Context: an optimization exercise on an open-source flow, tuned for small area, a short achievable clock period and few clock cycles. The choices shown serve that exercise and are no tape-out recipe. At most, simulation tests tie the RTL to the original design; equivalence was not proved. Some runs may be left out. An edit can pass the tests and still lose a function that they never use. Only the layout flow was run in runs 2 to 4; the RTL was not checked for function there.

==> run_1/final_clocks.png <==
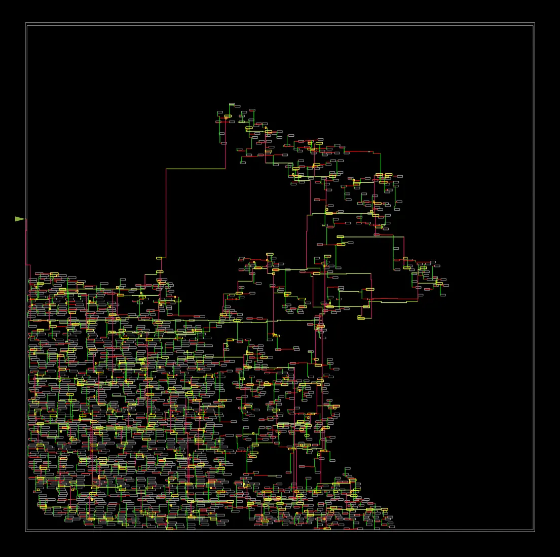
==> run_1/registers.png <==
Other sequential cells in the stronger gray, the rest of the logic in the fainter gray.
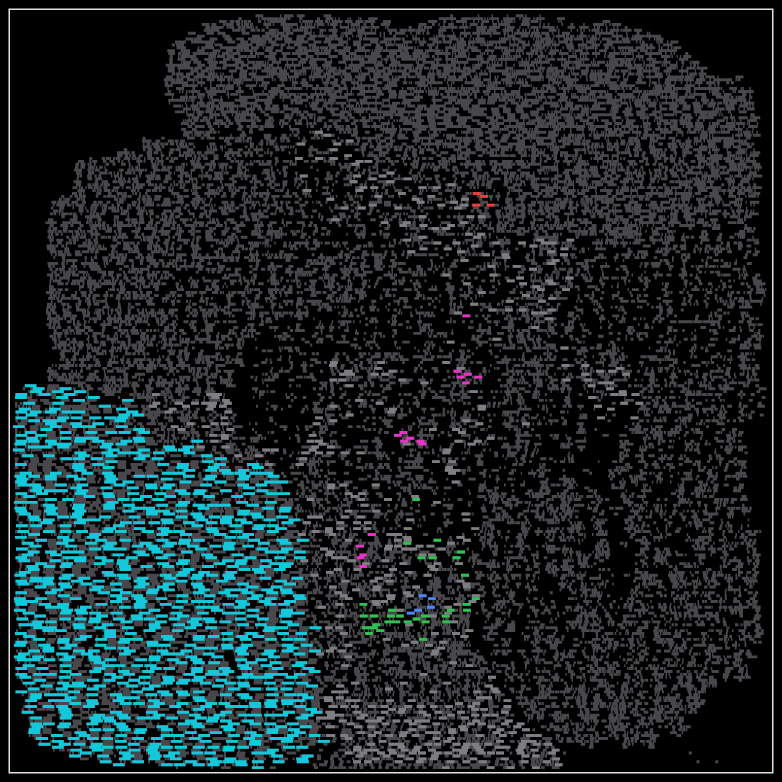
==> run_1/hierarchy.png <==
Other sequential cells in the stronger gray, the rest of the logic in the fainter gray.
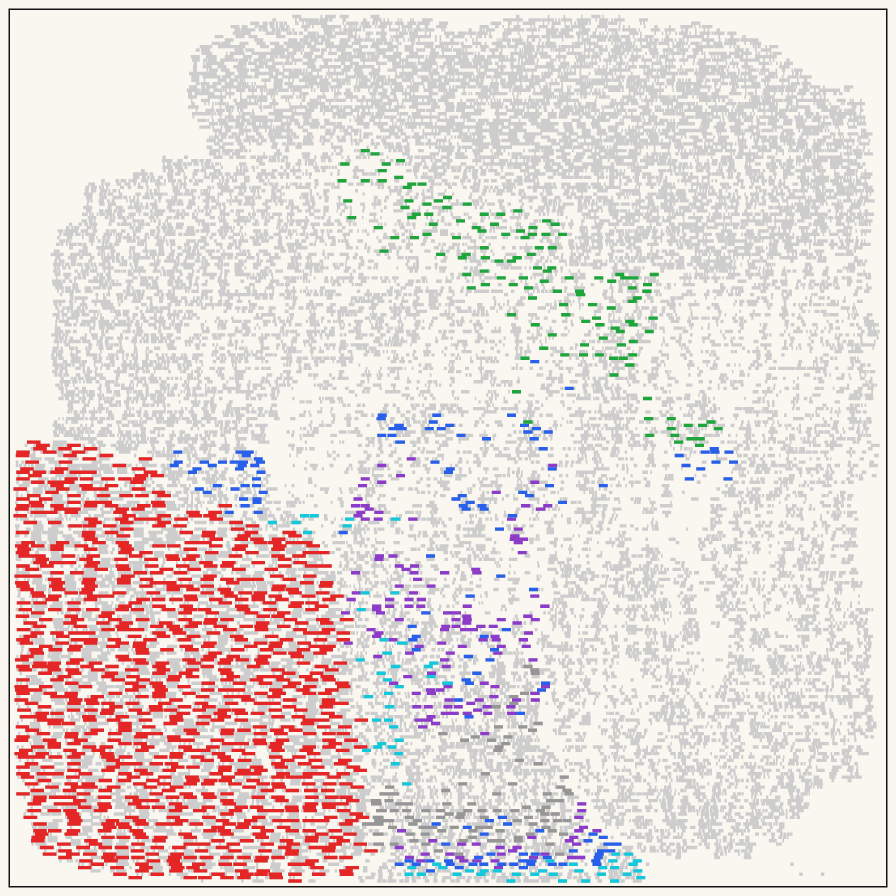
--- flow/design.v ---
module PC (
    input clk,
    input reset,
    input en,
    input [31:0] NPC,
    output reg [31:0] PC
);
    always@(posedge clk)begin
        if(reset)begin
            PC<=32'h0000_3000;
        end
        else if(en) begin
            PC<=NPC;
        end
    end
endmodule  
module NPC (
    input [31:0] PC_F,
    input [31:0] PC_D,
    input [31:0] rs,
    input [15:0] imm,
    input [25:0] ins_index,
    input isJr,
    input isJ,
    input isBranchSuccess,
    output [31:0] NPC
);
    assign NPC  =   (isJ)?                  {PC_D[31:28],   ins_index,  2'b00}:
                    (isBranchSuccess)?      PC_D + 4 + { {14{imm[15]}}, imm, 2'b00}:
                    (isJr)?                 rs:
                                            PC_F+4;
endmodule
module GRF (
    input clk,
    input reset,
    input [31:0] PC_W,
    input [4:0] A1,A2,A3,
    input [31:0] WD,
    output [31:0]RD1,RD2
);
    reg [31:0]GRFdeReg[0:31];
    integer i;
    always @(posedge clk) begin
        if(reset)begin
            for(i=0;i<32;i=i+1)begin
                GRFdeReg[i]<=32'h0000_0000;
            end
        end
        else if(A3!=5'd0)begin
            GRFdeReg[A3]<=WD;
        end
    end
    assign RD1  =   ((A1==A3)&(A1!=5'd0))? WD:
                                                GRFdeReg[A1];
    assign RD2  =   ((A2==A3)&(A2!=5'd0))? WD:
                                                GRFdeReg[A2];
endmodule
module ALU(
    input [31:0] A,B,
    input [3:0] ALUOp,
    output [31:0] C
);
    wire isSlt;
    assign isSlt = $signed(A) < $signed(B);
    wire isSltu;
    assign isSltu = A < B;
    assign C =  (ALUOp==4'd0)?  A+B:
                (ALUOp==4'd1)?  A-B:
                (ALUOp==4'd2)?  A&B:
                (ALUOp==4'd3)?  A|B:
                (ALUOp==4'd4)?  B<<16:
                (ALUOp==4'd5)?  {31'd0,isSlt}:
                (ALUOp==4'd6)?  {31'd0,isSltu}:
                                32'd0;
endmodule 
module BE_WD(
    input [31:0]    RD2_M_final,
    input [31:0]    DM_A,
    input           DM_WE_01,
    input [1:0]     DM_Width_02,
    output reg [31:0]   DM_WD_11,
    output reg [3:0]    DM_Byteen_12
);
    always @(*) begin
        if (DM_WE_01) begin
            case (DM_Width_02)
                2'd2: begin
                    case (DM_A[1:0])
                        2'b00:begin
                            DM_WD_11        = {24'd0,RD2_M_final[7:0]};
                            DM_Byteen_12    = 4'b0001;
                        end 
                        2'b01:begin
                            DM_WD_11        = {16'd0,RD2_M_final[7:0],8'd0};
                            DM_Byteen_12    = 4'b0010;
                        end
                        2'b10:begin
                            DM_WD_11        = {8'd0,RD2_M_final[7:0],16'd0};
                            DM_Byteen_12    = 4'b0100;
                        end
                        2'b11:begin
                            DM_WD_11        = {RD2_M_final[7:0],24'd0};
                            DM_Byteen_12    = 4'b1000;
                        end
                    endcase
                end
                2'd1:begin
                    case (DM_A[1])
                        1'b0: begin
                            DM_WD_11        = {16'd0,RD2_M_final[15:0]};
                            DM_Byteen_12    = 4'b0011;
                        end 
                        1'b1:begin
                            DM_WD_11        = {RD2_M_final[15:0],16'd0};
                            DM_Byteen_12    = 4'b1100;
                        end
                    endcase
                end
                default:begin
                            DM_WD_11        = RD2_M_final;
                            DM_Byteen_12    = 4'b1111;
                end
            endcase
        end
        else begin
            DM_WD_11    = 32'd0;
            DM_Byteen_12= 4'b0000;
        end
    end
endmodule  
module BE_RD(
    input [31:0]    DM_RD,
    input [31:0]    DM_A,
    input [1:0]     DM_Width_02,
    output reg [31:0]   DM_RD_13
);
    always @(*) begin
        case (DM_Width_02)
            2'd2: begin
                case (DM_A[1:0])        
                    2'b00: begin
                        DM_RD_13 = {{24{DM_RD[7]}},DM_RD[7:0]};
                    end
                    2'b01:begin
                        DM_RD_13 = {{24{DM_RD[15]}},DM_RD[15:8]};
                    end
                    2'b10:begin
                        DM_RD_13 = {{24{DM_RD[23]}},DM_RD[23:16]};
                    end
                    2'b11:begin
                        DM_RD_13 = {{24{DM_RD[31]}},DM_RD[31:24]};
                    end
                endcase
            end
            2'd1:begin
                case (DM_A[1])
                    1'b0: begin
                        DM_RD_13 = {{16{DM_RD[15]}},DM_RD[15:0]};
                    end
                    1'b1: begin
                        DM_RD_13 = {{16{DM_RD[31]}},DM_RD[31:16]};
                    end
                endcase
            end
            default:begin
                        DM_RD_13 = DM_RD;
            end
        endcase
    end
endmodule  
module EXT(
    input [15:0]imm,
    input zeroOrSigned,
    output [31:0]immHasExted
);
    assign immHasExted  =   (zeroOrSigned==0)?  {16'd0,imm}:
                                                {{16{imm[15]}},imm};
endmodule 
module Controller(
    input [31:0]    ins,
    output          NPC_isJr_01,
    output          NPC_isJ_02,
    output          NPC_isBranch_03,
    output          CMP_Select,
    output          isMDFT,
    output          OutSelect_D,
    output [4:0]    A3_D,
    output [1:0]    Tuse_Rs_D,
    output [1:0]    Tuse_Rt_D,
    output [1:0]    Tnew_D,
    output          ALU_B_01,
    output          ALU_immExt_02,
    output [3:0]    ALU_Op_03,
    output          MDU_Start_01,
    output [2:0]    MDU_Op_02,
    output          MDU_HI_Write_03,
    output          MDU_LO_Write_04,
    output [1:0]    OutSelect_E,
    output          DM_WE_01,
    output [1:0]    DM_Width_02,
    output          OutSelect_M,
    output          isRead_Rs,
    output          isRead_Rt
);
    wire [5:0]  op      =   ins[31:26];
    wire [5:0]  func    =   ins[5:0];
    wire [4:0]  Rs      =   ins[25:21];
    wire [4:0]  Rt      =   ins[20:16];
    wire [4:0]  Rd      =   ins[15:11];
    wire R;
    wire add,sub,and_,or_,slt,sltu;
    wire mult,multu,div,divu;
    wire mfhi,mflo,mthi,mtlo;
    wire jr,jalr;
    wire addi,andi,ori,lui;
    wire beq,bne;
    wire lw,lh,lb;
    wire sw,sh,sb;
    wire j,jal;
    wire nop;
        assign R    = (op==6'b000000);
        assign add  = (R)&(func==6'b100_000);
        assign sub  = (R)&(func==6'b100_010);
        assign and_ = (R)&(func==6'b100_100);
        assign or_  = (R)&(func==6'b100_101);
        assign slt  = (R)&(func==6'b101_010);
        assign sltu = (R)&(func==6'b101_011);
        assign mult = (R)&(func==6'b011_000);
        assign multu= (R)&(func==6'b011_001);
        assign div  = (R)&(func==6'b011_010);
        assign divu = (R)&(func==6'b011_011);
        assign mfhi = (R)&(func==6'b010_000);
        assign mflo = (R)&(func==6'b010_010);
        assign mthi = (R)&(func==6'b010_001);
        assign mtlo = (R)&(func==6'b010_011);
        assign jr   = (R)&(func==6'b001_000);
        assign jalr = (R)&(func==6'b001_001);
        assign addi = (op==6'b001_000);
        assign andi = (op==6'b001_100);
        assign ori  = (op==6'b001_101);
        assign lui  = (op==6'b001_111);
        assign beq  = (op==6'b000_100);
        assign bne  = (op==6'b000_101);
        assign lw   = (op==6'b100_011);
        assign lh   = (op==6'b100_001);
        assign lb   = (op==6'b100_000);
        assign sw   = (op==6'b101_011);
        assign sh   = (op==6'b101_001);
        assign sb   = (op==6'b101_000);
        assign j    = (op==6'b000_010);
        assign jal  = (op==6'b000_011);
        assign nop  = (ins==32'h0000_0000);
    wire isCal_r,isMd,isMf,isMt,isJReg;
    wire isCal_i,isBranch,isLoad,isStore;
    wire isLink,isJ;
    assign isCal_r  =   (add||sub||and_||or_||slt||sltu);
    assign isMd     =   (mult||multu||div||divu);
    assign isMf     =   (mfhi||mflo);
    assign isMt     =   (mthi||mtlo);
    assign isJReg   =   (jr||jalr);
    assign isCal_i  =   (addi||andi||ori||lui);
    assign isBranch =   (beq||bne);
    assign isLoad   =   (lw||lh||lb);
    assign isStore  =   (sw||sh||sb);
    assign isLink   =   (jal||jalr);
    assign isJ      =   (j||jal);
        assign NPC_isJr_01      =   isJReg;
        assign NPC_isJ_02       =   isJ;
        assign NPC_isBranch_03  =   isBranch;
        assign CMP_Select       =   (beq)? 0:1;
        assign isMDFT           = (isMd||isMf||isMt);
        assign OutSelect_D      =   isLink;
        assign A3_D = 
            (isCal_r||isMf)?    Rd:
            (isCal_i||isLoad)?  Rt:
            (isLink)?           5'd31:
                                5'd0;
        assign Tuse_Rs_D = 
            (isJReg||isBranch)?                                 2'd0:
            (isCal_r||isMd||isMt||isCal_i||isLoad||isStore)?    2'd1:
                                                                2'd3;
        assign Tuse_Rt_D = 
            (isBranch)?         2'd0:
            (isCal_r||isMd)?    2'd1:
            (isStore)?          2'd2:
                                2'd3;
        assign Tnew_D = 
            (isLoad)?                   2'd3:
            (isCal_r||isMf||isCal_i)?   2'd2:
            (isLink)?                   2'd1:
                                        2'd0;
        assign ALU_B_01         = (isCal_i||isLoad||isStore);
        assign ALU_immExt_02    = (addi||isLoad||isStore);
        assign ALU_Op_03        = 
            (add||addi||isLoad||isStore)?   4'd0:
            (sub)?                          4'd1:
            (and_||andi)?                   4'd2:
            (or_||ori)?                     4'd3:
            (lui)?                          4'd4:
            (slt)?                          4'd5:
            (sltu)?                         4'd6:
                                            4'd0;
        assign MDU_Start_01 = (isMd);
        assign MDU_Op_02    = 
            (divu)?     3'd3:
            (div)?      3'd2:
            (multu)?    3'd1:
                        3'd0;
        assign MDU_HI_Write_03 = mthi;
        assign MDU_LO_Write_04 = mtlo;
        assign OutSelect_E      = 
            (mflo)?                 2'd3:
            (mfhi)?                 2'd2:
            (isCal_r||isCal_i)?     2'd1:
                                    2'd0;
        assign DM_WE_01     = isStore;
        assign DM_Width_02  = 
            (sb||lb)?   2'd2:
            (sh||lh)?   2'd1:
                        2'd0;
        assign OutSelect_M  = isLoad;
        assign isRead_Rs = (isCal_r||isMd||isMt||isJReg||isCal_i||isBranch||isLoad||isStore);
        assign isRead_Rt = (isCal_r||isMd||isBranch||isStore);
endmodule  
module CMP(
    input [31:0]Rs,
    input [31:0]Rt,
    input CMP_Select,
    output isSuc
);
    assign isSuc = (CMP_Select==1'b0)?  Rs==Rt:
                                        Rs!=Rt;
endmodule  
module DEMW(
    input           clk,reset,en,
    input [31:0]    INS,
    input [31:0]    PC,
    input [4:0]     A3,
    input [1:0]     Tuse_Rs,
    input [1:0]     Tuse_Rt,
    input [1:0]     Tnew,
    input [31:0]    RD1,
    input [31:0]    RD2,
    input [31:0]    Data,
    input [31:0]    ALU,
    output reg [31:0]    INS_n,
    output reg [31:0]    PC_n,
    output reg [4:0]     A3_n,
    output reg [1:0]     Tuse_Rs_n,
    output reg [1:0]     Tuse_Rt_n,
    output reg [1:0]     Tnew_n,
    output reg [31:0]    RD1_n,
    output reg [31:0]    RD2_n,
    output reg [31:0]    Data_n,
    output reg [31:0]    ALU_n
);
    always @(posedge clk) begin
        if(reset)begin
            INS_n       <=32'd0;
            PC_n        <=32'd0;
            A3_n        <=5'd0;
            Tuse_Rs_n   <=2'd3;
            Tuse_Rt_n   <=2'd3;
            Tnew_n      <=2'd0;
            RD1_n       <=32'd0;
            RD2_n       <=32'd0;
            Data_n      <=32'd0;
            ALU_n       <=32'd0;
        end
        else if(en)begin
            INS_n       <=INS;
            PC_n        <=PC;
            A3_n        <=A3;
            Tuse_Rs_n   <=
                ((Tuse_Rs-2'b01)==2'b11)?   2'd0:
                                            Tuse_Rs-2'b01;
            Tuse_Rt_n   <=
                ((Tuse_Rt-2'b01)==2'b11)?   2'd0:
                                            Tuse_Rt-2'b01;
            Tnew_n      <=
                ((Tnew-2'b01)   ==2'b11)?      2'd0:
                                            Tnew-2'b01;
            RD1_n       <=RD1;
            RD2_n       <=RD2;
            Data_n      <=Data;
            ALU_n       <=ALU;
        end
    end
endmodule  
module Hazard(
    input       isRead_Rs_D,
    input [1:0] Tuse_Rs_D,
    input [4:0] Rs_D,
    input       isRead_Rt_D,
    input [1:0] Tuse_Rt_D,
    input [4:0] Rt_D,
    input       isMDFT_D,
    input [4:0] A3_E,
    input [1:0] Tnew_E,
    input       E_Start,
    input       E_Busy,
    input [4:0] A3_M,
    input [1:0] Tnew_M,
    output stallPC,stallID,flushEX
);
    wire clash1;
    assign clash1 = 
        (isRead_Rs_D 
        & (Rs_D===A3_E) & (A3_E!=5'd0) 
        & (Tuse_Rs_D<Tnew_E) );
    wire clash2;
    assign clash2 = 
        (isRead_Rt_D 
        & (Rt_D===A3_E) & (A3_E!=5'd0) 
        & (Tuse_Rt_D<Tnew_E) );
    wire clashMD;
    assign clashMD = 
        ( isMDFT_D
        & (E_Start || E_Busy)
        );
    wire clash3;
    assign clash3 = 
        (isRead_Rs_D 
        & (Rs_D===A3_M) & (A3_M!=5'd0) 
        & (Tuse_Rs_D<Tnew_M) );
    wire clash4;
    assign clash4 = 
        (isRead_Rt_D 
        & (Rt_D===A3_M) & (A3_M!=5'd0) 
        & (Tuse_Rt_D<Tnew_M) );
    wire stall;
    assign stall = (clash1||clash2||clashMD||clash3||clash4);
    assign stallPC = stall;
    assign stallID = stall;
    assign flushEX = stall;
endmodule  
module Forward(
    input [4:0]     D_A1,
    input [4:0]     D_A2,
    input           D_Use_1,
    input           D_Use_2,
    input [31:0]    D_RD1,
    input [31:0]    D_RD2,
    input [4:0]     D_A3,
    input [4:0]     E_A1,
    input [4:0]     E_A2,
    input           E_Use_1,
    input           E_Use_2,
    input [31:0]    E_RD1,
    input [31:0]    E_RD2,
    input [4:0]     E_A3,
    input [4:0]     M_A1,
    input [4:0]     M_A2,
    input           M_Use_1,
    input           M_Use_2,
    input [31:0]    M_RD1,
    input [31:0]    M_RD2,
    input [4:0]     M_A3,
    input [4:0]     W_A3,
    input [31:0]    Data_E,
    input [31:0]    Data_M,
    input [31:0]    Data_W,
    output [31:0]   RD1_D_final,
    output [31:0]   RD2_D_final,
    output [31:0]   RD1_E_final,
    output [31:0]   RD2_E_final,
    output [31:0]   RD1_M_final,
    output [31:0]   RD2_M_final
);
    wire nfd1;
    wire nfd2;
    wire nfd3;
    wire nfd4;
    wire nfd5;
    wire nfd6;
    wire nfd7;
    wire nfd8;
    wire nfd9;
    wire nfd10;
    assign nfd1 = (D_Use_1 & (D_A1===E_A3) & (E_A3!=5'd0));
    assign nfd2 = (D_Use_1 & (D_A1===M_A3) & (M_A3!=5'd0));
    assign nfd3 = (D_Use_2 & (D_A2===E_A3) & (E_A3!=5'd0));
    assign nfd4 = (D_Use_2 & (D_A2===M_A3) & (M_A3!=5'd0));
    assign nfd5 = (E_Use_1 & (E_A1===M_A3) & (M_A3!=5'd0));
    assign nfd6 = (E_Use_1 & (E_A1===W_A3) & (W_A3!=5'd0));
    assign nfd7 = (E_Use_2 & (E_A2===M_A3) & (M_A3!=5'd0));
    assign nfd8 = (E_Use_2 & (E_A2===W_A3) & (W_A3!=5'd0));
   assign nfd9 = (M_Use_1 & (M_A1==W_A3) & (W_A3!=5'd0));
   assign nfd10 = (M_Use_2 & (M_A2==W_A3) & (W_A3!=5'd0));
    assign RD1_D_final =    
        (nfd1)?     Data_E:
        (nfd2)?     Data_M:
                    D_RD1;
    assign RD2_D_final =
        (nfd3)?     Data_E:
        (nfd4)?     Data_M:
                    D_RD2;
    assign RD1_E_final = 
        (nfd5)?     Data_M:
        (nfd6)?     Data_W:
                    E_RD1;
    assign RD2_E_final =
        (nfd7)?     Data_M:
        (nfd8)?     Data_W:
                    E_RD2;
    assign RD1_M_final = 
        (nfd9)?     Data_W:
                    M_RD1;
    assign RD2_M_final = 
        (nfd10)?    Data_W:
                    M_RD2;
endmodule 
module MDU(
    input           clk,reset,start,
    input [31:0]    A,
    input [31:0]    B,
    input [2:0]     MDU_Op, 
    input           HI_Write,
    input           LO_Write,
    output reg [31:0]   HI,
    output reg [31:0]   LO,
    output reg busy
);
    reg [31:0]  HI_temp;
    reg [31:0]  LO_temp;
    reg [3:0]   cnt;
    always @(posedge clk) begin
        if(reset)begin
            HI      <= 32'd0;
            LO      <= 32'd0;
            HI_temp <= 32'd0;
            LO_temp <= 32'd0;
            cnt     <= 4'd0;
            busy    <= 1'b0;
        end
        else if(start) begin
            case (MDU_Op)
                3'd3: begin
                    if(B!=32'd0)begin
                        LO_temp <= A / B;
                        HI_temp <= A % B;
                        cnt <= 10;
                    end 
                    else begin
                        LO_temp <= LO;
                        HI_temp <= HI;
                        cnt <= 10;
                    end
                end
                3'd2: begin
                    if((A==32'h8000_0000)&&(B==32'hffff_ffff))begin
                        LO_temp <= 32'h8000_0000;
                        HI_temp <= 32'd0;
                        cnt <= 10;
                    end
                    else if(B!=32'd0)begin
                        LO_temp <= $signed(A) / $signed(B);
                        HI_temp <= $signed(A) % $signed(B);
                        cnt <= 10;
                    end
                    else begin
                        LO_temp <= LO;
                        HI_temp <= HI;
                        cnt <= 10;
                    end
                end
                3'd1: begin
                    {HI_temp, LO_temp} <= A * B;
					cnt <= 5;
                end
                3'd0: begin
                    {HI_temp, LO_temp} <= $signed(A) * $signed(B);
					cnt <= 5;  
                end
            endcase
            busy <= 1'b1;
        end
        else if(HI_Write)begin
            HI <= A;
        end
        else if(LO_Write)begin
            LO <= A;
        end
        else if( (cnt!=4'd1) & (cnt!=4'd0) )begin
            cnt <= cnt-1;
        end
        else if(cnt==4'd1)begin
            cnt <= cnt - 4'd1;
            busy <= 1'b0;
            HI <= HI_temp;
            LO <= LO_temp;
        end
    end
endmodule  
module mips(
    input clk,
    input reset,
    output  [31:0]  i_inst_addr,  
    input   [31:0]  i_inst_rdata, 
    output  [31:0]  m_data_addr,
    output  [31:0]  m_data_wdata,
    output  [3:0]   m_data_byteen,
    output  [31:0]  m_inst_addr,
    input   [31:0]  m_data_rdata,
    output          w_grf_we,
    output [4:0]    w_grf_addr,
    output [31:0]   w_grf_wdata,
    output [31:0]   w_inst_addr
);
        wire [31:0] PC_F, IN_F;
        wire [31:0] IN_D, PC_D;
        wire [31:0] IN_E, PC_E;
        wire [4:0]  A3_E;
        wire [1:0]  Tuse_Rs_E;
        wire [1:0]  Tuse_Rt_E;
        wire [1:0]  Tnew_E;
        wire [31:0] RD1_E;
        wire [31:0] RD2_E;
        wire [31:0] Data_E;
        wire [31:0] IN_M, PC_M;
        wire [4:0]  A3_M;
        wire [1:0]  Tuse_Rs_M;
        wire [1:0]  Tuse_Rt_M;
        wire [1:0]  Tnew_M;
        wire [31:0] RD1_M;
        wire [31:0] RD2_M;
        wire [31:0] Data_M;
        wire [31:0] DM_A;
        wire [31:0] IN_W, PC_W;
        wire [4:0]  A3_W;
        wire [1:0]  Tuse_Rs_W;
        wire [1:0]  Tuse_Rt_W;
        wire [1:0]  Tnew_W;
        wire [31:0] RD1_W;
        wire [31:0] RD2_W;
        wire [31:0] Data_W;
        wire NPC_isJr_01,   NPC_isJ_02,     NPC_isBranch_03;
        wire CMP_Select;
        wire isMDFT_D;
        wire OutSelect_D;
        wire [4:0] A3_D;
        wire [1:0] Tuse_Rs_D,   Tuse_Rt_D,  Tnew_D;
        wire isRead_Rs_D,   isRead_Rt_D;
        wire ALU_B_01,  ALU_immExt_02;
        wire [3:0] ALU_Op_03;
        wire MDU_Start_01;
        wire [2:0]  MDU_Op_02;
        wire MDU_HI_Write_03,   MDU_LO_Write_04;
        wire [1:0] OutSelect_E;
        wire isRead_Rs_E,   isRead_Rt_E;
        wire DM_WE_01;
        wire [1:0] DM_Width_02;
        wire OutSelect_M;
        wire isRead_Rs_M,   isRead_Rt_M;
        wire isRead_Rs_W,   isRead_Rt_W;
        wire [31:0] RD1_D,  RD2_D;
        wire [31:0] NPC;
        wire isSuc_CMP;
        wire [31:0] Data_D_final;
        wire [31:0] ALU_C;
        wire [31:0] HI, LO;
        wire E_Busy;
        wire [31:0] imm_E_final;
        wire [31:0] Data_E_final;
        wire [31:0] DM_WD;
        wire [3:0]  DM_Byteen;
        wire [31:0] DM_RD;
        wire [31:0] Data_M_final;
        wire stallPC, stallID, flushEX;
        wire [31:0] RD1_D_final, RD2_D_final;
        wire [31:0] RD1_E_final, RD2_E_final;
        wire [31:0] RD1_M_final, RD2_M_final;
    wire enEX,  enMEM,  enWB;
    assign enEX = 1'b1;
    assign enMEM = 1'b1;
    assign enWB = 1'b1;
    wire [4:0]  Rs_D,    Rt_D,   Rd_D;
    wire [15:0] imm_D;
    wire [25:0] ins_index_D; 
    wire [4:0]  Rs_E,    Rt_E,   Rd_E;
    wire [15:0] imm_E;
    wire [25:0] ins_index_E; 
    wire [4:0]  Rs_M,    Rt_M,   Rd_M;
    wire [15:0] imm_M;
    wire [25:0] ins_index_M; 
    wire [4:0]  Rs_W,    Rt_W,   Rd_W;
    wire [15:0] imm_W;
    wire [25:0] ins_index_W; 
    assign Rs_D         = IN_D[25:21];
    assign Rt_D         = IN_D[20:16];
    assign Rd_D         = IN_D[15:11];
    assign imm_D        = IN_D[15:0];
    assign ins_index_D  = IN_D[25:0];
    assign Rs_E         = IN_E[25:21];
    assign Rt_E         = IN_E[20:16];
    assign Rd_E         = IN_E[15:11];
    assign imm_E        = IN_E[15:0];
    assign ins_index_E  = IN_E[25:0];
    assign Rs_M         = IN_M[25:21];
    assign Rt_M         = IN_M[20:16];
    assign Rd_M         = IN_M[15:11];
    assign imm_M        = IN_M[15:0];
    assign ins_index_M  = IN_M[25:0];
    assign Rs_W         = IN_W[25:21];
    assign Rt_W         = IN_W[20:16];
    assign Rd_W         = IN_W[15:11];
    assign imm_W        = IN_W[15:0];
    assign ins_index_W  = IN_W[25:0];
        PC u_PC(
            .clk   	( clk       ),
            .reset 	( reset     ),
            .en    	( ~stallPC  ),
            .NPC   	( NPC       ),
            .PC    	( PC_F      )
        );
        assign i_inst_addr = PC_F;
        assign IN_F = i_inst_rdata;
        DEMW ID(
            .clk       	( clk           ),
            .reset     	( reset         ),
            .en        	( ~stallID      ),
            .INS       	( IN_F        ),
            .PC        	( PC_F         ),
            .INS_n     	( IN_D    ),
            .PC_n      	( PC_D     )
        );
        wire tmp_01;
        assign tmp_01 = (reset||flushEX);
        DEMW EX(
            .clk       	( clk           ),
            .reset     	( tmp_01  ),
            .en        	( enEX         ),
            .INS       	( IN_D       ),
            .PC        	( PC_D         ),
            .A3        	( A3_D         ),
            .Tuse_Rs   	( Tuse_Rs_D    ),
            .Tuse_Rt   	( Tuse_Rt_D    ),
            .Tnew      	( Tnew_D       ),
            .RD1       	( RD1_D_final        ),
            .RD2       	( RD2_D_final        ),
            .Data      	( Data_D_final       ),
            .INS_n     	( IN_E      ),
            .PC_n      	( PC_E       ),
            .A3_n      	( A3_E       ),
            .Tuse_Rs_n 	( Tuse_Rs_E  ),
            .Tuse_Rt_n 	( Tuse_Rt_E  ),
            .Tnew_n    	( Tnew_E     ),
            .RD1_n     	( RD1_E      ),
            .RD2_n     	( RD2_E      ),
            .Data_n    	( Data_E     )
        );
        DEMW MEM(
            .clk       	( clk           ),
            .reset     	( reset  ),
            .en        	( enMEM         ),
            .INS       	( IN_E       ),
            .PC        	( PC_E         ),
            .A3        	( A3_E         ),
            .Tuse_Rs   	( Tuse_Rs_E    ),
            .Tuse_Rt   	( Tuse_Rt_E    ),
            .Tnew      	( Tnew_E       ),
            .RD1       	( RD1_E_final        ),
            .RD2       	( RD2_E_final        ),
            .Data      	( Data_E_final       ),
            .ALU        ( ALU_C     ),
            .INS_n     	( IN_M      ),
            .PC_n      	( PC_M       ),
            .A3_n      	( A3_M       ),
            .Tuse_Rs_n 	( Tuse_Rs_M  ),
            .Tuse_Rt_n 	( Tuse_Rt_M  ),
            .Tnew_n    	( Tnew_M     ),
            .RD1_n     	( RD1_M      ),
            .RD2_n     	( RD2_M      ),
            .Data_n    	( Data_M     ),
            .ALU_n      ( DM_A       )
        );
        DEMW WB(
            .clk       	( clk           ),
            .reset     	( reset  ),
            .en        	( enWB         ),
            .INS       	( IN_M       ),
            .PC        	( PC_M         ),
            .A3        	( A3_M         ),
            .Tuse_Rs   	( Tuse_Rs_M    ),
            .Tuse_Rt   	( Tuse_Rt_M    ),
            .Tnew      	( Tnew_M       ),
            .RD1       	( RD1_M_final        ),
            .RD2       	( RD2_M_final        ),
            .Data      	( Data_M_final       ),
            .INS_n     	( IN_W      ),
            .PC_n      	( PC_W       ),
            .A3_n      	( A3_W       ),
            .Tuse_Rs_n 	( Tuse_Rs_W  ),
            .Tuse_Rt_n 	( Tuse_Rt_W  ),
            .Tnew_n    	( Tnew_W     ),
            .RD1_n     	( RD1_W      ),
            .RD2_n     	( RD2_W      ),
            .Data_n    	( Data_W     )
        );
        Controller u_Controller_D(
            .ins           	( IN_D           ),
            .NPC_isJr_01   	( NPC_isJr_01    ),
            .NPC_isJ_02    	( NPC_isJ_02     ),
            .NPC_isBranch_03  	( NPC_isBranch_03   ),
            .CMP_Select     ( CMP_Select),
            .isMDFT           ( isMDFT_D  ),
            .OutSelect_D   	( OutSelect_D    ),
            .A3_D          	( A3_D           ),
            .Tuse_Rs_D     	( Tuse_Rs_D      ),
            .Tuse_Rt_D     	( Tuse_Rt_D      ),
            .Tnew_D        	( Tnew_D         ),
            .isRead_Rs     	( isRead_Rs_D      ),
            .isRead_Rt     	( isRead_Rt_D      )
        );
        Controller u_Controller_E(
            .ins           	( IN_E            ),
            .ALU_B_01      	( ALU_B_01       ),
            .ALU_immExt_02 	( ALU_immExt_02  ),
            .ALU_Op_03     	( ALU_Op_03      ),
            .MDU_Start_01   (MDU_Start_01   ),
            .MDU_Op_02      (MDU_Op_02      ),
            .MDU_HI_Write_03(MDU_HI_Write_03),
            .MDU_LO_Write_04(MDU_LO_Write_04),
            .OutSelect_E   	( OutSelect_E    ),
            .isRead_Rs     	( isRead_Rs_E      ),
            .isRead_Rt     	( isRead_Rt_E      )
        );
        Controller u_Controller_M(
            .ins           	( IN_M            ),
            .DM_WE_01      	( DM_WE_01       ),
            .DM_Width_02    ( DM_Width_02 ),
            .OutSelect_M   	( OutSelect_M    ),
            .isRead_Rs     	( isRead_Rs_M      ),
            .isRead_Rt     	( isRead_Rt_M      )
        );
        Controller u_Controller_W(
            .ins           	( IN_W            ),
            .isRead_Rs     	( isRead_Rs_W      ),
            .isRead_Rt     	( isRead_Rt_W      )
        );
        GRF u_GRF(
            .clk   	( clk    ),
            .reset 	( reset  ),
            .PC_W  	( PC_W   ),
            .A1    	( Rs_D    ),
            .A2    	( Rt_D    ),
            .A3    	( A3_W     ),
            .WD    	( Data_W     ),
            .RD1   	( RD1_D    ),
            .RD2   	( RD2_D   )
        );
        assign w_grf_we     = (A3_W!=5'd0);
        assign w_grf_addr   = A3_W;
        assign w_grf_wdata  = Data_W;
        assign w_inst_addr  = PC_W;
        wire tmp_02;
        assign tmp_02 = (NPC_isBranch_03 & isSuc_CMP);
        NPC u_NPC(
            .PC_F            	( PC_F             ),
            .PC_D            	( PC_D             ),
            .rs              	( RD1_D_final      ),
            .imm             	( imm_D             ),
            .ins_index       	( ins_index_D        ),
            .isJr            	( NPC_isJr_01           ),
            .isJ             	( NPC_isJ_02             ),
            .isBranchSuccess 	( tmp_02  ),
            .NPC             	( NPC              )
        );
        CMP u_CMP(
            .Rs      	( RD1_D_final       ),
            .Rt      	(  RD2_D_final       ),
            .CMP_Select (CMP_Select),
            .isSuc 	    ( isSuc_CMP )
        );
        EXT u_EXT(
            .imm          	( imm_E           ),
            .zeroOrSigned 	( ALU_immExt_02  ),
            .immHasExted  	( imm_E_final   )
        );
        wire [31:0] tmp_03;
        assign tmp_03 = 
            (ALU_B_01)? imm_E_final: 
                        RD2_E_final;
        ALU u_ALU(
            .A     	( RD1_E_final      ),
            .B     	( tmp_03      ),
            .ALUOp 	( ALU_Op_03  ),
            .C     	( ALU_C      )
        );
        MDU u_MDU(
            .clk        (clk),
            .reset      (reset),
            .start      (MDU_Start_01),
            .A          (RD1_E_final),
            .B          (RD2_E_final),
            .MDU_Op     (MDU_Op_02),
            .HI_Write   (MDU_HI_Write_03),
            .LO_Write   (MDU_LO_Write_04),
            .HI         (HI),
            .LO         (LO),
            .busy       (E_Busy)
        );
        BE_WD u_BE_WD(
                .RD2_M_final    (RD2_M_final),
                .DM_A           (DM_A),
                .DM_WE_01       (DM_WE_01),
                .DM_Width_02    (DM_Width_02),
                .DM_WD_11       (DM_WD),
                .DM_Byteen_12   (DM_Byteen)
        );
        assign m_data_addr      = DM_A;
        assign m_data_wdata     = DM_WD;
        assign m_data_byteen    = DM_Byteen;
        assign m_inst_addr      = PC_M;
        BE_RD u_BE_RD(
            .DM_RD          (m_data_rdata),
            .DM_A           (DM_A),
            .DM_Width_02    (DM_Width_02),
            .DM_RD_13       (DM_RD)
        );
        Hazard u_Hazard(
            .isRead_Rs_D 	( isRead_Rs_D  ),
            .Tuse_Rs_D   	( Tuse_Rs_D    ),
            .Rs_D        	( Rs_D         ),
            .isRead_Rt_D 	( isRead_Rt_D  ),
            .Tuse_Rt_D   	( Tuse_Rt_D    ),
            .Rt_D        	( Rt_D         ),
            .isMDFT_D       ( isMDFT_D     ),
            .A3_E        	( A3_E         ),
            .Tnew_E      	( Tnew_E       ),
            .E_Start        ( MDU_Start_01 ),
            .E_Busy         ( E_Busy       ),
            .A3_M        	( A3_M         ),
            .Tnew_M      	( Tnew_M       ),
            .stallPC     	( stallPC      ),
            .stallID     	( stallID      ),
            .flushEX     	( flushEX      )
        );
        Forward u_Forward(
            .D_A1        	( Rs_D         ),
            .D_A2        	( Rt_D         ),
            .D_Use_1     	( isRead_Rs_D      ),
            .D_Use_2     	( isRead_Rt_D      ),
            .D_RD1       	( RD1_D        ),
            .D_RD2       	( RD2_D        ),
            .D_A3        	( A3_D         ),
            .E_A1        	( Rs_E         ),
            .E_A2        	( Rt_E         ),
            .E_Use_1     	( isRead_Rs_E      ),
            .E_Use_2     	( isRead_Rt_E      ),
            .E_RD1       	( RD1_E        ),
            .E_RD2       	(  RD2_E        ),
            .E_A3        	( A3_E         ),
            .M_A1        	( Rs_M         ),
            .M_A2        	( Rt_M         ),
            .M_Use_1     	( isRead_Rs_M      ),
            .M_Use_2     	( isRead_Rt_M      ),
            .M_RD1       	( RD1_M        ),
            .M_RD2       	(  RD2_M        ),
            .M_A3        	( A3_M         ),
            .W_A3        	( A3_W         ),
            .Data_E      	( Data_E       ),
            .Data_M      	( Data_M       ),
            .Data_W      	( Data_W       ),
            .RD1_D_final 	( RD1_D_final  ),
            .RD2_D_final 	( RD2_D_final  ),
            .RD1_E_final 	( RD1_E_final  ),
            .RD2_E_final 	( RD2_E_final  ),
            .RD1_M_final 	( RD1_M_final  ),
            .RD2_M_final 	( RD2_M_final  )
        );
    assign Data_D_final = (OutSelect_D)?    (PC_D+32'h0000_0008) : 32'd0;
    assign Data_E_final = 
        (OutSelect_E==2'd3)?    LO: 
        (OutSelect_E==2'd2)?    HI: 
        (OutSelect_E==2'd1)?    ALU_C: 
                                Data_E;
    assign Data_M_final = (OutSelect_M)?    DM_RD : Data_M;
endmodule
--- flow/run.sh ---
#!/bin/bash
# synth_recipe.tcl (not shown) runs the flow's synth.tcl, then flattens the netlist and writes it again
# the make line also repeats each setting of config.mk as NAME=value (left out here)
make -C /OpenROAD-flow-scripts/flow DESIGN_CONFIG=/design/flow/config.mk WORK_HOME=/design/flow/orfs CLKGATE_MAP_FILE= SYNTH_SCRIPT=/design/flow/synth_recipe.tcl finish
--- flow/config.mk ---
export PLATFORM = sky130hd
export DESIGN_NAME = mips
export DESIGN_NICKNAME = mips
export VERILOG_FILES = /design/flow/design.v
export SDC_FILE = /design/flow/constraint.sdc
export NUM_CORES = 4
export LEC_CHECK = 0
export CAP_MARGIN = 35
export CORE_MARGIN = 2
export CORE_UTILIZATION = 40
export SLEW_MARGIN = 35
--- flow/constraint.sdc ---
create_clock -name core_clock -period 130.0 [get_ports {clk}]
set_input_delay 26.0000 -clock core_clock [delete_from_list [all_inputs] [get_ports {clk}]]
set_output_delay 26.0000 -clock core_clock [all_outputs]
set_load 0.01 [all_outputs]
==> flow_summary.json, run 1 <==
{
  "run_status": "timing/DRC/antenna clean",
  "fillerInstances": 49008,
  "synth_seq_area_share_pct": 21.65,
  "ctsResizeCount": 0,
  "rr_worst_depth": 416,
  "area.share.sequential_pct": 19.73,
  "average_size_of_a_mapped_cell_um2": 8.829,
  "final-seq-area_mm2": 0.04336,
  "cts_max_path_buffers": 4,
  "dp_worst_setup_slack_ns": 18.22,
  "multi_input_area_mm2": 0.1459,
  "n_multi_input_combinational_cell": 17715,
  "synth_top_area_cell": "sky130_fd_sc_hd__edfxtp_1",
  "wl_per_cell_um": 35.76,
  "critical_path.max_stage_delay_ns": 0.78,
  "netlist_top_cells_count": "2,241 x sky130_fd_sc_hd__nand2_1, 2,211 x sky130_fd_sc_hd__nor2_1, 1,929 x sky130_fd_sc_hd__inv_1",
  "total_nets_final": 25665,
  "clock.fmax_mhz": 8.714,
  "synthMostInstantiatedCell": "sky130_fd_sc_hd__nand2_1",
  "synth_top_family_by_area": "adder cells",
  "fin_crit_ns": 114.75,
  "critical-path-top-cell-by-count": "sky130_fd_sc_hd__o21a_1",
  "ys_warn_count": 6,
  "reg2reg_from": "WB.A3_n[4]",
  "buffer_cell_driving_the_clock_tree_root": "sky130_fd_sc_hd__clkbuf_16",
  "cts_setup_buffers": 0,
  "worstPathMaxFanout": 43,
  "synth-compound-area-share_pct": 15.59,
  "synth-async-reset-ratio_pct": 0,
  "die_width_um": 711.2,
  "layoutNonFillerInstCount": 29413,
  "yosys.area_share.simple_pct": 18.33,
  "top_library_cells_by_usage_in_the_layout_fill_and_taps_aside": "2,228 x sky130_fd_sc_hd__nand2_1, 2,184 x sky130_fd_sc_hd__nor2_1, 1,913 x sky130_fd_sc_hd__inv_1",
  "ys_types": 129,
  "core_area_mm2": 0.4978,
  "floorplan.tapcells": 6655,
  "detailedPlacementHpwl_um": 792300,
  "worst-endpoint-required_ns": 130.81,
  "worst_clock_skew_ns": 0.1168,
  "grt.busiest_layer": "met2",
  "timing.hold.worst_path_depth": 1,
  "setup_viol_count_final": 0,
  "final_worst_hold_slack_ns": 0.4351,
  "placed_cells": 28960,
  "die_y_um": 711.2,
  "critical_path.top_delay_family": "compound AO/OA/AOI/OAI gates",
  "dr.first_iter.drc_count": 25596,
  "layout.nonclk_buf_share_pct": 3.782,
  "cp.buffers_inverters": 26,
  "clk_share_pct": 2.848,
  "firstDrtPassIters": 8,
  "detailed_place.area_mm2": 0.2131,
  "portBuffers": 267,
  "routed_wl_um": 1052000,
  "critical-path-slowest-cell": "sky130_fd_sc_hd__a21oi_1",
  "unrepaired_setup_endpoints_after_global_routing": "false"
}
Testbench counts for the RTL of run 1, summed over its fixed seeds: cycles 75,323.
-- final_clocks.png (at the start) --
clock buffers created by TritonCTS: 193

-- registers.png (at the start) --
legend:
  magenta:
    signal: MEM.INS_n
    placed_flops: 17
    where: middle
  cyan:
    signal: u_GRF.GRFdeReg
    placed_flops: 1,024
    where: bottom left
  green:
    signal: EX.Data_n
    placed_flops: 32
    where: bottom middle
  blue:
    signal: EX.A3_n
    placed_flops: 5
    where: bottom middle
  red:
    signal: u_MDU.cnt
    placed_flops: 4

-- hierarchy.png (at the start) --
legend:
  red:
    scope: u_GRF
    placed_flops: 1,024
    where: bottom left
  blue:
    scope: MEM
    placed_flops: 152
  green:
    scope: u_MDU
    placed_flops: 133
  purple:
    scope: EX
    placed_flops: 167
  cyan:
    scope: WB
    placed_flops: 69
    where: bottom middle
not colored: 106

run 1: metal layers:
layer / up-vias / routed length, um / share of wire (%)
met5: - / 807 / 0.077
met2: 12163 / 441900 / 42
met4: 88 / 88140 / 8.4
met3: 3065 / 126300 / 12
met1: 94655 / 394700 / 38
li1: 80127 / - / -
run 1: worst max-delay path by stage:
stage,startpoint,to,slack [ns]
after CTS,WB.A3_n[4],u_MDU.HI_temp[31],17.84
after floorplan,WB.A3_n[2],u_MDU.LO_temp[30],35.18
final,WB.A3_n[4],u_MDU.HI_temp[31],15.25
after detailed placement,WB.A3_n[2],u_MDU.HI_temp[31],18.22
after global routing,WB.A3_n[2],u_MDU.HI_temp[30],8.43
after global placement,WB.A3_n[4],u_MDU.HI_temp[31],18.48
## Run 2: files that changed since run 1, shown whole
==> flow/design.v <==
module NPC (
    input  [31:0] PC_F,
    input  [31:0] PC_X,
    input  [31:0] rs,
    input  [15:0] imm,
    input  [25:0] ins_index,
    input         isJ,
    input         isJr,
    input         isBranchSuccess,
    output [31:0] NPC
);
    wire [29:0] btgt = PC_X[31:2] + {{14{imm[15]}}, imm} + 30'd1;
    assign NPC = (isJ)             ? {PC_X[31:28], ins_index, 2'b00} :
                 (isBranchSuccess) ? {btgt, PC_X[1:0]} :
                 (isJr)            ? rs :
                                     PC_F + 32'd4;
endmodule
module GRF (
    input         clk,
    input         reset,
    input  [4:0]  A1, A2, A3,
    input  [31:0] WD,
    output [31:0] RD1, RD2
);
    reg [31:0] r [1:31];
    integer i;
    always @(posedge clk) begin
        if (reset) begin
            for (i = 1; i < 32; i = i + 1) r[i] <= 32'd0;
        end else if (A3 != 5'd0) begin
            r[A3] <= WD;
        end
    end
    assign RD1 = (A1 == 5'd0) ? 32'd0 : r[A1];
    assign RD2 = (A2 == 5'd0) ? 32'd0 : r[A2];
endmodule
module ALU(
    input  [31:0] A, B,
    input  [2:0]  ALUOp,
    output [31:0] C
);
    wire        sb = (ALUOp != 3'd0);
    wire [32:0] s  = {1'b0, A} + {1'b0, B ^ {32{sb}}} + {32'd0, sb};
    wire        ltu = ~s[32];
    wire        lt  = (A[31] ^ B[31]) ? A[31] : s[31];
    assign C =  (ALUOp == 3'd2) ? (A & B) :
                (ALUOp == 3'd3) ? (A | B) :
                (ALUOp == 3'd4) ? {B[15:0], 16'd0} :
                (ALUOp == 3'd5) ? {31'd0, lt} :
                (ALUOp == 3'd6) ? {31'd0, ltu} :
                                  s[31:0];
endmodule
module BE_WD(
    input  [31:0] rt,
    input  [1:0]  addr,
    input         store,
    input  [1:0]  width,
    output [31:0] wd,
    output [3:0]  be
);
    assign wd = (width == 2'd2) ? {4{rt[7:0]}} :
                (width == 2'd1) ? {2{rt[15:0]}} :
                                  rt;
    assign be = ~store          ? 4'b0000 :
                (width == 2'd2) ? (4'b0001 << addr) :
                (width == 2'd1) ? (addr[1] ? 4'b1100 : 4'b0011) :
                                  4'b1111;
endmodule
module BE_RD(
    input  [31:0] rdata,
    input  [1:0]  addr,
    input  [1:0]  width,
    output [31:0] out
);
    wire [15:0] h = addr[1] ? rdata[31:16] : rdata[15:0];
    wire [7:0]  b = addr[0] ? h[15:8] : h[7:0];
    assign out = (width == 2'd2) ? {{24{b[7]}}, b} :
                 (width == 2'd1) ? {{16{h[15]}}, h} :
                                   rdata;
endmodule
module Controller(
    input  [31:0] ins,
    output        rtype,
    output        alu_r,       
    output        imm_sx,      
    output        use_imm,     
    output        lui,
    output        load,
    output        store,
    output        beq,
    output        bne,
    output        j,
    output        jal,
    output        jr,
    output        jalr,
    output        md,          
    output [2:0]  md_fn,       
    output        mfhi,
    output        mflo,
    output        mthi,
    output        mtlo,
    output [2:0]  aluop,       
    output [1:0]  width,       
    output [4:0]  a3,
    output        use_rs,
    output        use_rt
);
    wire [5:0] op = ins[31:26];
    wire [5:0] fn = ins[5:0];
    assign rtype = (op == 6'b000000);
    wire add  = rtype & (fn == 6'b100000);
    wire sub  = rtype & (fn == 6'b100010);
    wire and_ = rtype & (fn == 6'b100100);
    wire or_  = rtype & (fn == 6'b100101);
    wire slt  = rtype & (fn == 6'b101010);
    wire sltu = rtype & (fn == 6'b101011);
    wire mult = rtype & (fn == 6'b011000);
    wire multu= rtype & (fn == 6'b011001);
    wire div  = rtype & (fn == 6'b011010);
    wire divu = rtype & (fn == 6'b011011);
    assign mfhi = rtype & (fn == 6'b010000);
    assign mflo = rtype & (fn == 6'b010010);
    assign mthi = rtype & (fn == 6'b010001);
    assign mtlo = rtype & (fn == 6'b010011);
    assign jr   = rtype & (fn == 6'b001000);
    assign jalr = rtype & (fn == 6'b001001);
    wire addi = (op == 6'b001000);
    wire andi = (op == 6'b001100);
    wire ori  = (op == 6'b001101);
    assign lui  = (op == 6'b001111);
    assign beq  = (op == 6'b000100);
    assign bne  = (op == 6'b000101);
    wire lw   = (op == 6'b100011);
    wire lh   = (op == 6'b100001);
    wire lb   = (op == 6'b100000);
    wire sw   = (op == 6'b101011);
    wire sh   = (op == 6'b101001);
    wire sb   = (op == 6'b101000);
    assign j    = (op == 6'b000010);
    assign jal  = (op == 6'b000011);
    assign load  = lw | lh | lb;
    assign store = sw | sh | sb;
    assign alu_r = add | sub | and_ | or_ | slt | sltu;
    wire   alu_i = addi | andi | ori | lui;
    assign md    = mult | multu | div | divu;
    assign md_fn = {div | divu, multu | divu, 1'b0};
    assign imm_sx  = addi | load | store;
    assign use_imm = alu_i | load | store;
    assign aluop =
        (sub)  ? 3'd1 :
        (and_ | andi) ? 3'd2 :
        (or_  | ori)  ? 3'd3 :
        (lui)  ? 3'd4 :
        (slt)  ? 3'd5 :
        (sltu) ? 3'd6 :
                 3'd0;
    assign width = (sb | lb) ? 2'd2 : (sh | lh) ? 2'd1 : 2'd0;
    assign a3 =
        (alu_r | mfhi | mflo) ? ins[15:11] :
        (alu_i | load)        ? ins[20:16] :
        (jal | jalr)          ? 5'd31 :
                                5'd0;
    assign use_rs = ~(j | jal);
    assign use_rt = rtype | beq | bne | store;
endmodule
module MDU(
    input             clk, reset, start,
    input      [2:0]  md_fn,           
    input             hi_we, lo_we,
    input      [31:0] A, B,
    output reg [31:0] HI, LO,
    output            busy
);
    reg  [31:0] M;         
    reg         ms;        
    reg         hx;        
    reg         mul;       
    reg         sgn;       
    reg  [2:0]  cnt;       
    reg  [1:0]  nch;       
    reg         fix;       
    reg         negq, negr;
    assign busy = (cnt != 3'd0) | fix;
    wire is_div = md_fn[2];
    wire is_uns = md_fn[1];
    wire        bsg  = ~is_uns & B[31];
    wire [31:0] bx   = B ^ {32{bsg}};
    wire        b4   = is_uns ? (bx[31:24] != 8'd0) : (bx[31:23] != 9'd0);
    wire        b3   = is_uns ? (bx[23:16] != 8'd0) : (bx[23:15] != 9'd0);
    wire        b2   = is_uns ? (bx[15:8]  != 8'd0) : (bx[15:7]  != 9'd0);
    wire [1:0]  bn   = b4 ? 2'd3 : b3 ? 2'd2 : b2 ? 2'd1 : 2'd0;
    wire        m_first = start & ~is_div;
    wire [32:0] m_acc = m_first ? 33'd0 : {hx, HI};
    wire [32:0] m_m   = m_first ? {~is_uns & A[31], A} : {ms, M};
    wire [7:0]  m_c   = m_first ? B[7:0] : LO[7:0];
    wire        m_last = m_first ? (bn == 2'd0) : (cnt == 3'd1);
    wire        m_cs  = (m_first ? ~is_uns : sgn) & m_last;
    wire [41:0] m_p   = $signed({{9{m_acc[32]}}, m_acc}) +
                        $signed({{9{m_m[32]}}, m_m}) * $signed({{34{m_cs & m_c[7]}}, m_c});
    wire [1:0]  m_n   = m_first ? bn : nch;
    wire [64:0] m_full = {m_p[40:0], LO[31:8]};
    wire [63:0] m_res =
        (m_n == 2'd3) ? m_full[63:0] :
        (m_n == 2'd2) ? {{8{m_p[40]}}, m_full[63:8]} :
        (m_n == 2'd1) ? {{16{m_p[40]}}, m_full[63:16]} :
                        {{24{m_p[40]}}, m_full[63:24]};
    wire        as  = ~is_uns & A[31];
    wire        bs  = ~is_uns & B[31];
    wire [31:0] aa  = as ? (32'd0 - A) : A;
    wire [31:0] ab  = bs ? (32'd0 - B) : B;
    wire [1:0]  az  = (aa[31:24] != 8'd0) ? 2'd0 :
                      (aa[23:16] != 8'd0) ? 2'd1 :
                      (aa[15:8]  != 8'd0) ? 2'd2 : 2'd3;
    wire [31:0] ash = (az == 2'd0) ? aa :
                      (az == 2'd1) ? {aa[23:0], 8'd0} :
                      (az == 2'd2) ? {aa[15:0], 16'd0} :
                                     {aa[7:0], 24'd0};
    wire        d_first = start & is_div;
    wire [31:0] d_r = d_first ? 32'd0 : HI;
    wire [31:0] d_q = d_first ? ash : LO;
    wire [31:0] d_d = d_first ? ab : M;
    reg  [31:0] r [0:4];
    reg  [31:0] q [0:4];
    reg  [32:0] t;
    integer i;
    always @(*) begin
        r[0] = d_r; q[0] = d_q;
        for (i = 0; i < 4; i = i + 1) begin
            t = {r[i], q[i][31]} - {1'b0, d_d};
            if (!t[32]) begin r[i+1] = t[31:0];            q[i+1] = {q[i][30:0], 1'b1}; end
            else        begin r[i+1] = {r[i][30:0], q[i][31]}; q[i+1] = {q[i][30:0], 1'b0}; end
        end
    end
    wire [2:0]  d_cnt = (az == 2'd0) ? 3'd7 : (az == 2'd1) ? 3'd5 :
                        (az == 2'd2) ? 3'd3 : 3'd1;
    wire [31:0] nq = 32'd0 - LO;
    wire [31:0] nr = 32'd0 - HI;
    always @(posedge clk) begin
        if (reset) begin
            HI <= 32'd0; LO <= 32'd0; M <= 32'd0; ms <= 1'b0; hx <= 1'b0;
            mul <= 1'b0; sgn <= 1'b0; cnt <= 3'd0; nch <= 2'd0; fix <= 1'b0;
            negq <= 1'b0; negr <= 1'b0;
        end else if (start) begin
            mul <= ~is_div;
            sgn <= ~is_uns;
            if (~is_div) begin
                M   <= A;
                ms  <= ~is_uns & A[31];
                nch <= bn;
                cnt <= {1'b0, bn};
                if (bn == 2'd0) begin
                    {HI, LO} <= m_res;
                end else begin
                    {hx, HI} <= m_p[40:8];
                    LO <= {m_p[7:0], B[31:8]};
                end
            end else if (B != 32'd0) begin
                M    <= ab;
                HI   <= r[4];
                LO   <= q[4];
                cnt  <= d_cnt;
                fix  <= as | bs;
                negq <= as ^ bs;
                negr <= as;
            end
        end else if (hi_we) begin
            HI <= A;
        end else if (lo_we) begin
            LO <= A;
        end else if (cnt != 3'd0) begin
            cnt <= cnt - 3'd1;
            if (mul) begin
                if (cnt == 3'd1) {HI, LO} <= m_res;
                else begin
                    {hx, HI} <= m_p[40:8];
                    LO <= {m_p[7:0], LO[31:8]};
                end
            end else begin
                HI <= r[4];
                LO <= q[4];
            end
        end else if (fix) begin
            fix <= 1'b0;
            if (negq) LO <= nq;
            if (negr) HI <= nr;
        end
    end
endmodule
module mips(
    input           clk,
    input           reset,
    output  [31:0]  i_inst_addr,
    input   [31:0]  i_inst_rdata,
    output  [31:0]  m_data_addr,
    output  [31:0]  m_data_wdata,
    output  [3:0]   m_data_byteen,
    output  [31:0]  m_inst_addr,
    input   [31:0]  m_data_rdata,
    output          w_grf_we,
    output  [4:0]   w_grf_addr,
    output  [31:0]  w_grf_wdata,
    output  [31:0]  w_inst_addr
);
    reg  [31:0] pc_f;
    reg  [31:0] ir, pc_x;
    reg  [31:0] res_m, wd_m, pc_m;
    reg  [3:0]  be_m;
    reg  [4:0]  a3_m;
    reg         ld_m;
    reg  [1:0]  lw_m;            
    reg  [31:0] data_w, pc_w;
    reg  [4:0]  a3_w;
    wire [5:0]  op = ir[31:26];
    wire [5:0]  fn = ir[5:0];
    wire [4:0]  rs = ir[25:21];
    wire [4:0]  rt = ir[20:16];
    wire [4:0]  rd = ir[15:11];
    wire [15:0] imm = ir[15:0];
    wire [2:0]  mdu_fn;
    wire        c_rtype, c_alu_r, c_imm_sx, c_imm, c_lui, c_load, c_store;
    wire        c_beq, c_bne, c_j, c_jal, c_jr, c_jalr, c_md, c_mfhi, c_mflo;
    wire        c_mthi, c_mtlo, c_use_rs, c_use_rt;
    wire [2:0]  c_aluop;
    wire [1:0]  c_width;
    wire [4:0]  c_a3;
    Controller u_ctrl(
        .ins(ir), .rtype(c_rtype), .alu_r(c_alu_r), .imm_sx(c_imm_sx), .use_imm(c_imm),
        .lui(c_lui), .load(c_load), .store(c_store), .beq(c_beq), .bne(c_bne),
        .j(c_j), .jal(c_jal), .jr(c_jr), .jalr(c_jalr), .md(c_md), .md_fn(mdu_fn),
        .mfhi(c_mfhi), .mflo(c_mflo), .mthi(c_mthi), .mtlo(c_mtlo),
        .aluop(c_aluop), .width(c_width), .a3(c_a3), .use_rs(c_use_rs), .use_rt(c_use_rt)
    );
    wire [31:0] grf_rs, grf_rt;
    GRF u_grf(
        .clk(clk), .reset(reset),
        .A1(rs), .A2(rt), .A3(a3_w), .WD(data_w),
        .RD1(grf_rs), .RD2(grf_rt)
    );
    wire fw_rs_m = (rs == a3_m) & (a3_m != 5'd0);
    wire fw_rs_w = (rs == a3_w) & (a3_w != 5'd0);
    wire fw_rt_m = (rt == a3_m) & (a3_m != 5'd0);
    wire fw_rt_w = (rt == a3_w) & (a3_w != 5'd0);
    wire [31:0] v_rs = fw_rs_m ? res_m : fw_rs_w ? data_w : grf_rs;
    wire [31:0] v_rt = fw_rt_m ? res_m : fw_rt_w ? data_w : grf_rt;
    wire        mdu_busy;
    wire stall_ld = ld_m & ((c_use_rs & fw_rs_m) | (c_use_rt & fw_rt_m));
    wire stall_md = mdu_busy & (c_md | c_mfhi | c_mflo | c_mthi | c_mtlo);
    wire stall    = stall_ld | stall_md;
    wire [31:0] immx = {{16{c_imm_sx & imm[15]}}, imm};
    wire [31:0] alu_b = c_imm ? immx : v_rt;
    wire [31:0] alu_c;
    ALU u_alu(.A(v_rs), .B(alu_b), .ALUOp(c_aluop), .C(alu_c));
    wire [31:0] hi, lo;
    MDU u_mdu(
        .clk(clk), .reset(reset),
        .start(c_md & ~stall), .md_fn(mdu_fn),
        .hi_we(c_mthi & ~stall), .lo_we(c_mtlo & ~stall),
        .A(v_rs), .B(v_rt),
        .HI(hi), .LO(lo), .busy(mdu_busy)
    );
    wire        eq = (v_rs == v_rt);
    wire        taken = (c_beq & eq) | (c_bne & ~eq);
    wire [31:0] npc;
    NPC u_npc(
        .PC_F(pc_f), .PC_X(pc_x), .rs(v_rs), .imm(imm), .ins_index(ir[25:0]),
        .isJ(c_j | c_jal), .isJr(c_jr | c_jalr), .isBranchSuccess(taken),
        .NPC(npc)
    );
    wire [31:0] link = {pc_x[31:3] + 29'd1, pc_x[2:0]};
    wire [31:0] res_x =
        (c_mfhi)          ? hi   :
        (c_mflo)          ? lo   :
        (c_jal | c_jalr)  ? link :
                            alu_c;
    wire [31:0] wd_x;
    wire [3:0]  be_x;
    BE_WD u_bewd(.rt(v_rt), .addr(alu_c[1:0]), .store(c_store), .width(c_width),
                 .wd(wd_x), .be(be_x));
    always @(posedge clk) begin
        if (reset) begin
            pc_f <= 32'h0000_3000;
            ir   <= 32'd0;
            pc_x <= 32'd0;
        end else if (~stall) begin
            pc_f <= npc;
            ir   <= i_inst_rdata;
            pc_x <= pc_f;
        end
    end
    always @(posedge clk) begin
        if (reset) begin
            res_m <= 32'd0;
            wd_m  <= 32'd0;
            pc_m  <= 32'd0;
            be_m  <= 4'd0;
            a3_m  <= 5'd0;
            ld_m  <= 1'b0;
            lw_m  <= 2'd0;
        end else begin
            res_m <= res_x;
            wd_m  <= wd_x;
            pc_m  <= pc_x;
            be_m  <= stall ? 4'd0 : be_x;
            a3_m  <= stall ? 5'd0 : c_a3;
            ld_m  <= ~stall & c_load;
            lw_m  <= c_width;
        end
    end
    wire [31:0] ld_data;
    BE_RD u_berd(.rdata(m_data_rdata), .addr(res_m[1:0]), .width(lw_m), .out(ld_data));
    always @(posedge clk) begin
        if (reset) begin
            data_w <= 32'd0;
            pc_w   <= 32'd0;
            a3_w   <= 5'd0;
        end else begin
            data_w <= ld_m ? ld_data : res_m;
            pc_w   <= pc_m;
            a3_w   <= a3_m;
        end
    end
    assign i_inst_addr   = pc_f;
    assign m_data_addr   = res_m;
    assign m_data_wdata  = wd_m;
    assign m_data_byteen = be_m;
    assign m_inst_addr   = pc_m;
    assign w_grf_we      = (a3_w != 5'd0);
    assign w_grf_addr    = a3_w;
    assign w_grf_wdata   = data_w;
    assign w_inst_addr   = pc_w;
endmodule
==> flow/config.mk <==
export PLATFORM = sky130hd
export DESIGN_NAME = mips
export DESIGN_NICKNAME = mips
export VERILOG_FILES = /design/flow/design.v
export SDC_FILE = /design/flow/constraint.sdc
export NUM_CORES = 4
export LEC_CHECK = 0
export ABC_AREA = 1
export CAP_MARGIN = 35
export CORE_MARGIN = 2
export CORE_UTILIZATION = 40
export SLEW_MARGIN = 35
==> run_2/registers.png <==
Other sequential cells in the stronger gray, the rest of the logic in the fainter gray.
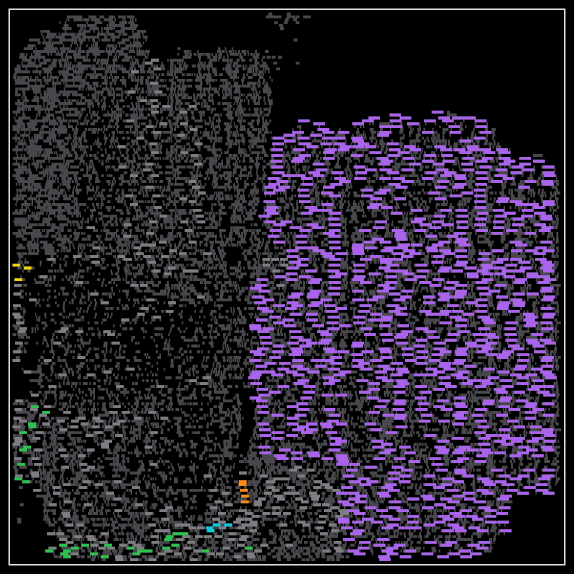
legend:
  orange:
    signal: a3_m
    placed_flops: 5
    where: bottom middle
  cyan:
    signal: be_m
    placed_flops: 4
  green:
    signal: pc_m
    placed_flops: 32
  purple:
    signal: u_grf.r
    placed_flops: 1,024
  yellow:
    signal: u_mdu.cnt
    placed_flops: 3
not colored: 347

==> run_2/zoom.png <==
The bar under the picture is 10 um long. Region (241, 241) to (281, 281) um. Cells in gray, sequential cells in the stronger gray; small squares are vias.
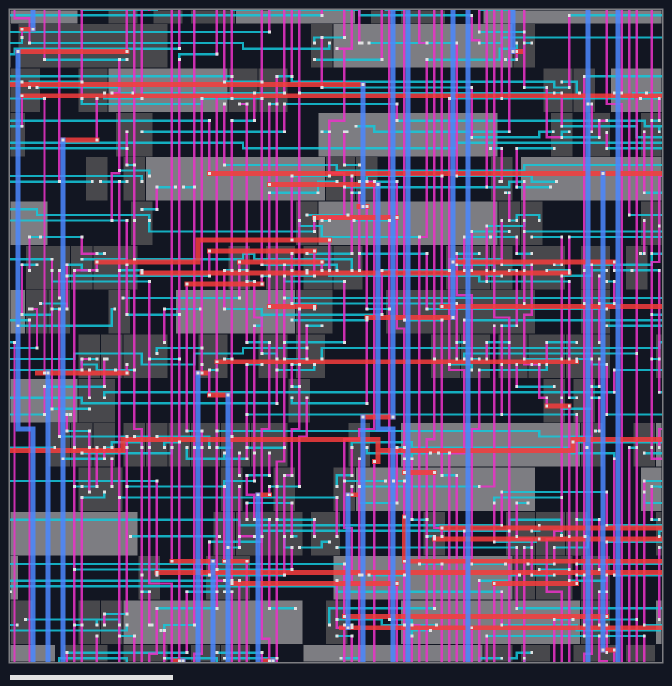
legend:
  red:
    layer: met3
  cyan:
    layer: met1
  blue:
    layer: met4
  magenta:
    layer: met2
most frequent: nand2_1 (20), nor2_1 (17), nand3_1 (14)
cells with their middle in the window: 103
sequential cells in the window: 13
netlist names of flops here include: u_grf.r (11), data_w (2)

==> run 2 against run 1 <==
Compared with the run above: still clean on timing, DRC and antenna; die area down 46%; utilization rose by 0.072 points; clock skew is 0.015 ns lower; non-clock buffer count down 406; global-route usage shrank 4.2 points; hold slack got worse by 0.014 ns; register-to-register slack better by 94 ns; maximum frequency increased to 4.0 times the previous value; critical endpoint is now w_grf_we.
==> flow_summary.json, run 2 <==
{
  "nClkBuffers": 221,
  "core_area_mm2": 0.2674,
  "worst_clock_skew_ns": 0.1014,
  "multi_input_area_mm2": 0.05819,
  "grt.busiest_layer": "met2",
  "clk_share_pct": 4.538,
  "ys_types": 76,
  "die_width_um": 521.9,
  "via_count_of_the_first_global_routing_pass": 97506,
  "cts_max_path_buffers": 3,
  "area.share.sequential_pct": 32.64,
  "floorplan.tapcells": 3552,
  "cts_setup_buffers": 0,
  "unrepaired_setup_endpoints_after_global_routing": "false",
  "layout_commonest_cell": "sky130_fd_sc_hd__nand2_1",
  "routed_wl_um": 506900,
  "tritoncts.num_buffers": 168,
  "n_multi_input_combinational_cell": 10426,
  "top_layer_used": "met5",
  "wl_met1_um": 195400,
  "wl_per_cell_um": 28.15,
  "met3WireLength_um": 55700,
  "fillerInstances": 27359,
  "portBuffers": 267,
  "cp_cell_sequence": "nor3_4 -> nand2_2 -> clkdlybuf4s50_1",
  "layout.nonclk_buf_share_pct": 4.334,
  "critPathCaptureType": "output port",
  "final-seq-area_mm2": 0.03861,
  "track_usage_pct": 36.12,
  "largest_area_class_layout": "multi-input gates",
  "fin_crit_ns": 28.72,
  "average_size_of_a_mapped_cell_um2": 7.389,
  "ctsResizeCount": 0,
  "setup_viol_count_final": 0,
  "run_status": "timing/DRC/antenna clean",
  "netlist_top_cells_count": "2,649 x sky130_fd_sc_hd__nand2_1, 1,731 x sky130_fd_sc_hd__nor2_1, 1,680 x sky130_fd_sc_hd__inv_1",
  "yosys.area_share.simple_pct": 24.22,
  "synthMostInstantiatedCell": "sky130_fd_sc_hd__nand2_1",
  "largest_net_degree_at_the_start_of_global_routing": 201,
  "synth-edff-count": 1024,
  "synth_seq_area_share_pct": 35.95,
  "total_nets_final": 14942,
  "synth_top_family_by_area": "simple AND/OR/NAND/NOR gates",
  "clock.fmax_mhz": 34.82,
  "synth-compound-area-share_pct": 17.63,
  "detailroute.wirelength.met2_um": 217900,
  "critical_path.max_stage_delay_ns": 0.76,
  "top_library_cells_by_usage_in_the_layout_fill_and_taps_aside": "2,595 x sky130_fd_sc_hd__nand2_1, 1,723 x sky130_fd_sc_hd__nor2_1, 1,672 x sky130_fd_sc_hd__inv_1",
  "detailed_place.area_mm2": 0.1127,
  "worst-endpoint-required_ns": 104.00,
  "die_y_um": 521.9,
  "firstDrtPassIters": 6,
  "detailedPlacementHpwl_um": 361000,
  "cts.hold.buffers_added": 0,
  "globalRouteOverflowTotal": 0,
  "synth_top_area_cell": "sky130_fd_sc_hd__edfxtp_1",
  "post-route-worst-setup-slack_ns": 101.29,
  "ys_warn_count": 5,
  "synth-async-reset-ratio_pct": 0,
  "dp_worst_setup_slack_ns": 100.48,
  "worstPathMaxFanout": 8,
  "num-nonclk-inverters": 1719,
  "diodes": 20,
  "critical-path-slowest-cell": "sky130_fd_sc_hd__dfxtp_1",
  "buffer_cell_driving_the_clock_tree_root": "sky130_fd_sc_hd__clkbuf_16",
  "dr.first_iter.drc_count": 15610,
  "vias_per_cell": 5.968,
  "final.setup.tns_ns": 0
}
==> run_2/port_nets.png <==
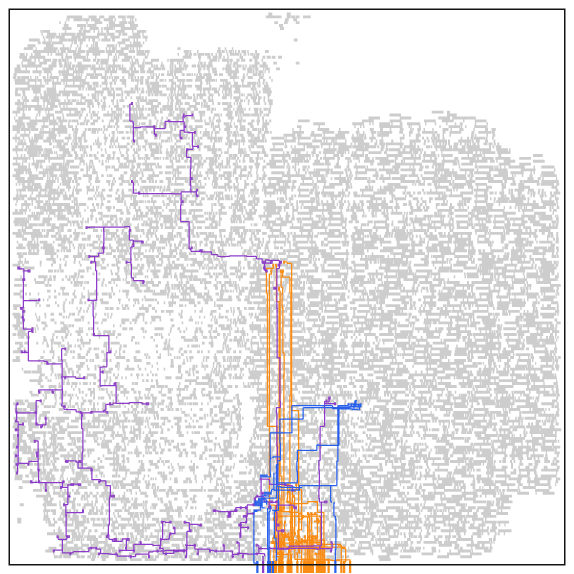
legend:
  blue:
    port: w_grf_addr
    direction: output
    edge: bottom
    end_cells: 5
    wire: 1,130 um
  purple:
    port: reset
    direction: input
    edge: bottom
    end_cells: 179
    wire: 3,110 um
  orange:
    port: m_data_rdata
    direction: input
    edge: bottom
    end_cells: 56
    wire: 3,620 um

==> run_2/final_clocks.png <==
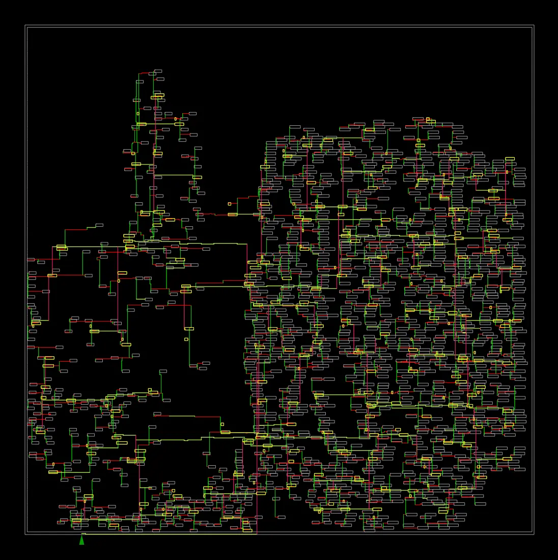
clock sink count: 1,415

-- run 2: cell types whose count changed after synthesis, sizes merged, moves of 360 or more --
cell / delta
nand2: +467
clkbuf: -505
nor3: -1250
a21oi: -360
o21ai: +396
mux4: -641
nor2: -453
ha: -1322
o211ai: +484
xnor2: -461
nand3: +1012
fa: -1200
-- run 2: final timing paths --
kind                                     to  slack [ns]  cells past startpoint  startpoint
worst max-delay path               w_grf_we      101.29                      3     a3_w[3]
worst min-delay path               pc_w[21]        0.42                      2    pc_m[21]
worst max register to register  u_mdu.HI[5]      109.38                    101        flop
worst min register to register     pc_w[21]        0.42                      2    pc_m[21]
-- run 2: through the flow --
| step | hold WS [ns] | instances | utilization, % |
|---|---|---|---|
| 2_1_floorplan | 0.4379 | 14552 | - |
| 3_3_place_gp | 0.4100 | 17678 | 42.08 |
| 3_5_place_dp | 0.4150 | 17682 | 42.15 |
| 4_1_cts | 0.4257 | 17983 | 44.16 |
| 5_1_grt | 0.4481 | 17988 | 44.21 |
| 6_report | 0.4207 | 18007 | 44.22 |
-- run 2: critical path: cells and delay by family, from the launching register on --
kind,cells,cell delay [ns]
simple gates,2,0.47
flops,1,0.76
buf+inv,1,0.62
==> run 3: a larger rewrite; changed files in full <==
==> flow/design.v <==
module NPC (
    input  [31:0] PC_F,
    input  [31:0] PC_X,
    input  [31:0] rs,
    input  [15:0] imm,
    input  [25:0] ins_index,
    input         isJ,
    input         isJr,
    input         isBranchSuccess,
    output [31:0] NPC,
    output [31:0] LINK
);
    wire [29:0] btgt;
    wire        bco;
    RADD #(30) u_bt(.a(PC_X[31:2]), .b({{14{imm[15]}}, imm}), .ci(1'b1), .s(btgt), .co(bco));
    wire [29:0] seq;
    RINC #(30) u_seq(.a(PC_F[31:2]), .ci(1'b1), .s(seq));
    wire [28:0] lk;
    RINC #(29) u_lk(.a(PC_X[31:3]), .ci(1'b1), .s(lk));
    assign LINK = {lk, PC_X[2:0]};
    assign NPC = (isJ)             ? {PC_X[31:28], ins_index, 2'b00} :
                 (isBranchSuccess) ? {btgt, PC_X[1:0]} :
                 (isJr)            ? rs :
                                     {seq, PC_F[1:0]};
endmodule
module GRF (
    input         clk,
    input         clr,
    input  [4:0]  A1, A2, A3,
    input  [31:0] WD,
    output [31:0] RD1, RD2
);
    wire [31:0] wdg = WD & {32{~clr}};
    wire [31:0] s1 = 32'd1 << A1;
    wire [31:0] s2 = 32'd1 << A2;
    wire [31:0] o1 [0:31];
    wire [31:0] o2 [0:31];
    assign o1[0] = 32'd0;
    assign o2[0] = 32'd0;
    genvar i;
    for (i = 1; i < 32; i = i + 1) begin : g
        reg [31:0] q;
        always @(posedge clk)
            if (clr | (A3 == i)) q <= wdg;
        assign o1[i] = o1[i-1] | (q & {32{s1[i]}});
        assign o2[i] = o2[i-1] | (q & {32{s2[i]}});
    end
    assign RD1 = o1[31];
    assign RD2 = o2[31];
endmodule
module ALU(
    input  [31:0] A, B,
    input  [2:0]  ALUOp,
    output [31:0] C
);
    wire        sb = (ALUOp != 3'd0);
    wire [31:0] s;
    wire        co;
    RADD #(32) u_add(.a(A), .b(B ^ {32{sb}}), .ci(sb), .s(s), .co(co));
    wire        ltu = ~co;
    wire        lt  = (A[31] ^ B[31]) ? A[31] : s[31];
    assign C =  (ALUOp == 3'd2) ? (A & B) :
                (ALUOp == 3'd3) ? (A | B) :
                (ALUOp == 3'd4) ? {B[15:0], 16'd0} :
                (ALUOp == 3'd5) ? {31'd0, lt} :
                (ALUOp == 3'd6) ? {31'd0, ltu} :
                                  s;
endmodule
module BE_WD(
    input  [31:0] rt,
    input  [1:0]  addr,
    input         store,
    input  [1:0]  width,
    output [31:0] wd,
    output [3:0]  be
);
    assign wd = (width == 2'd2) ? {4{rt[7:0]}} :
                (width == 2'd1) ? {2{rt[15:0]}} :
                                  rt;
    assign be = ~store          ? 4'b0000 :
                (width == 2'd2) ? (4'b0001 << addr) :
                (width == 2'd1) ? (addr[1] ? 4'b1100 : 4'b0011) :
                                  4'b1111;
endmodule
module BE_RD(
    input  [31:0] rdata,
    input  [1:0]  addr,
    input  [1:0]  width,
    output [31:0] out
);
    wire [15:0] h = addr[1] ? rdata[31:16] : rdata[15:0];
    wire [7:0]  b = addr[0] ? h[15:8] : h[7:0];
    assign out = (width == 2'd2) ? {{24{b[7]}}, b} :
                 (width == 2'd1) ? {{16{h[15]}}, h} :
                                   rdata;
endmodule
module RADD #(parameter N = 32) (
    input  [N-1:0] a, b,
    input          ci,
    output [N-1:0] s,
    output         co
);
    wire [N:0] c;
    assign c[0] = ci;
    genvar i;
    for (i = 0; i < N; i = i + 1) begin : fa
        assign s[i]   = a[i] ^ b[i] ^ c[i];
        assign c[i+1] = (a[i] & b[i]) | (c[i] & (a[i] ^ b[i]));
    end
    assign co = c[N];
endmodule
module RINC #(parameter N = 32) (
    input  [N-1:0] a,
    input          ci,
    output [N-1:0] s
);
    wire [N:0] c;
    assign c[0] = ci;
    genvar i;
    for (i = 0; i < N; i = i + 1) begin : ha
        assign s[i]   = a[i] ^ c[i];
        assign c[i+1] = a[i] & c[i];
    end
endmodule
module Controller(
    input  [31:0] ins,
    output        rtype,
    output        alu_r,       
    output        imm_sx,      
    output        use_imm,     
    output        lui,
    output        load,
    output        store,
    output        beq,
    output        bne,
    output        j,
    output        jal,
    output        jr,
    output        jalr,
    output        md,          
    output [2:0]  md_fn,       
    output        mfhi,
    output        mflo,
    output        mthi,
    output        mtlo,
    output [2:0]  aluop,       
    output [1:0]  width,       
    output [4:0]  a3,
    output        use_rs,
    output        use_rt
);
    wire [5:0] op = ins[31:26];
    wire [5:0] fn = ins[5:0];
    assign rtype = (op == 6'b000000);
    wire add  = rtype & (fn == 6'b100000);
    wire sub  = rtype & (fn == 6'b100010);
    wire and_ = rtype & (fn == 6'b100100);
    wire or_  = rtype & (fn == 6'b100101);
    wire slt  = rtype & (fn == 6'b101010);
    wire sltu = rtype & (fn == 6'b101011);
    wire mult = rtype & (fn == 6'b011000);
    wire multu= rtype & (fn == 6'b011001);
    wire div  = rtype & (fn == 6'b011010);
    wire divu = rtype & (fn == 6'b011011);
    assign mfhi = rtype & (fn == 6'b010000);
    assign mflo = rtype & (fn == 6'b010010);
    assign mthi = rtype & (fn == 6'b010001);
    assign mtlo = rtype & (fn == 6'b010011);
    assign jr   = rtype & (fn == 6'b001000);
    assign jalr = rtype & (fn == 6'b001001);
    wire addi = (op == 6'b001000);
    wire andi = (op == 6'b001100);
    wire ori  = (op == 6'b001101);
    assign lui  = (op == 6'b001111);
    assign beq  = (op == 6'b000100);
    assign bne  = (op == 6'b000101);
    wire lw   = (op == 6'b100011);
    wire lh   = (op == 6'b100001);
    wire lb   = (op == 6'b100000);
    wire sw   = (op == 6'b101011);
    wire sh   = (op == 6'b101001);
    wire sb   = (op == 6'b101000);
    assign j    = (op == 6'b000010);
    assign jal  = (op == 6'b000011);
    assign load  = lw | lh | lb;
    assign store = sw | sh | sb;
    assign alu_r = add | sub | and_ | or_ | slt | sltu;
    wire   alu_i = addi | andi | ori | lui;
    assign md    = mult | multu | div | divu;
    assign md_fn = {div | divu, multu | divu, 1'b0};
    assign imm_sx  = addi | load | store;
    assign use_imm = alu_i | load | store;
    assign aluop =
        (sub)  ? 3'd1 :
        (and_ | andi) ? 3'd2 :
        (or_  | ori)  ? 3'd3 :
        (lui)  ? 3'd4 :
        (slt)  ? 3'd5 :
        (sltu) ? 3'd6 :
                 3'd0;
    assign width = (sb | lb) ? 2'd2 : (sh | lh) ? 2'd1 : 2'd0;
    assign a3 =
        (alu_r | mfhi | mflo) ? ins[15:11] :
        (alu_i | load)        ? ins[20:16] :
        (jal | jalr)          ? 5'd31 :
                                5'd0;
    assign use_rs = ~(j | jal);
    assign use_rt = rtype | beq | bne | store;
endmodule
module BKADD #(parameter N = 33) (
    input  [N-1:0] a, b,
    input          ci,
    output [N-1:0] s,
    output         co
);
    localparam LG = $clog2(N + 1);
    reg [N:0] g, p, cg, cp;    
    integer i, l, d;
    always @(*) begin
        g[0] = ci; p[0] = 1'b0;
        for (i = 0; i < N; i = i + 1) begin
            g[i+1] = a[i] & b[i];
            p[i+1] = a[i] ^ b[i];
        end
        cg = g; cp = p;
        for (l = 0; l < LG; l = l + 1)
            for (i = (2 << l) - 1; i <= N; i = i + (2 << l)) begin
                d = 1 << l;
                cg[i] = cg[i] | (cp[i] & cg[i-d]);
                cp[i] = cp[i] & cp[i-d];
            end
        for (l = LG - 2; l >= 0; l = l - 1)
            for (i = 3 * (1 << l) - 1; i <= N; i = i + (2 << l)) begin
                d = 1 << l;
                cg[i] = cg[i] | (cp[i] & cg[i-d]);
                cp[i] = cp[i] & cp[i-d];
            end
    end
    assign s  = p[N:1] ^ cg[N-1:0];
    assign co = cg[N];
endmodule
module MDU(
    input             clk, clr, start,
    input      [2:0]  md_fn,           
    input             hi_we, lo_we,
    input      [31:0] A, B,
    output reg [31:0] HI, LO,
    output            busy
);
    reg  [31:0] M;         
    reg         ms;        
    reg         hx;        
    reg         mul;
    reg         sgn;
    reg  [2:0]  cnt;       
    reg  [1:0]  nch;       
    reg         fix, negq, negr;
    assign busy = (cnt != 3'd0) | fix;
    wire is_div = md_fn[2];
    wire is_uns = md_fn[1];
    wire        bsg = ~is_uns & B[31];
    wire [31:0] bx  = B ^ {32{bsg}};
    wire        b4  = is_uns ? (bx[31:24] != 8'd0) : (bx[31:23] != 9'd0);
    wire        b3  = is_uns ? (bx[23:16] != 8'd0) : (bx[23:15] != 9'd0);
    wire        b2  = is_uns ? (bx[15:8]  != 8'd0) : (bx[15:7]  != 9'd0);
    wire [1:0]  bn  = b4 ? 2'd3 : b3 ? 2'd2 : b2 ? 2'd1 : 2'd0;
    wire        m_first = start & ~is_div;
    wire [32:0] m_acc = m_first ? 33'd0 : {hx, HI};
    wire [32:0] m_m   = m_first ? {~is_uns & A[31], A} : {ms, M};
    wire [7:0]  m_c   = m_first ? B[7:0] : LO[7:0];
    wire        m_last = m_first ? (bn == 2'd0) : (cnt == 3'd1);
    wire        m_cs  = (m_first ? ~is_uns : sgn) & m_last;
    wire [1:0]  m_n   = m_first ? bn : nch;
    wire [32:0] mt [0:8];
    wire [7:0]  mo;
    assign mt[0] = m_acc;
    genvar j;
    for (j = 0; j < 8; j = j + 1) begin : mrow
        wire        ng = (j == 7) & m_cs & m_c[j];
        wire [33:0] y  = {34{m_c[j]}} & ({m_m[32], m_m} ^ {34{ng}});
        wire [33:0] s;
        wire        co;
        RADD #(34) u_row(.a({mt[j][32], mt[j]}), .b(y), .ci(ng), .s(s), .co(co));
        assign mo[j]   = s[0];
        assign mt[j+1] = s[33:1];
    end
    wire [64:0] m_full = {mt[8], mo, LO[31:8]};
    wire [63:0] m_res =
        (m_n == 2'd3) ? m_full[63:0] :
        (m_n == 2'd2) ? {{8{mt[8][32]}},  m_full[63:8]} :
        (m_n == 2'd1) ? {{16{mt[8][32]}}, m_full[63:16]} :
                        {{24{mt[8][32]}}, m_full[63:24]};
    wire        as = ~is_uns & A[31];
    wire        bs = ~is_uns & B[31];
    wire [31:0] aa = as ? (32'd0 - A) : A;
    wire [31:0] ab = bs ? (32'd0 - B) : B;
    wire [1:0]  az = (aa[31:24] != 8'd0) ? 2'd0 :
                     (aa[23:16] != 8'd0) ? 2'd1 :
                     (aa[15:8]  != 8'd0) ? 2'd2 : 2'd3;
    wire [31:0] ash = (az == 2'd0) ? aa :
                      (az == 2'd1) ? {aa[23:0], 8'd0} :
                      (az == 2'd2) ? {aa[15:0], 16'd0} :
                                     {aa[7:0], 24'd0};
    wire [2:0]  d_cnt = (az == 2'd0) ? 3'd7 : (az == 2'd1) ? 3'd5 :
                        (az == 2'd2) ? 3'd3 : 3'd1;
    wire        d_first = start & is_div;
    wire [31:0] dr [0:4];
    wire [31:0] dq [0:4];
    wire [31:0] d_d = d_first ? ab : M;
    assign dr[0] = d_first ? 32'd0 : HI;
    assign dq[0] = d_first ? ash : LO;
    for (j = 0; j < 4; j = j + 1) begin : dstep
        wire [32:0] t;
        wire        ok;
        BKADD #(33) u_sub(.a({dr[j], dq[j][31]}), .b(~{1'b0, d_d}), .ci(1'b1), .s(t), .co(ok));
        assign dr[j+1] = ok ? t[31:0] : {dr[j][30:0], dq[j][31]};
        assign dq[j+1] = {dq[j][30:0], ok};
    end
    wire [31:0] nq, nr;
    RINC #(32) u_nq(.a(~LO), .ci(1'b1), .s(nq));
    RINC #(32) u_nr(.a(~HI), .ci(1'b1), .s(nr));
    always @(posedge clk) begin
        if (clr) begin
            HI <= 32'd0; LO <= 32'd0;
            mul <= 1'b0; sgn <= 1'b0; cnt <= 3'd0; nch <= 2'd0; fix <= 1'b0;
            negq <= 1'b0; negr <= 1'b0; hx <= 1'b0; ms <= 1'b0;
        end else if (start) begin
            mul <= ~is_div;
            sgn <= ~is_uns;
            if (~is_div) begin
                M   <= A;
                ms  <= ~is_uns & A[31];
                nch <= bn;
                cnt <= {1'b0, bn};
                if (bn == 2'd0) begin
                    {HI, LO} <= m_res;
                end else begin
                    {hx, HI} <= mt[8];
                    LO <= {mo, B[31:8]};
                end
            end else if (B != 32'd0) begin
                M    <= ab;
                HI   <= dr[4];
                LO   <= dq[4];
                cnt  <= d_cnt;
                fix  <= as | bs;
                negq <= as ^ bs;
                negr <= as;
            end
        end else if (hi_we) begin
            HI <= A;
        end else if (lo_we) begin
            LO <= A;
        end else if (cnt != 3'd0) begin
            cnt <= cnt - 3'd1;
            if (mul) begin
                if (cnt == 3'd1) {HI, LO} <= m_res;
                else begin
                    {hx, HI} <= mt[8];
                    LO <= {mo, LO[31:8]};
                end
            end else begin
                HI <= dr[4];
                LO <= dq[4];
            end
        end else if (fix) begin
            fix <= 1'b0;
            if (negq) LO <= nq;
            if (negr) HI <= nr;
        end
    end
endmodule
module mips(
    input           clk,
    input           reset,
    output  [31:0]  i_inst_addr,
    input   [31:0]  i_inst_rdata,
    output  [31:0]  m_data_addr,
    output  [31:0]  m_data_wdata,
    output  [3:0]   m_data_byteen,
    output  [31:0]  m_inst_addr,
    input   [31:0]  m_data_rdata,
    output          w_grf_we,
    output  [4:0]   w_grf_addr,
    output  [31:0]  w_grf_wdata,
    output  [31:0]  w_inst_addr
);
    reg         rst_q;
    reg  [31:0] pc_f;
    reg  [31:0] ir, pc_x;
    reg  [31:0] res_m, wd_m, pc_m;
    reg  [3:0]  be_m;
    reg  [4:0]  a3_m;
    reg         ld_m;
    reg  [1:0]  lw_m;            
    reg  [31:0] data_w, pc_w;
    reg  [4:0]  a3_w;
    wire [5:0]  op = ir[31:26];
    wire [5:0]  fn = ir[5:0];
    wire [4:0]  rs = ir[25:21];
    wire [4:0]  rt = ir[20:16];
    wire [4:0]  rd = ir[15:11];
    wire [15:0] imm = ir[15:0];
    wire [2:0]  mdu_fn;
    wire        c_rtype, c_alu_r, c_imm_sx, c_imm, c_lui, c_load, c_store;
    wire        c_beq, c_bne, c_j, c_jal, c_jr, c_jalr, c_md, c_mfhi, c_mflo;
    wire        c_mthi, c_mtlo, c_use_rs, c_use_rt;
    wire [2:0]  c_aluop;
    wire [1:0]  c_width;
    wire [4:0]  c_a3;
    Controller u_ctrl(
        .ins(ir), .rtype(c_rtype), .alu_r(c_alu_r), .imm_sx(c_imm_sx), .use_imm(c_imm),
        .lui(c_lui), .load(c_load), .store(c_store), .beq(c_beq), .bne(c_bne),
        .j(c_j), .jal(c_jal), .jr(c_jr), .jalr(c_jalr), .md(c_md), .md_fn(mdu_fn),
        .mfhi(c_mfhi), .mflo(c_mflo), .mthi(c_mthi), .mtlo(c_mtlo),
        .aluop(c_aluop), .width(c_width), .a3(c_a3), .use_rs(c_use_rs), .use_rt(c_use_rt)
    );
    wire [31:0] grf_rs, grf_rt;
    GRF u_grf(
        .clk(clk), .clr(rst_q),
        .A1(rs), .A2(rt), .A3(a3_w), .WD(data_w),
        .RD1(grf_rs), .RD2(grf_rt)
    );
    wire fw_rs_m = (rs == a3_m) & (a3_m != 5'd0);
    wire fw_rs_w = (rs == a3_w) & (a3_w != 5'd0);
    wire fw_rt_m = (rt == a3_m) & (a3_m != 5'd0);
    wire fw_rt_w = (rt == a3_w) & (a3_w != 5'd0);
    wire [31:0] v_rs = fw_rs_m ? res_m : fw_rs_w ? data_w : grf_rs;
    wire [31:0] v_rt = fw_rt_m ? res_m : fw_rt_w ? data_w : grf_rt;
    wire        mdu_busy;
    wire stall_ld = ld_m & ((c_use_rs & fw_rs_m) | (c_use_rt & fw_rt_m));
    wire stall_md = mdu_busy & (c_md | c_mfhi | c_mflo | c_mthi | c_mtlo);
    wire stall    = stall_ld | stall_md;
    wire [31:0] immx = {{16{c_imm_sx & imm[15]}}, imm};
    wire [31:0] alu_b = c_imm ? immx : v_rt;
    wire [31:0] alu_c;
    ALU u_alu(.A(v_rs), .B(alu_b), .ALUOp(c_aluop), .C(alu_c));
    wire [31:0] hi, lo;
    MDU u_mdu(
        .clk(clk), .clr(rst_q),
        .start(c_md & ~stall), .md_fn(mdu_fn),
        .hi_we(c_mthi & ~stall), .lo_we(c_mtlo & ~stall),
        .A(v_rs), .B(v_rt),
        .HI(hi), .LO(lo), .busy(mdu_busy)
    );
    wire        eq = (v_rs == v_rt);
    wire        taken = (c_beq & eq) | (c_bne & ~eq);
    wire [31:0] npc, link;
    NPC u_npc(
        .PC_F(pc_f), .PC_X(pc_x), .rs(v_rs), .imm(imm), .ins_index(ir[25:0]),
        .isJ(c_j | c_jal), .isJr(c_jr | c_jalr), .isBranchSuccess(taken),
        .NPC(npc), .LINK(link)
    );
    wire [31:0] res_x =
        (c_mfhi)          ? hi   :
        (c_mflo)          ? lo   :
        (c_jal | c_jalr)  ? link :
                            alu_c;
    wire [31:0] wd_x;
    wire [3:0]  be_x;
    BE_WD u_bewd(.rt(v_rt), .addr(alu_c[1:0]), .store(c_store), .width(c_width),
                 .wd(wd_x), .be(be_x));
    wire [31:0] ld_data;
    BE_RD u_berd(.rdata(m_data_rdata), .addr(res_m[1:0]), .width(lw_m), .out(ld_data));
    always @(posedge clk) rst_q <= reset;
    always @(posedge clk) begin
        if (rst_q) begin
            pc_f <= 32'h0000_3000;
            ir   <= 32'd0;
        end else if (~stall) begin
            pc_f <= npc;
            ir   <= i_inst_rdata;
        end
    end
    always @(posedge clk) begin
        if (~stall) pc_x <= pc_f;
        res_m <= res_x;
        wd_m  <= wd_x;
        pc_m  <= pc_x;
        lw_m  <= c_width;
        data_w <= ld_m ? ld_data : res_m;
        pc_w   <= pc_m;
    end
    always @(posedge clk) begin
        if (reset | rst_q) begin
            be_m <= 4'd0;
            a3_w <= 5'd0;
        end else begin
            be_m <= stall ? 4'd0 : be_x;
            a3_w <= a3_m;
        end
    end
    always @(posedge clk) begin
        if (rst_q) begin
            a3_m <= 5'd0;
            ld_m <= 1'b0;
        end else begin
            a3_m <= stall ? 5'd0 : c_a3;
            ld_m <= ~stall & c_load;
        end
    end
    assign i_inst_addr   = pc_f;
    assign m_data_addr   = res_m;
    assign m_data_wdata  = wd_m;
    assign m_data_byteen = be_m;
    assign m_inst_addr   = pc_m;
    assign w_grf_we      = (a3_w != 5'd0);
    assign w_grf_addr    = a3_w;
    assign w_grf_wdata   = data_w;
    assign w_inst_addr   = pc_w;
endmodule
==> flow/config.mk <==
export PLATFORM = sky130hd
export DESIGN_NAME = mips
export DESIGN_NICKNAME = mips
export VERILOG_FILES = /design/flow/design.v
export SDC_FILE = /design/flow/constraint.sdc
export NUM_CORES = 4
export LEC_CHECK = 0
export CAP_MARGIN = 35
export CORE_MARGIN = 2
export CORE_UTILIZATION = 40
export SLEW_MARGIN = 35
==> run_3/hierarchy.png <==
Other sequential cells in the stronger gray, the rest of the logic in the fainter gray.
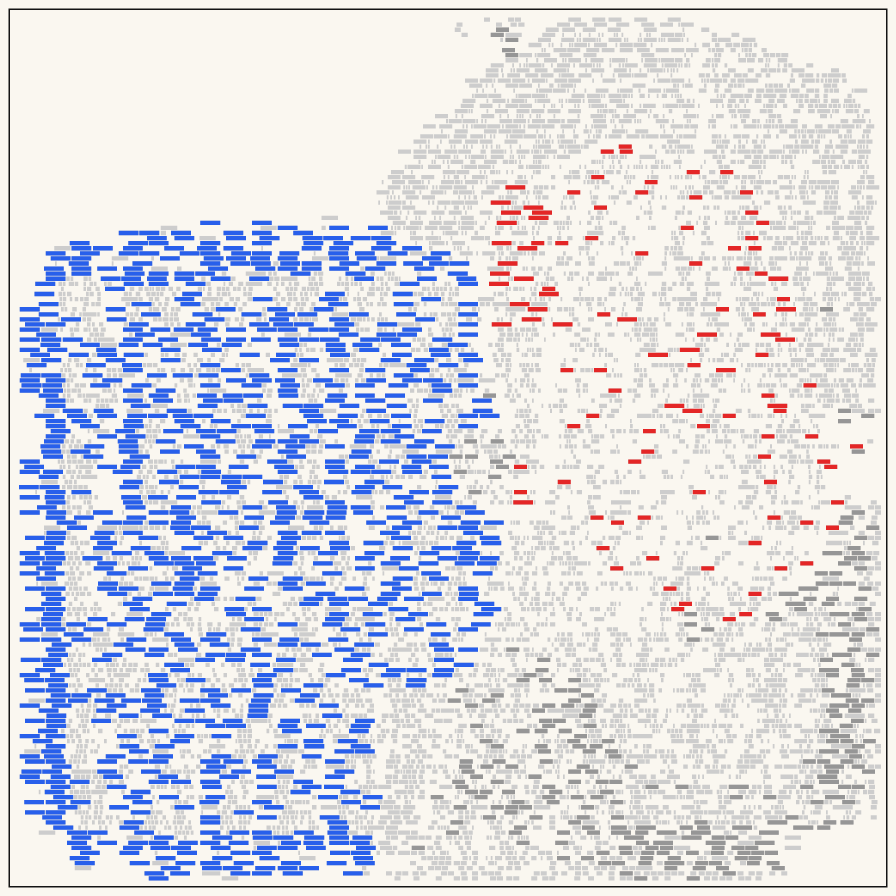
legend:
  red:
    scope: u_mdu
    placed_flops: 108
  blue:
    scope: u_grf
    placed_flops: 992

==> run_3/zoom.png <==
The bar under the picture is 10 um long. Region (214, 214) to (254, 254) um. Cells in gray, sequential cells in the stronger gray; small squares are vias.
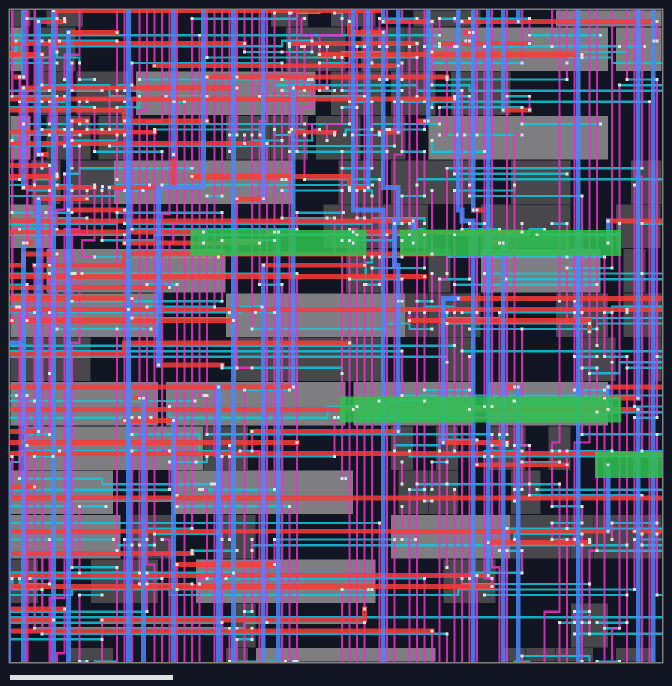
legend:
  blue:
    layer: met4
  magenta:
    layer: met2
  cyan:
    layer: met1
  red:
    layer: met3
  green:
    layer: met5
cells with their middle in the window: 72
netlist names of flops here include: u_grf.g.q (14), data_w (3)
most frequent: edfxtp_1 (14), a22oi_1 (8)
sequential cells in the window: 18

==> run 3 against run 2 <==
Compared with the run above: via count fell by 21%; non-clock buffer count rose by 87; sequential cell count fell by 41; sequential share of layout area rose by 5.5 points; synthesized cell count fell by 42%; still clean; synthesized area fell by 19%.
==> flow_summary.json, run 3 <==
{
  "total_nets_final": 9299,
  "globalRouteOverflowTotal": 0,
  "fin_crit_ns": 28.58,
  "top_library_cells_by_usage_in_the_layout_fill_and_taps_aside": "1,056 x sky130_fd_sc_hd__edfxtp_1, 598 x sky130_fd_sc_hd__nor2_1, 594 x sky130_fd_sc_hd__nand2_1",
  "synth_seq_area_share_pct": 44.04,
  "run_status": "timing/DRC/antenna clean",
  "synth_top_area_cell": "sky130_fd_sc_hd__edfxtp_1",
  "wl_met1_um": 162000,
  "worst_clock_skew_ns": 0.08251,
  "clock.fmax_mhz": 34.98,
  "ys_types": 91,
  "dp_worst_setup_slack_ns": 101.82,
  "portBuffers": 267,
  "ys_warn_count": 4,
  "buffer_cell_driving_the_clock_tree_root": "sky130_fd_sc_hd__clkbuf_16",
  "largest_net_degree_at_the_start_of_global_routing": 106,
  "wl_per_cell_um": 42.15,
  "critical-path-slowest-cell": "sky130_fd_sc_hd__clkdlybuf4s50_1",
  "cts.hold.buffers_added": 0,
  "cp_cell_sequence": "nor3_1 -> nand2_1 -> clkdlybuf4s50_1",
  "layoutNonFillerInstCount": 11625,
  "worstPathMaxFanout": 11,
  "final_core_utilization_pct": 46.52,
  "unrepaired_setup_endpoints_after_global_routing": "false",
  "synth_top_family_by_area": "compound AO/OA/AOI/OAI gates",
  "netlist_top_cells_count": "1,056 x sky130_fd_sc_hd__edfxtp_1, 664 x sky130_fd_sc_hd__nor2_1, 597 x sky130_fd_sc_hd__nand2_1",
  "multi_input_area_mm2": 0.04578,
  "reg2reg_from": "ir[23]",
  "final.setup.tns_ns": 0,
  "grt.busiest_layer": "met2",
  "cts_setup_buffers": 0,
  "synth-compound-area-share_pct": 17.74,
  "synthMostInstantiatedCell": "sky130_fd_sc_hd__edfxtp_1",
  "tritoncts.num_buffers": 153,
  "top_layer_used": "met5",
  "worst-endpoint-required_ns": 104.00,
  "detailed_place.area_mm2": 0.09447,
  "firstDrtPassIters": 11,
  "ctsResizeCount": 0,
  "placed_cells": 11276,
  "critical_path.max_stage_delay_ns": 0.53,
  "detailroute.wirelength.met2_um": 196100
}
==> run_3/port_nets.png <==
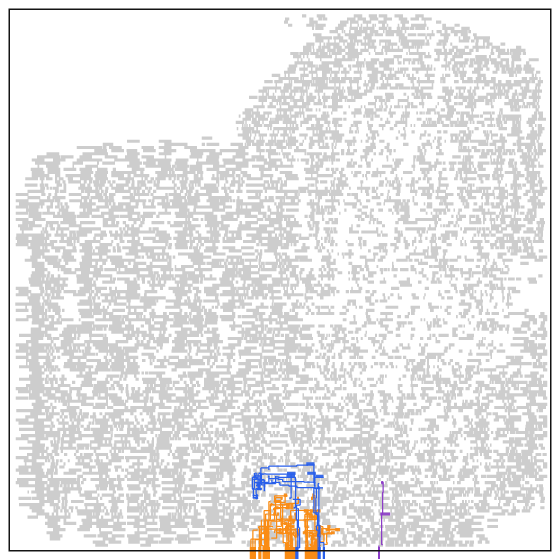
legend:
  purple:
    port: reset
    direction: input
    edge: bottom
    end_cells: 2
    wire: 61.6 um
  blue:
    port: w_grf_addr
    direction: output
    edge: bottom
    end_cells: 5
    wire: 820 um
  orange:
    port: m_data_rdata
    direction: input
    edge: bottom
    end_cells: 52
    wire: 1,450 um

==> run_3/final_clocks.png <==
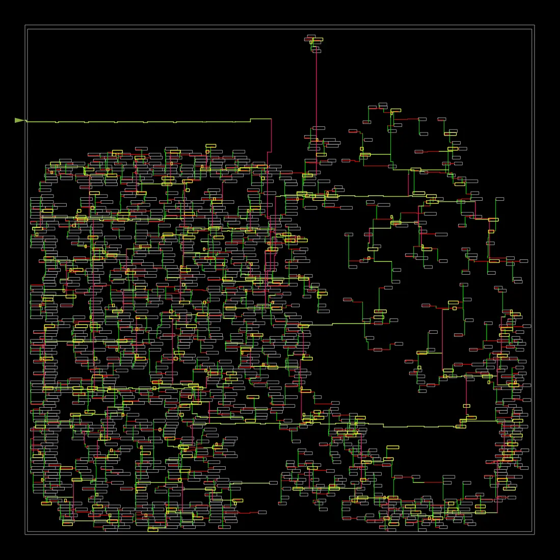
clock sink count: 1,374

run 3: cell type report:
class / count / area share [%]
clock buffer: 189 / 4.158
timing repair buffer: 661 / 5.847
sequential: 1374 / 38.14
inverter: 342 / 1.288
antenna: 65 / 0.1629
multi-input combinational: 6064 / 45.85
clock inverter: 92 / 0.9963
tap: 2838 / 3.556
run 3: path summary, 6_finish.rpt:
path	slack [ns]	cells past startpoint	to
setup / recovery	101.42	3	w_grf_we
hold / removal	0.35	0	pc_w[17]
setup reg to reg	102.10	70	u_mdu.HI[31]
hold reg to reg	0.35	0	pc_w[17]
run 3: worst max-delay path, delay by kind of cell (launching register included):
kind | cells | cell delay [ns]
flip-flops | 1 | 0.46
buffers and inverters | 1 | 0.53
AND/OR/NAND/NOR | 2 | 0.75
==> run 4: changes to the inputs <==
--- a/flow/design.v
+++ b/flow/design.v
@@ -86,11 +86,23 @@
     input  [31:0] rdata,
-    input  [1:0]  addr,
-    input  [1:0]  width,
+    input  [31:0] res,
+    input  [7:0]  sel,
     output [31:0] out
 );
-    wire [15:0] h = addr[1] ? rdata[31:16] : rdata[15:0];
-    wire [7:0]  b = addr[0] ? h[15:8] : h[7:0];
-    assign out = (width == 2'd2) ? {{24{b[7]}}, b} :
-                 (width == 2'd1) ? {{16{h[15]}}, h} :
-                                   rdata;
+    wire s_res = sel[7], s_w = sel[6];
+    wire s_b0 = sel[5], s_b1 = sel[4], s_b2 = sel[3], s_b3 = sel[2];
+    wire s_h0 = sel[1], s_h1 = sel[0];
+    wire s_byte = s_b0 | s_b1 | s_b2 | s_b3;
+    wire s_ext  = s_byte | s_h0 | s_h1;
+    wire sg = (s_b0 & rdata[7]) | ((s_b1 | s_h0) & rdata[15]) |
+              (s_b2 & rdata[23]) | ((s_b3 | s_h1) & rdata[31]);
+    wire s_l0 = s_w | s_b0 | s_h0;
+    wire s_l2 = s_b2 | s_h1;
+    wire s_m0 = s_w | s_h0;
+    assign out[7:0]   = ({8{s_res}} & res[7:0]) | ({8{s_l0}} & rdata[7:0]) |
+                        ({8{s_b1}} & rdata[15:8]) | ({8{s_l2}} & rdata[23:16]) |
+                        ({8{s_b3}} & rdata[31:24]);
+    assign out[15:8]  = ({8{s_res}} & res[15:8]) | ({8{s_m0}} & rdata[15:8]) |
+                        ({8{s_h1}} & rdata[31:24]) | ({8{s_byte & sg}});
+    assign out[31:16] = ({16{s_res}} & res[31:16]) | ({16{s_w}} & rdata[31:16]) |
+                        ({16{s_ext & sg}});
 endmodule
@@ -266,9 +278,8 @@
     wire [1:0]  bn  = b4 ? 2'd3 : b3 ? 2'd2 : b2 ? 2'd1 : 2'd0;
-    wire        m_first = start & ~is_div;
-    wire [32:0] m_acc = m_first ? 33'd0 : {hx, HI};
-    wire [32:0] m_m   = m_first ? {~is_uns & A[31], A} : {ms, M};
-    wire [7:0]  m_c   = m_first ? B[7:0] : LO[7:0];
-    wire        m_last = m_first ? (bn == 2'd0) : (cnt == 3'd1);
-    wire        m_cs  = (m_first ? ~is_uns : sgn) & m_last;
-    wire [1:0]  m_n   = m_first ? bn : nch;
+    wire [32:0] m_acc = {hx, HI};
+    wire [32:0] m_m   = {ms, M};
+    wire [7:0]  m_c   = LO[7:0];
+    wire        m_last = (cnt == 3'd1);
+    wire        m_cs  = sgn & m_last;
+    wire [1:0]  m_n   = nch;
     wire [32:0] mt [0:8];
@@ -333,9 +344,6 @@
                 nch <= bn;
-                cnt <= {1'b0, bn};
-                if (bn == 2'd0) begin
-                    {HI, LO} <= m_res;
-                end else begin
-                    {hx, HI} <= mt[8];
-                    LO <= {mo, B[31:8]};
-                end
+                cnt <= {1'b0, bn} + 3'd1;
+                hx  <= 1'b0;
+                HI  <= 32'd0;
+                LO  <= B;
             end else if (B != 32'd0) begin
@@ -394,3 +402,4 @@
     reg         ld_m;
-    reg  [1:0]  lw_m;            
+    reg  [7:0]  ls_m;            
+    reg         we_w;
     reg  [31:0] data_w, pc_w;
@@ -463,3 +472,9 @@
     wire [31:0] ld_data;
-    BE_RD u_berd(.rdata(m_data_rdata), .addr(res_m[1:0]), .width(lw_m), .out(ld_data));
+    BE_RD u_berd(.rdata(m_data_rdata), .res(res_m), .sel(ls_m), .out(ld_data));
+    wire [1:0]  ad = alu_c[1:0];
+    wire        x_b = c_load & (c_width == 2'd2);
+    wire        x_h = c_load & (c_width == 2'd1);
+    wire [7:0]  ls_x = {~c_load, c_load & (c_width == 2'd0),
+                        x_b & (ad == 2'd0), x_b & (ad == 2'd1), x_b & (ad == 2'd2), x_b & (ad == 2'd3),
+                        x_h & ~ad[1], x_h & ad[1]};
     always @(posedge clk) rst_q <= reset;
@@ -479,4 +494,4 @@
         pc_m  <= pc_x;
-        lw_m  <= c_width;
-        data_w <= ld_m ? ld_data : res_m;
+        ls_m  <= ls_x;
+        data_w <= ld_data;
         pc_w   <= pc_m;
@@ -487,2 +502,3 @@
             a3_w <= 5'd0;
+            we_w <= 1'b0;
         end else begin
@@ -490,2 +506,3 @@
             a3_w <= a3_m;
+            we_w <= (a3_m != 5'd0);
         end
@@ -506,3 +523,3 @@
     assign m_inst_addr   = pc_m;
-    assign w_grf_we      = (a3_w != 5'd0);
+    assign w_grf_we      = we_w;
     assign w_grf_addr    = a3_w;
--- a/flow/config.mk
+++ b/flow/config.mk
@@ -7,5 +7,7 @@
 export LEC_CHECK = 0
-export CAP_MARGIN = 35
+export CAP_MARGIN = 20
 export CORE_MARGIN = 2
 export CORE_UTILIZATION = 40
-export SLEW_MARGIN = 35
+export CTS_BUF_LIST = sky130_fd_sc_hd__clkbuf_8
+export CTS_CLUSTER_SIZE = 20
+export SLEW_MARGIN = 20
==> run_4/hierarchy.png <==
Other sequential cells in the stronger gray, the rest of the logic in the fainter gray.
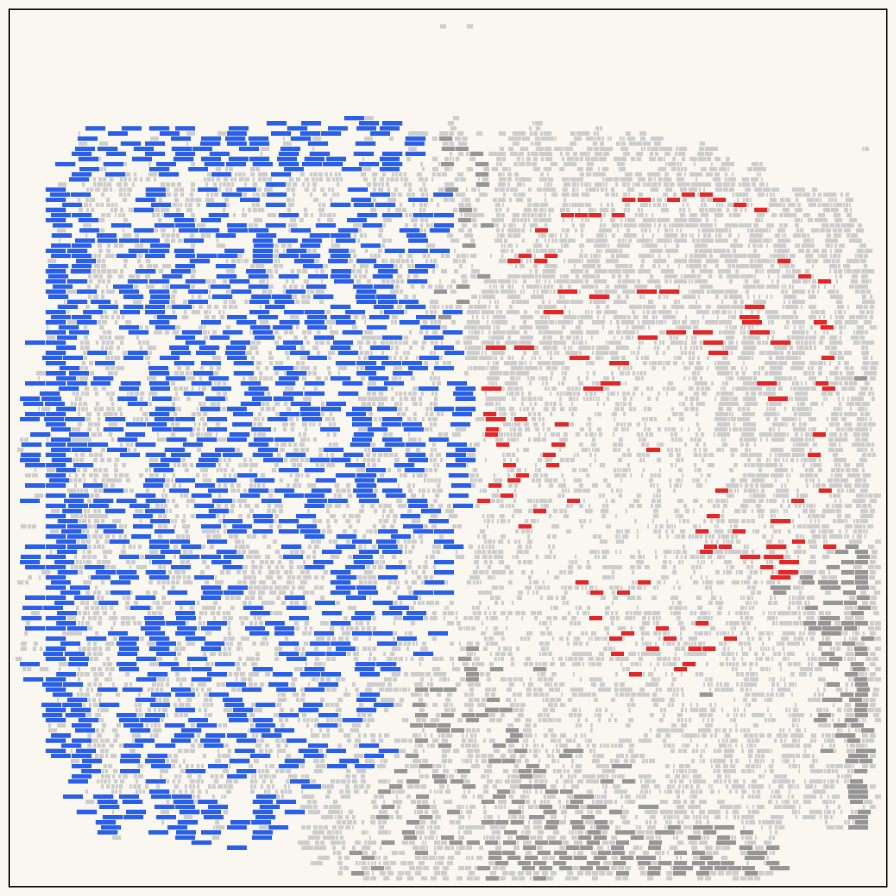
legend:
  red:
    scope: u_mdu
    placed_flops: 108
  blue:
    scope: u_grf
    placed_flops: 992

==> run_4/registers.png <==
Other sequential cells in the stronger gray, the rest of the logic in the fainter gray.
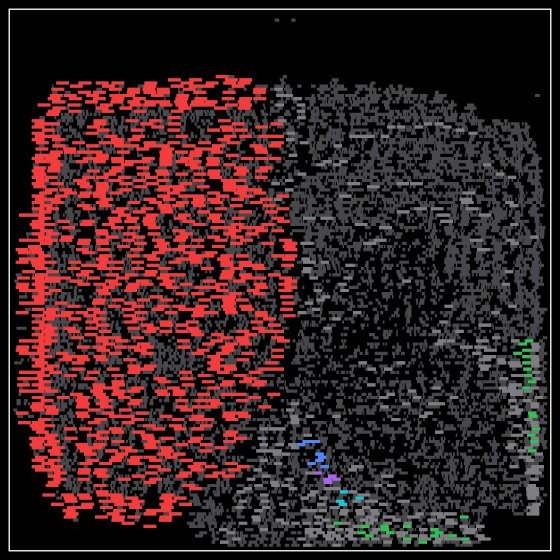
legend:
  cyan:
    signal: be_m
    placed_flops: 4
  blue:
    signal: ls_m
    placed_flops: 8
    where: bottom middle
  purple:
    signal: a3_m
    placed_flops: 5
    where: bottom middle
  red:
    signal: u_grf.g.q
    placed_flops: 992
  green:
    signal: pc_m
    placed_flops: 32
    where: bottom right
not colored: 340

==> run 4 against run 3 <==
Compared with the run above: count of clock-buffer cells in the layout is 63 higher; sequential cell count is 7 higher; utilization is 0.51 points lower; routed wire length is 6.5% lower; via count is 4.3% lower; synthesized cell count is 2.3% lower; setup slack worse by 0.0020 ns; synthesized area is 0.80% lower; global-route usage is 2.6 points lower; critical path type unchanged; largest cell class unchanged.
==> flow_summary.json, run 4 <==
{
  "run_status": "timing/DRC/antenna clean",
  "average_size_of_a_mapped_cell_um2": 10.44,
  "globalRouteOverflowTotal": 0,
  "grt.met2_usage_pct": 58.61,
  "area.growth.synth_to_final_pct": 14.02,
  "detailroute.wirelength.met2_um": 188000,
  "grt.busiest_layer": "met2",
  "critical_path.top_delay_family": "flip-flops",
  "tritoncts.num_buffers": 227,
  "min-delay-path-class": "reg2reg",
  "h-tree-depth": 4,
  "ys_warn_count": 4,
  "synth_top_area_cell": "sky130_fd_sc_hd__edfxtp_1",
  "synth-async-reset-ratio_pct": 0,
  "wl_met1_um": 151500,
  "timing.final.max_slew_violations": 0,
  "synth_cells": 8216,
  "die_area_mm2": 0.2181,
  "fin_crit_ns": 28.59,
  "synthAdderAreaFrac_pct": 12.72,
  "core_area_mm2": 0.2125,
  "setup.worst_path.start": "data_w[9]",
  "critical-path-slowest-cell": "sky130_fd_sc_hd__dfxtp_1",
  "netlist_top_cells_count": "1,056 x sky130_fd_sc_hd__edfxtp_1, 591 x sky130_fd_sc_hd__nand2_1, 559 x sky130_fd_sc_hd__nand3_1",
  "synth_seq_area_share_pct": 44.56,
  "met3WireLength_um": 69380,
  "cts_setup_buffers": 0,
  "via_count_of_the_first_global_routing_pass": 76605,
  "cts.hold.buffers_added": 0,
  "cp.buffers_inverters": 1,
  "insertion_delay_ns": 1.09,
  "reg2reg_from": "ir[21]",
  "worstPathMaxFanout": 4,
  "track_usage_pct": 40.77,
  "timing_hold_violations_final": 0,
  "routed_wl_um": 458000,
  "cts_max_path_buffers": 3,
  "detailed_place.area_mm2": 0.09288,
  "ios": 268,
  "synth-edff-count": 1056,
  "ctsResizeCount": 0,
  "largest_register_ffs": 992,
  "cts_tree": "yes",
  "top_layer_used": "met5",
  "firstDrtPassIters": 10,
  "synth-compound-area-share_pct": 17.33,
  "cp_cell_sequence": "clkdlybuf4s50_1",
  "top_library_cells_by_usage_in_the_layout_fill_and_taps_aside": "1,056 x sky130_fd_sc_hd__edfxtp_1, 588 x sky130_fd_sc_hd__nand2_1, 555 x sky130_fd_sc_hd__nand3_1",
  "buffer_cell_driving_the_clock_tree_root": "sky130_fd_sc_hd__clkbuf_8",
  "detailedPlacementHpwl_um": 297100,
  "grt_antenna_before_repair": 46,
  "die_y_um": 467.0,
  "cts.sinks": 1381,
  "layout_commonest_cell": "sky130_fd_sc_hd__edfxtp_1",
  "vias_per_cell": 7.102,
  "worst-endpoint-required_ns": 104.00,
  "die_width_um": 467.0,
  "yosys.area_share.simple_pct": 16.09,
  "synthMostInstantiatedCell": "sky130_fd_sc_hd__edfxtp_1",
  "total_nets_final": 9124,
  "ys.flop_type": "sky130_fd_sc_hd__edfxtp_1",
  "synth_top_family_by_area": "compound AO/OA/AOI/OAI gates",
  "post_synth_mux_area_share_pct": 2.218,
  "portBuffers": 267,
  "worst_clock_skew_ns": 0.1012,
  "final_design_area_no_fill_mm2": 0.09779,
  "period_share_pct": 21.99,
  "final.setup.tns_ns": 0,
  "synth.ff_latch_count": 1381,
  "clock.fmax_mhz": 34.98,
  "clk_pin_slew_worst_paths_ns": 0.06,
  "dr.first_iter.drc_count": 17066,
  "setup_viol_count_final": 0,
  "starting_density_of_the_core_pct": 40.36,
  "timing.critical_path.arrival_ns": 2.59,
  "tightest_slew_ns": 1.410,
  "ys_types": 109,
  "wl_per_cell_um": 39.91,
  "place_congestion": 1.043,
  "largest_net_degree_at_the_start_of_global_routing": 104,
  "critPathCaptureType": "output port",
  "synth.top_cell.area_share_pct": 36.98,
  "post_synth_instance_area_mm2": 0.08576,
  "critical_path.max_stage_delay_ns": 0.83,
  "synth-xor-area-share_pct": 2.482,
  "ant_nets": 0,
  "unrepaired_setup_endpoints_after_global_routing": "false",
  "wire_length_of_the_first_global_routing_pass_um": 621800,
  "final_core_utilization_pct": 46.01,
  "worstHoldStart": "pc_m[6]",
  "gr_layer_usage_met3_pct": 17.76
}
==> run_4/port_nets.png <==
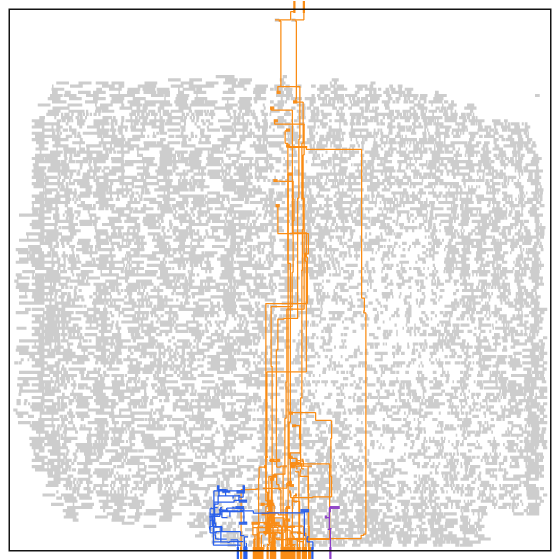
legend:
  purple:
    port: reset
    direction: input
    edge: bottom
    end_cells: 3
    wire: 44.7 um
  orange:
    port: m_data_rdata
    direction: input
    edge: 30 bottom, 2 top
    end_cells: 51
    wire: 5,440 um
  blue:
    port: w_grf_addr
    direction: output
    edge: bottom
    end_cells: 5
    wire: 685 um

==> run_4/zoom.png <==
The bar under the picture is 10 um long. Region (214, 214) to (254, 254) um. Cells in gray, sequential cells in the stronger gray; small squares are vias.
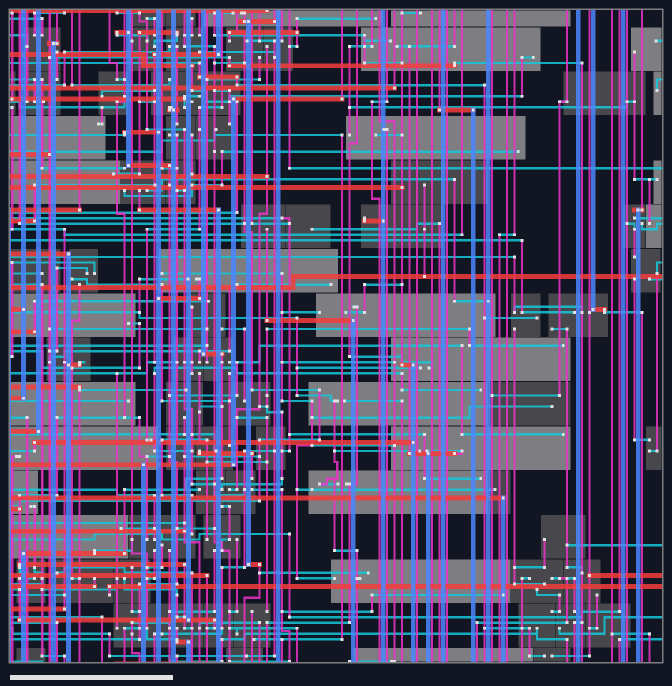
legend:
  magenta:
    layer: met2
  red:
    layer: met3
  cyan:
    layer: met1
  blue:
    layer: met4
netlist names of flops here include: u_grf.g.q (15)
sequential cells in the window: 15
most frequent: nand3_1 (18), edfxtp_1 (15), and3_1 (7)
cells with their middle in the window: 70

==> run 4: changes by cell type after synthesis, sizes merged, moves of 67 or more <==
cell and delta:
a22oi +70, nand3 +148, and3 -204, nor2 -269
and2 +163, a2111oi -74, buf +67
==> run 4: path summary, 6_finish.rpt <==
check / end / slack (ns) / cells past startpoint
worst min-delay path: pc_w[6] / 0.35 / 0
worst min register to register: pc_w[6] / 0.35 / 0
worst max register to register: u_mdu.HI[17] / 103.65 / 79
worst max-delay path: w_grf_wdata[9] / 101.41 / 1
==> run 4: through the flow <==
step,std cells,hold slack (ns),worst slack [ns]
3_3_place_gp,11006,0.3365,101.95
3_5_place_dp,11006,0.3371,102.01
6_report,11476,0.3501,101.41
4_1_cts,11431,0.3514,101.51
2_1_floorplan,8216,0.3696,103.04
5_1_grt,11441,0.3510,101.43
==> run 4: cell type report <==
class | instances | area [um^2]
fill | 19681 | 114700
multi-input combinational | 5839 | 44480
sequential | 1381 | 38230
timing repair buffer | 637 | 5483
tap | 2821 | 3530
clock buffer | 252 | 3468
clock inverter | 173 | 1257
inverter | 329 | 1236
antenna | 44 | 110.1
--- run 5: outline of the changes from run 4 ---
flow/design.v: 528 -> 517 lines; modules unchanged: 8
  BKADD: edited, 32 -> 32 lines
  MDU: edited, 127 -> 113 lines
  mips: edited, 148 -> 151 lines
==> module BKADD as of run 5 <==
module BKADD #(parameter N = 33) (
    input  [N-1:0] a, b,
    input          ci,
    output [N-1:0] s,
    output         co
);
    localparam LG = (N >= 64) ? 7 : (N >= 32) ? 6 : (N >= 16) ? 5 : (N >= 8) ? 4 : 3;
    reg [N:0] g, p, cg, cp;    
    integer i, l, d;
    always @(*) begin
        g[0] = ci; p[0] = 1'b0;
        for (i = 0; i < N; i = i + 1) begin
            g[i+1] = a[i] & b[i];
            p[i+1] = a[i] ^ b[i];
        end
        cg = g; cp = p;
        for (l = 0; l < LG; l = l + 1)
            for (i = (2 << l) - 1; i <= N; i = i + (2 << l)) begin
                d = 1 << l;
                cg[i] = cg[i] | (cp[i] & cg[i-d]);
                cp[i] = cp[i] & cp[i-d];
            end
        for (l = LG - 2; l >= 0; l = l - 1)
            for (i = 3 * (1 << l) - 1; i <= N; i = i + (2 << l)) begin
                d = 1 << l;
                cg[i] = cg[i] | (cp[i] & cg[i-d]);
                cp[i] = cp[i] & cp[i-d];
            end
    end
    assign s  = p[N:1] ^ cg[N-1:0];
    assign co = cg[N];
endmodule
--- a/flow/config.mk
+++ b/flow/config.mk
@@ -6,8 +6,9 @@
 export NUM_CORES = 4
 export LEC_CHECK = 0
-export CAP_MARGIN = 20
+export CAP_MARGIN = 35
 export CORE_MARGIN = 2
 export CORE_UTILIZATION = 40
-export CTS_BUF_LIST = sky130_fd_sc_hd__clkbuf_8
+export CTS_BUF_LIST = sky130_fd_sc_hd__clkbuf_16
+export CTS_CLUSTER_DIAMETER = 100
 export CTS_CLUSTER_SIZE = 20
-export SLEW_MARGIN = 20
+export SLEW_MARGIN = 35
==> run_5/registers.png <==
Other sequential cells in the stronger gray, the rest of the logic in the fainter gray.
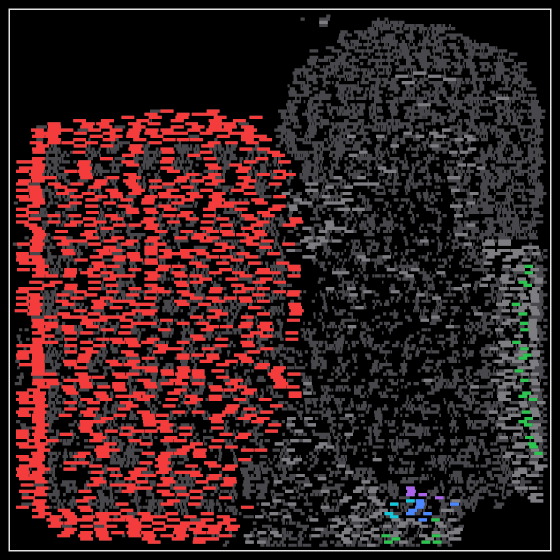
legend:
  purple:
    signal: a3_m
    placed_flops: 5
    where: bottom right
  blue:
    signal: ls_m
    placed_flops: 8
    where: bottom right
  cyan:
    signal: be_m
    placed_flops: 4
  red:
    signal: u_grf.g.q
    placed_flops: 992
  green:
    signal: pc_m
    placed_flops: 32

==> run_5/port_nets.png <==
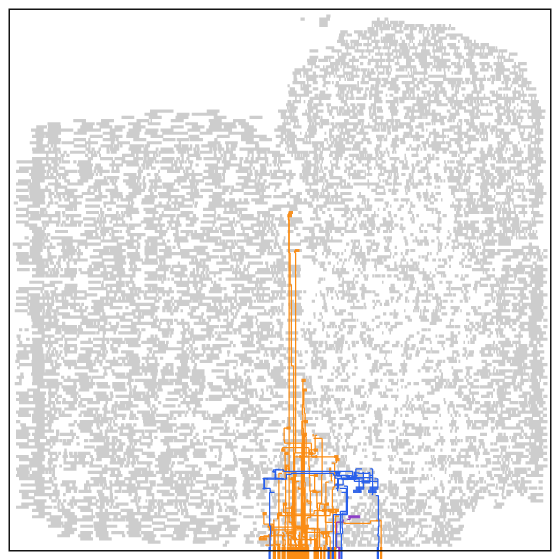
legend:
  purple:
    port: reset
    direction: input
    edge: bottom
    end_cells: 2
    wire: 45.6 um
  blue:
    port: w_grf_addr
    direction: output
    edge: bottom
    end_cells: 5
    wire: 844 um
  orange:
    port: m_data_rdata
    direction: input
    edge: bottom
    end_cells: 51
    wire: 3,270 um

==> run 5 against run 4 <==
Compared with the run above: global-route usage increased by 1.2 points; synthesized area fell by 1.5%; sequential cell count is 2 lower; setup slack gained 0.19 ns; final area is 2.5% lower; via count shrank 0.19%; count of clock-buffer cells in the layout decreased by 164; critical path depth did not move; clock skew shrank 0.024 ns; first-iteration DRC count fell by 6.2%.
==> flow_summary.json, run 5 <==
{
  "synth_top_area_cell": "sky130_fd_sc_hd__edfxtp_1",
  "cts.hold.buffers_added": 0,
  "dr.first_iter.drc_count": 16014,
  "timing.critical_path.arrival_ns": 2.40,
  "run_status": "timing/DRC/antenna clean",
  "critical-path-slowest-cell": "sky130_fd_sc_hd__dfxtp_1",
  "gr_layer_usage_met3_pct": 17.64,
  "top_library_cells_by_usage_in_the_layout_fill_and_taps_aside": "1,056 x sky130_fd_sc_hd__edfxtp_1, 562 x sky130_fd_sc_hd__a22oi_1, 495 x sky130_fd_sc_hd__nor2_1",
  "vias_per_cell": 7.312
}
Testbench counts for the RTL of run 5, summed over its fixed seeds: cycles 61,490.
==> run_5/hierarchy.png <==
Other sequential cells in the stronger gray, the rest of the logic in the fainter gray.
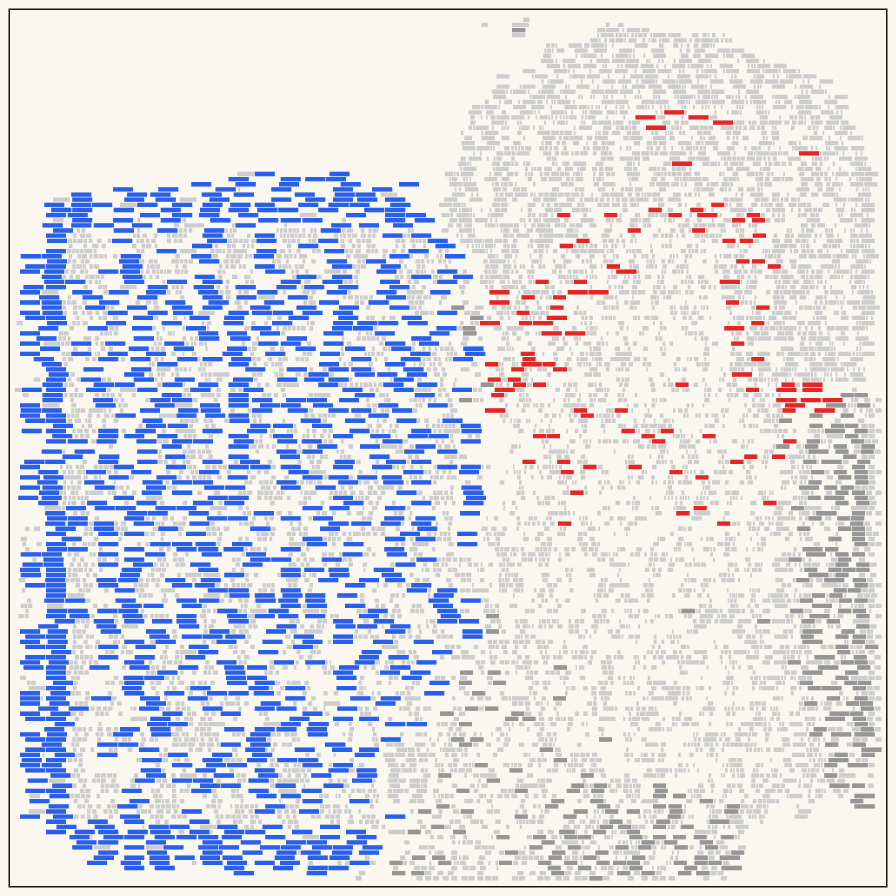
legend:
  red:
    scope: u_mdu
    placed_flops: 106
  blue:
    scope: u_grf
    placed_flops: 992

==> run_5/final_clocks.png <==
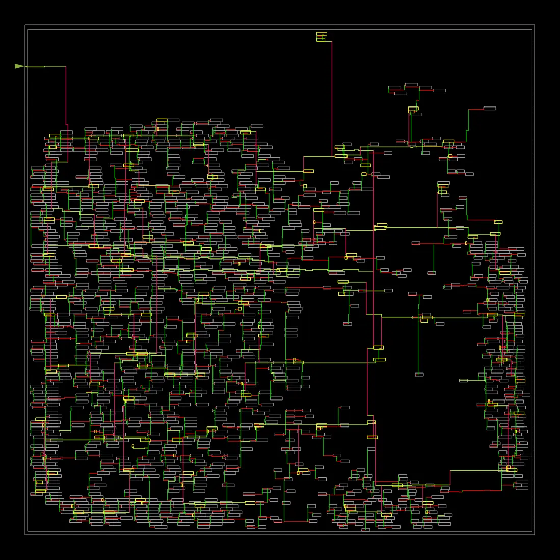
clock buffers created by TritonCTS: 87
clk_skew: 0.07747 ns

==> run 5: worst paths after layout <==
path	start	endpoint	slack, ns
worst max-delay path	data_w[22]	w_grf_wdata[22]	101.61
worst min-delay path	pc_m[3]	pc_w[3]	0.34
worst max register to register	ir[22]	res_m[0]	109.36
worst min register to register	pc_m[3]	pc_w[3]	0.34
==> run 5: cell type report <==
| type | count | area (um^2) | share of cell area, % |
|---|---|---|---|
| clock inverters | 51 | 491.7 | 0.5156 |
| repair buffers | 658 | 5741 | 6.019 |
| flip-flops and latches | 1379 | 38190 | 40.04 |
| inverters | 352 | 1325 | 1.389 |
| clock buffers | 88 | 2202 | 2.309 |
| multi-input cells | 5719 | 43740 | 45.86 |
| diodes | 73 | 182.7 | 0.1915 |
| well taps | 2805 | 3510 | 3.680 |

==> what the ideal ports hide <==
The flow's constraints put no driver on any port. The routed layouts listed below were extracted and timed again, unchanged, in two steps. Step 1 (the two cells are an assumption about what drives the block):
set clk [get_ports {clk}]
set_driving_cell -lib_cell sky130_fd_sc_hd__clkbuf_16 $clk
set_driving_cell -lib_cell sky130_fd_sc_hd__buf_2 [delete_from_list [all_inputs] $clk]
Step 2 also shifts input and output timing later by t, the mid clock arrival at the registers, as if the neighbouring blocks saw the same clock. Slacks: no drivers / after step 1 / after step 2; pairs: no drivers / after step 1.
run	shift t [ns]	setup slack, ns	worst setup path at the end	pins driven straight from the clock port
run 1	1.038	15.247 / 15.247 / 15.247	register to register	1
run 2	0.935	101.285 / 101.193 / 100.562	input to register	1
run 3	0.909	101.415 / 101.334 / 101.746	input to register	1
run 4	1.123	101.413 / 101.327 / 101.808	input to register	1
run 5	0.907	101.605 / 101.493 / 102.387	input to register	1
After both steps every run listed still meets setup and hold. The setup slack of run 2, which loses most, moves by -0.092 ns with the drivers and by -0.723 ns with both steps.
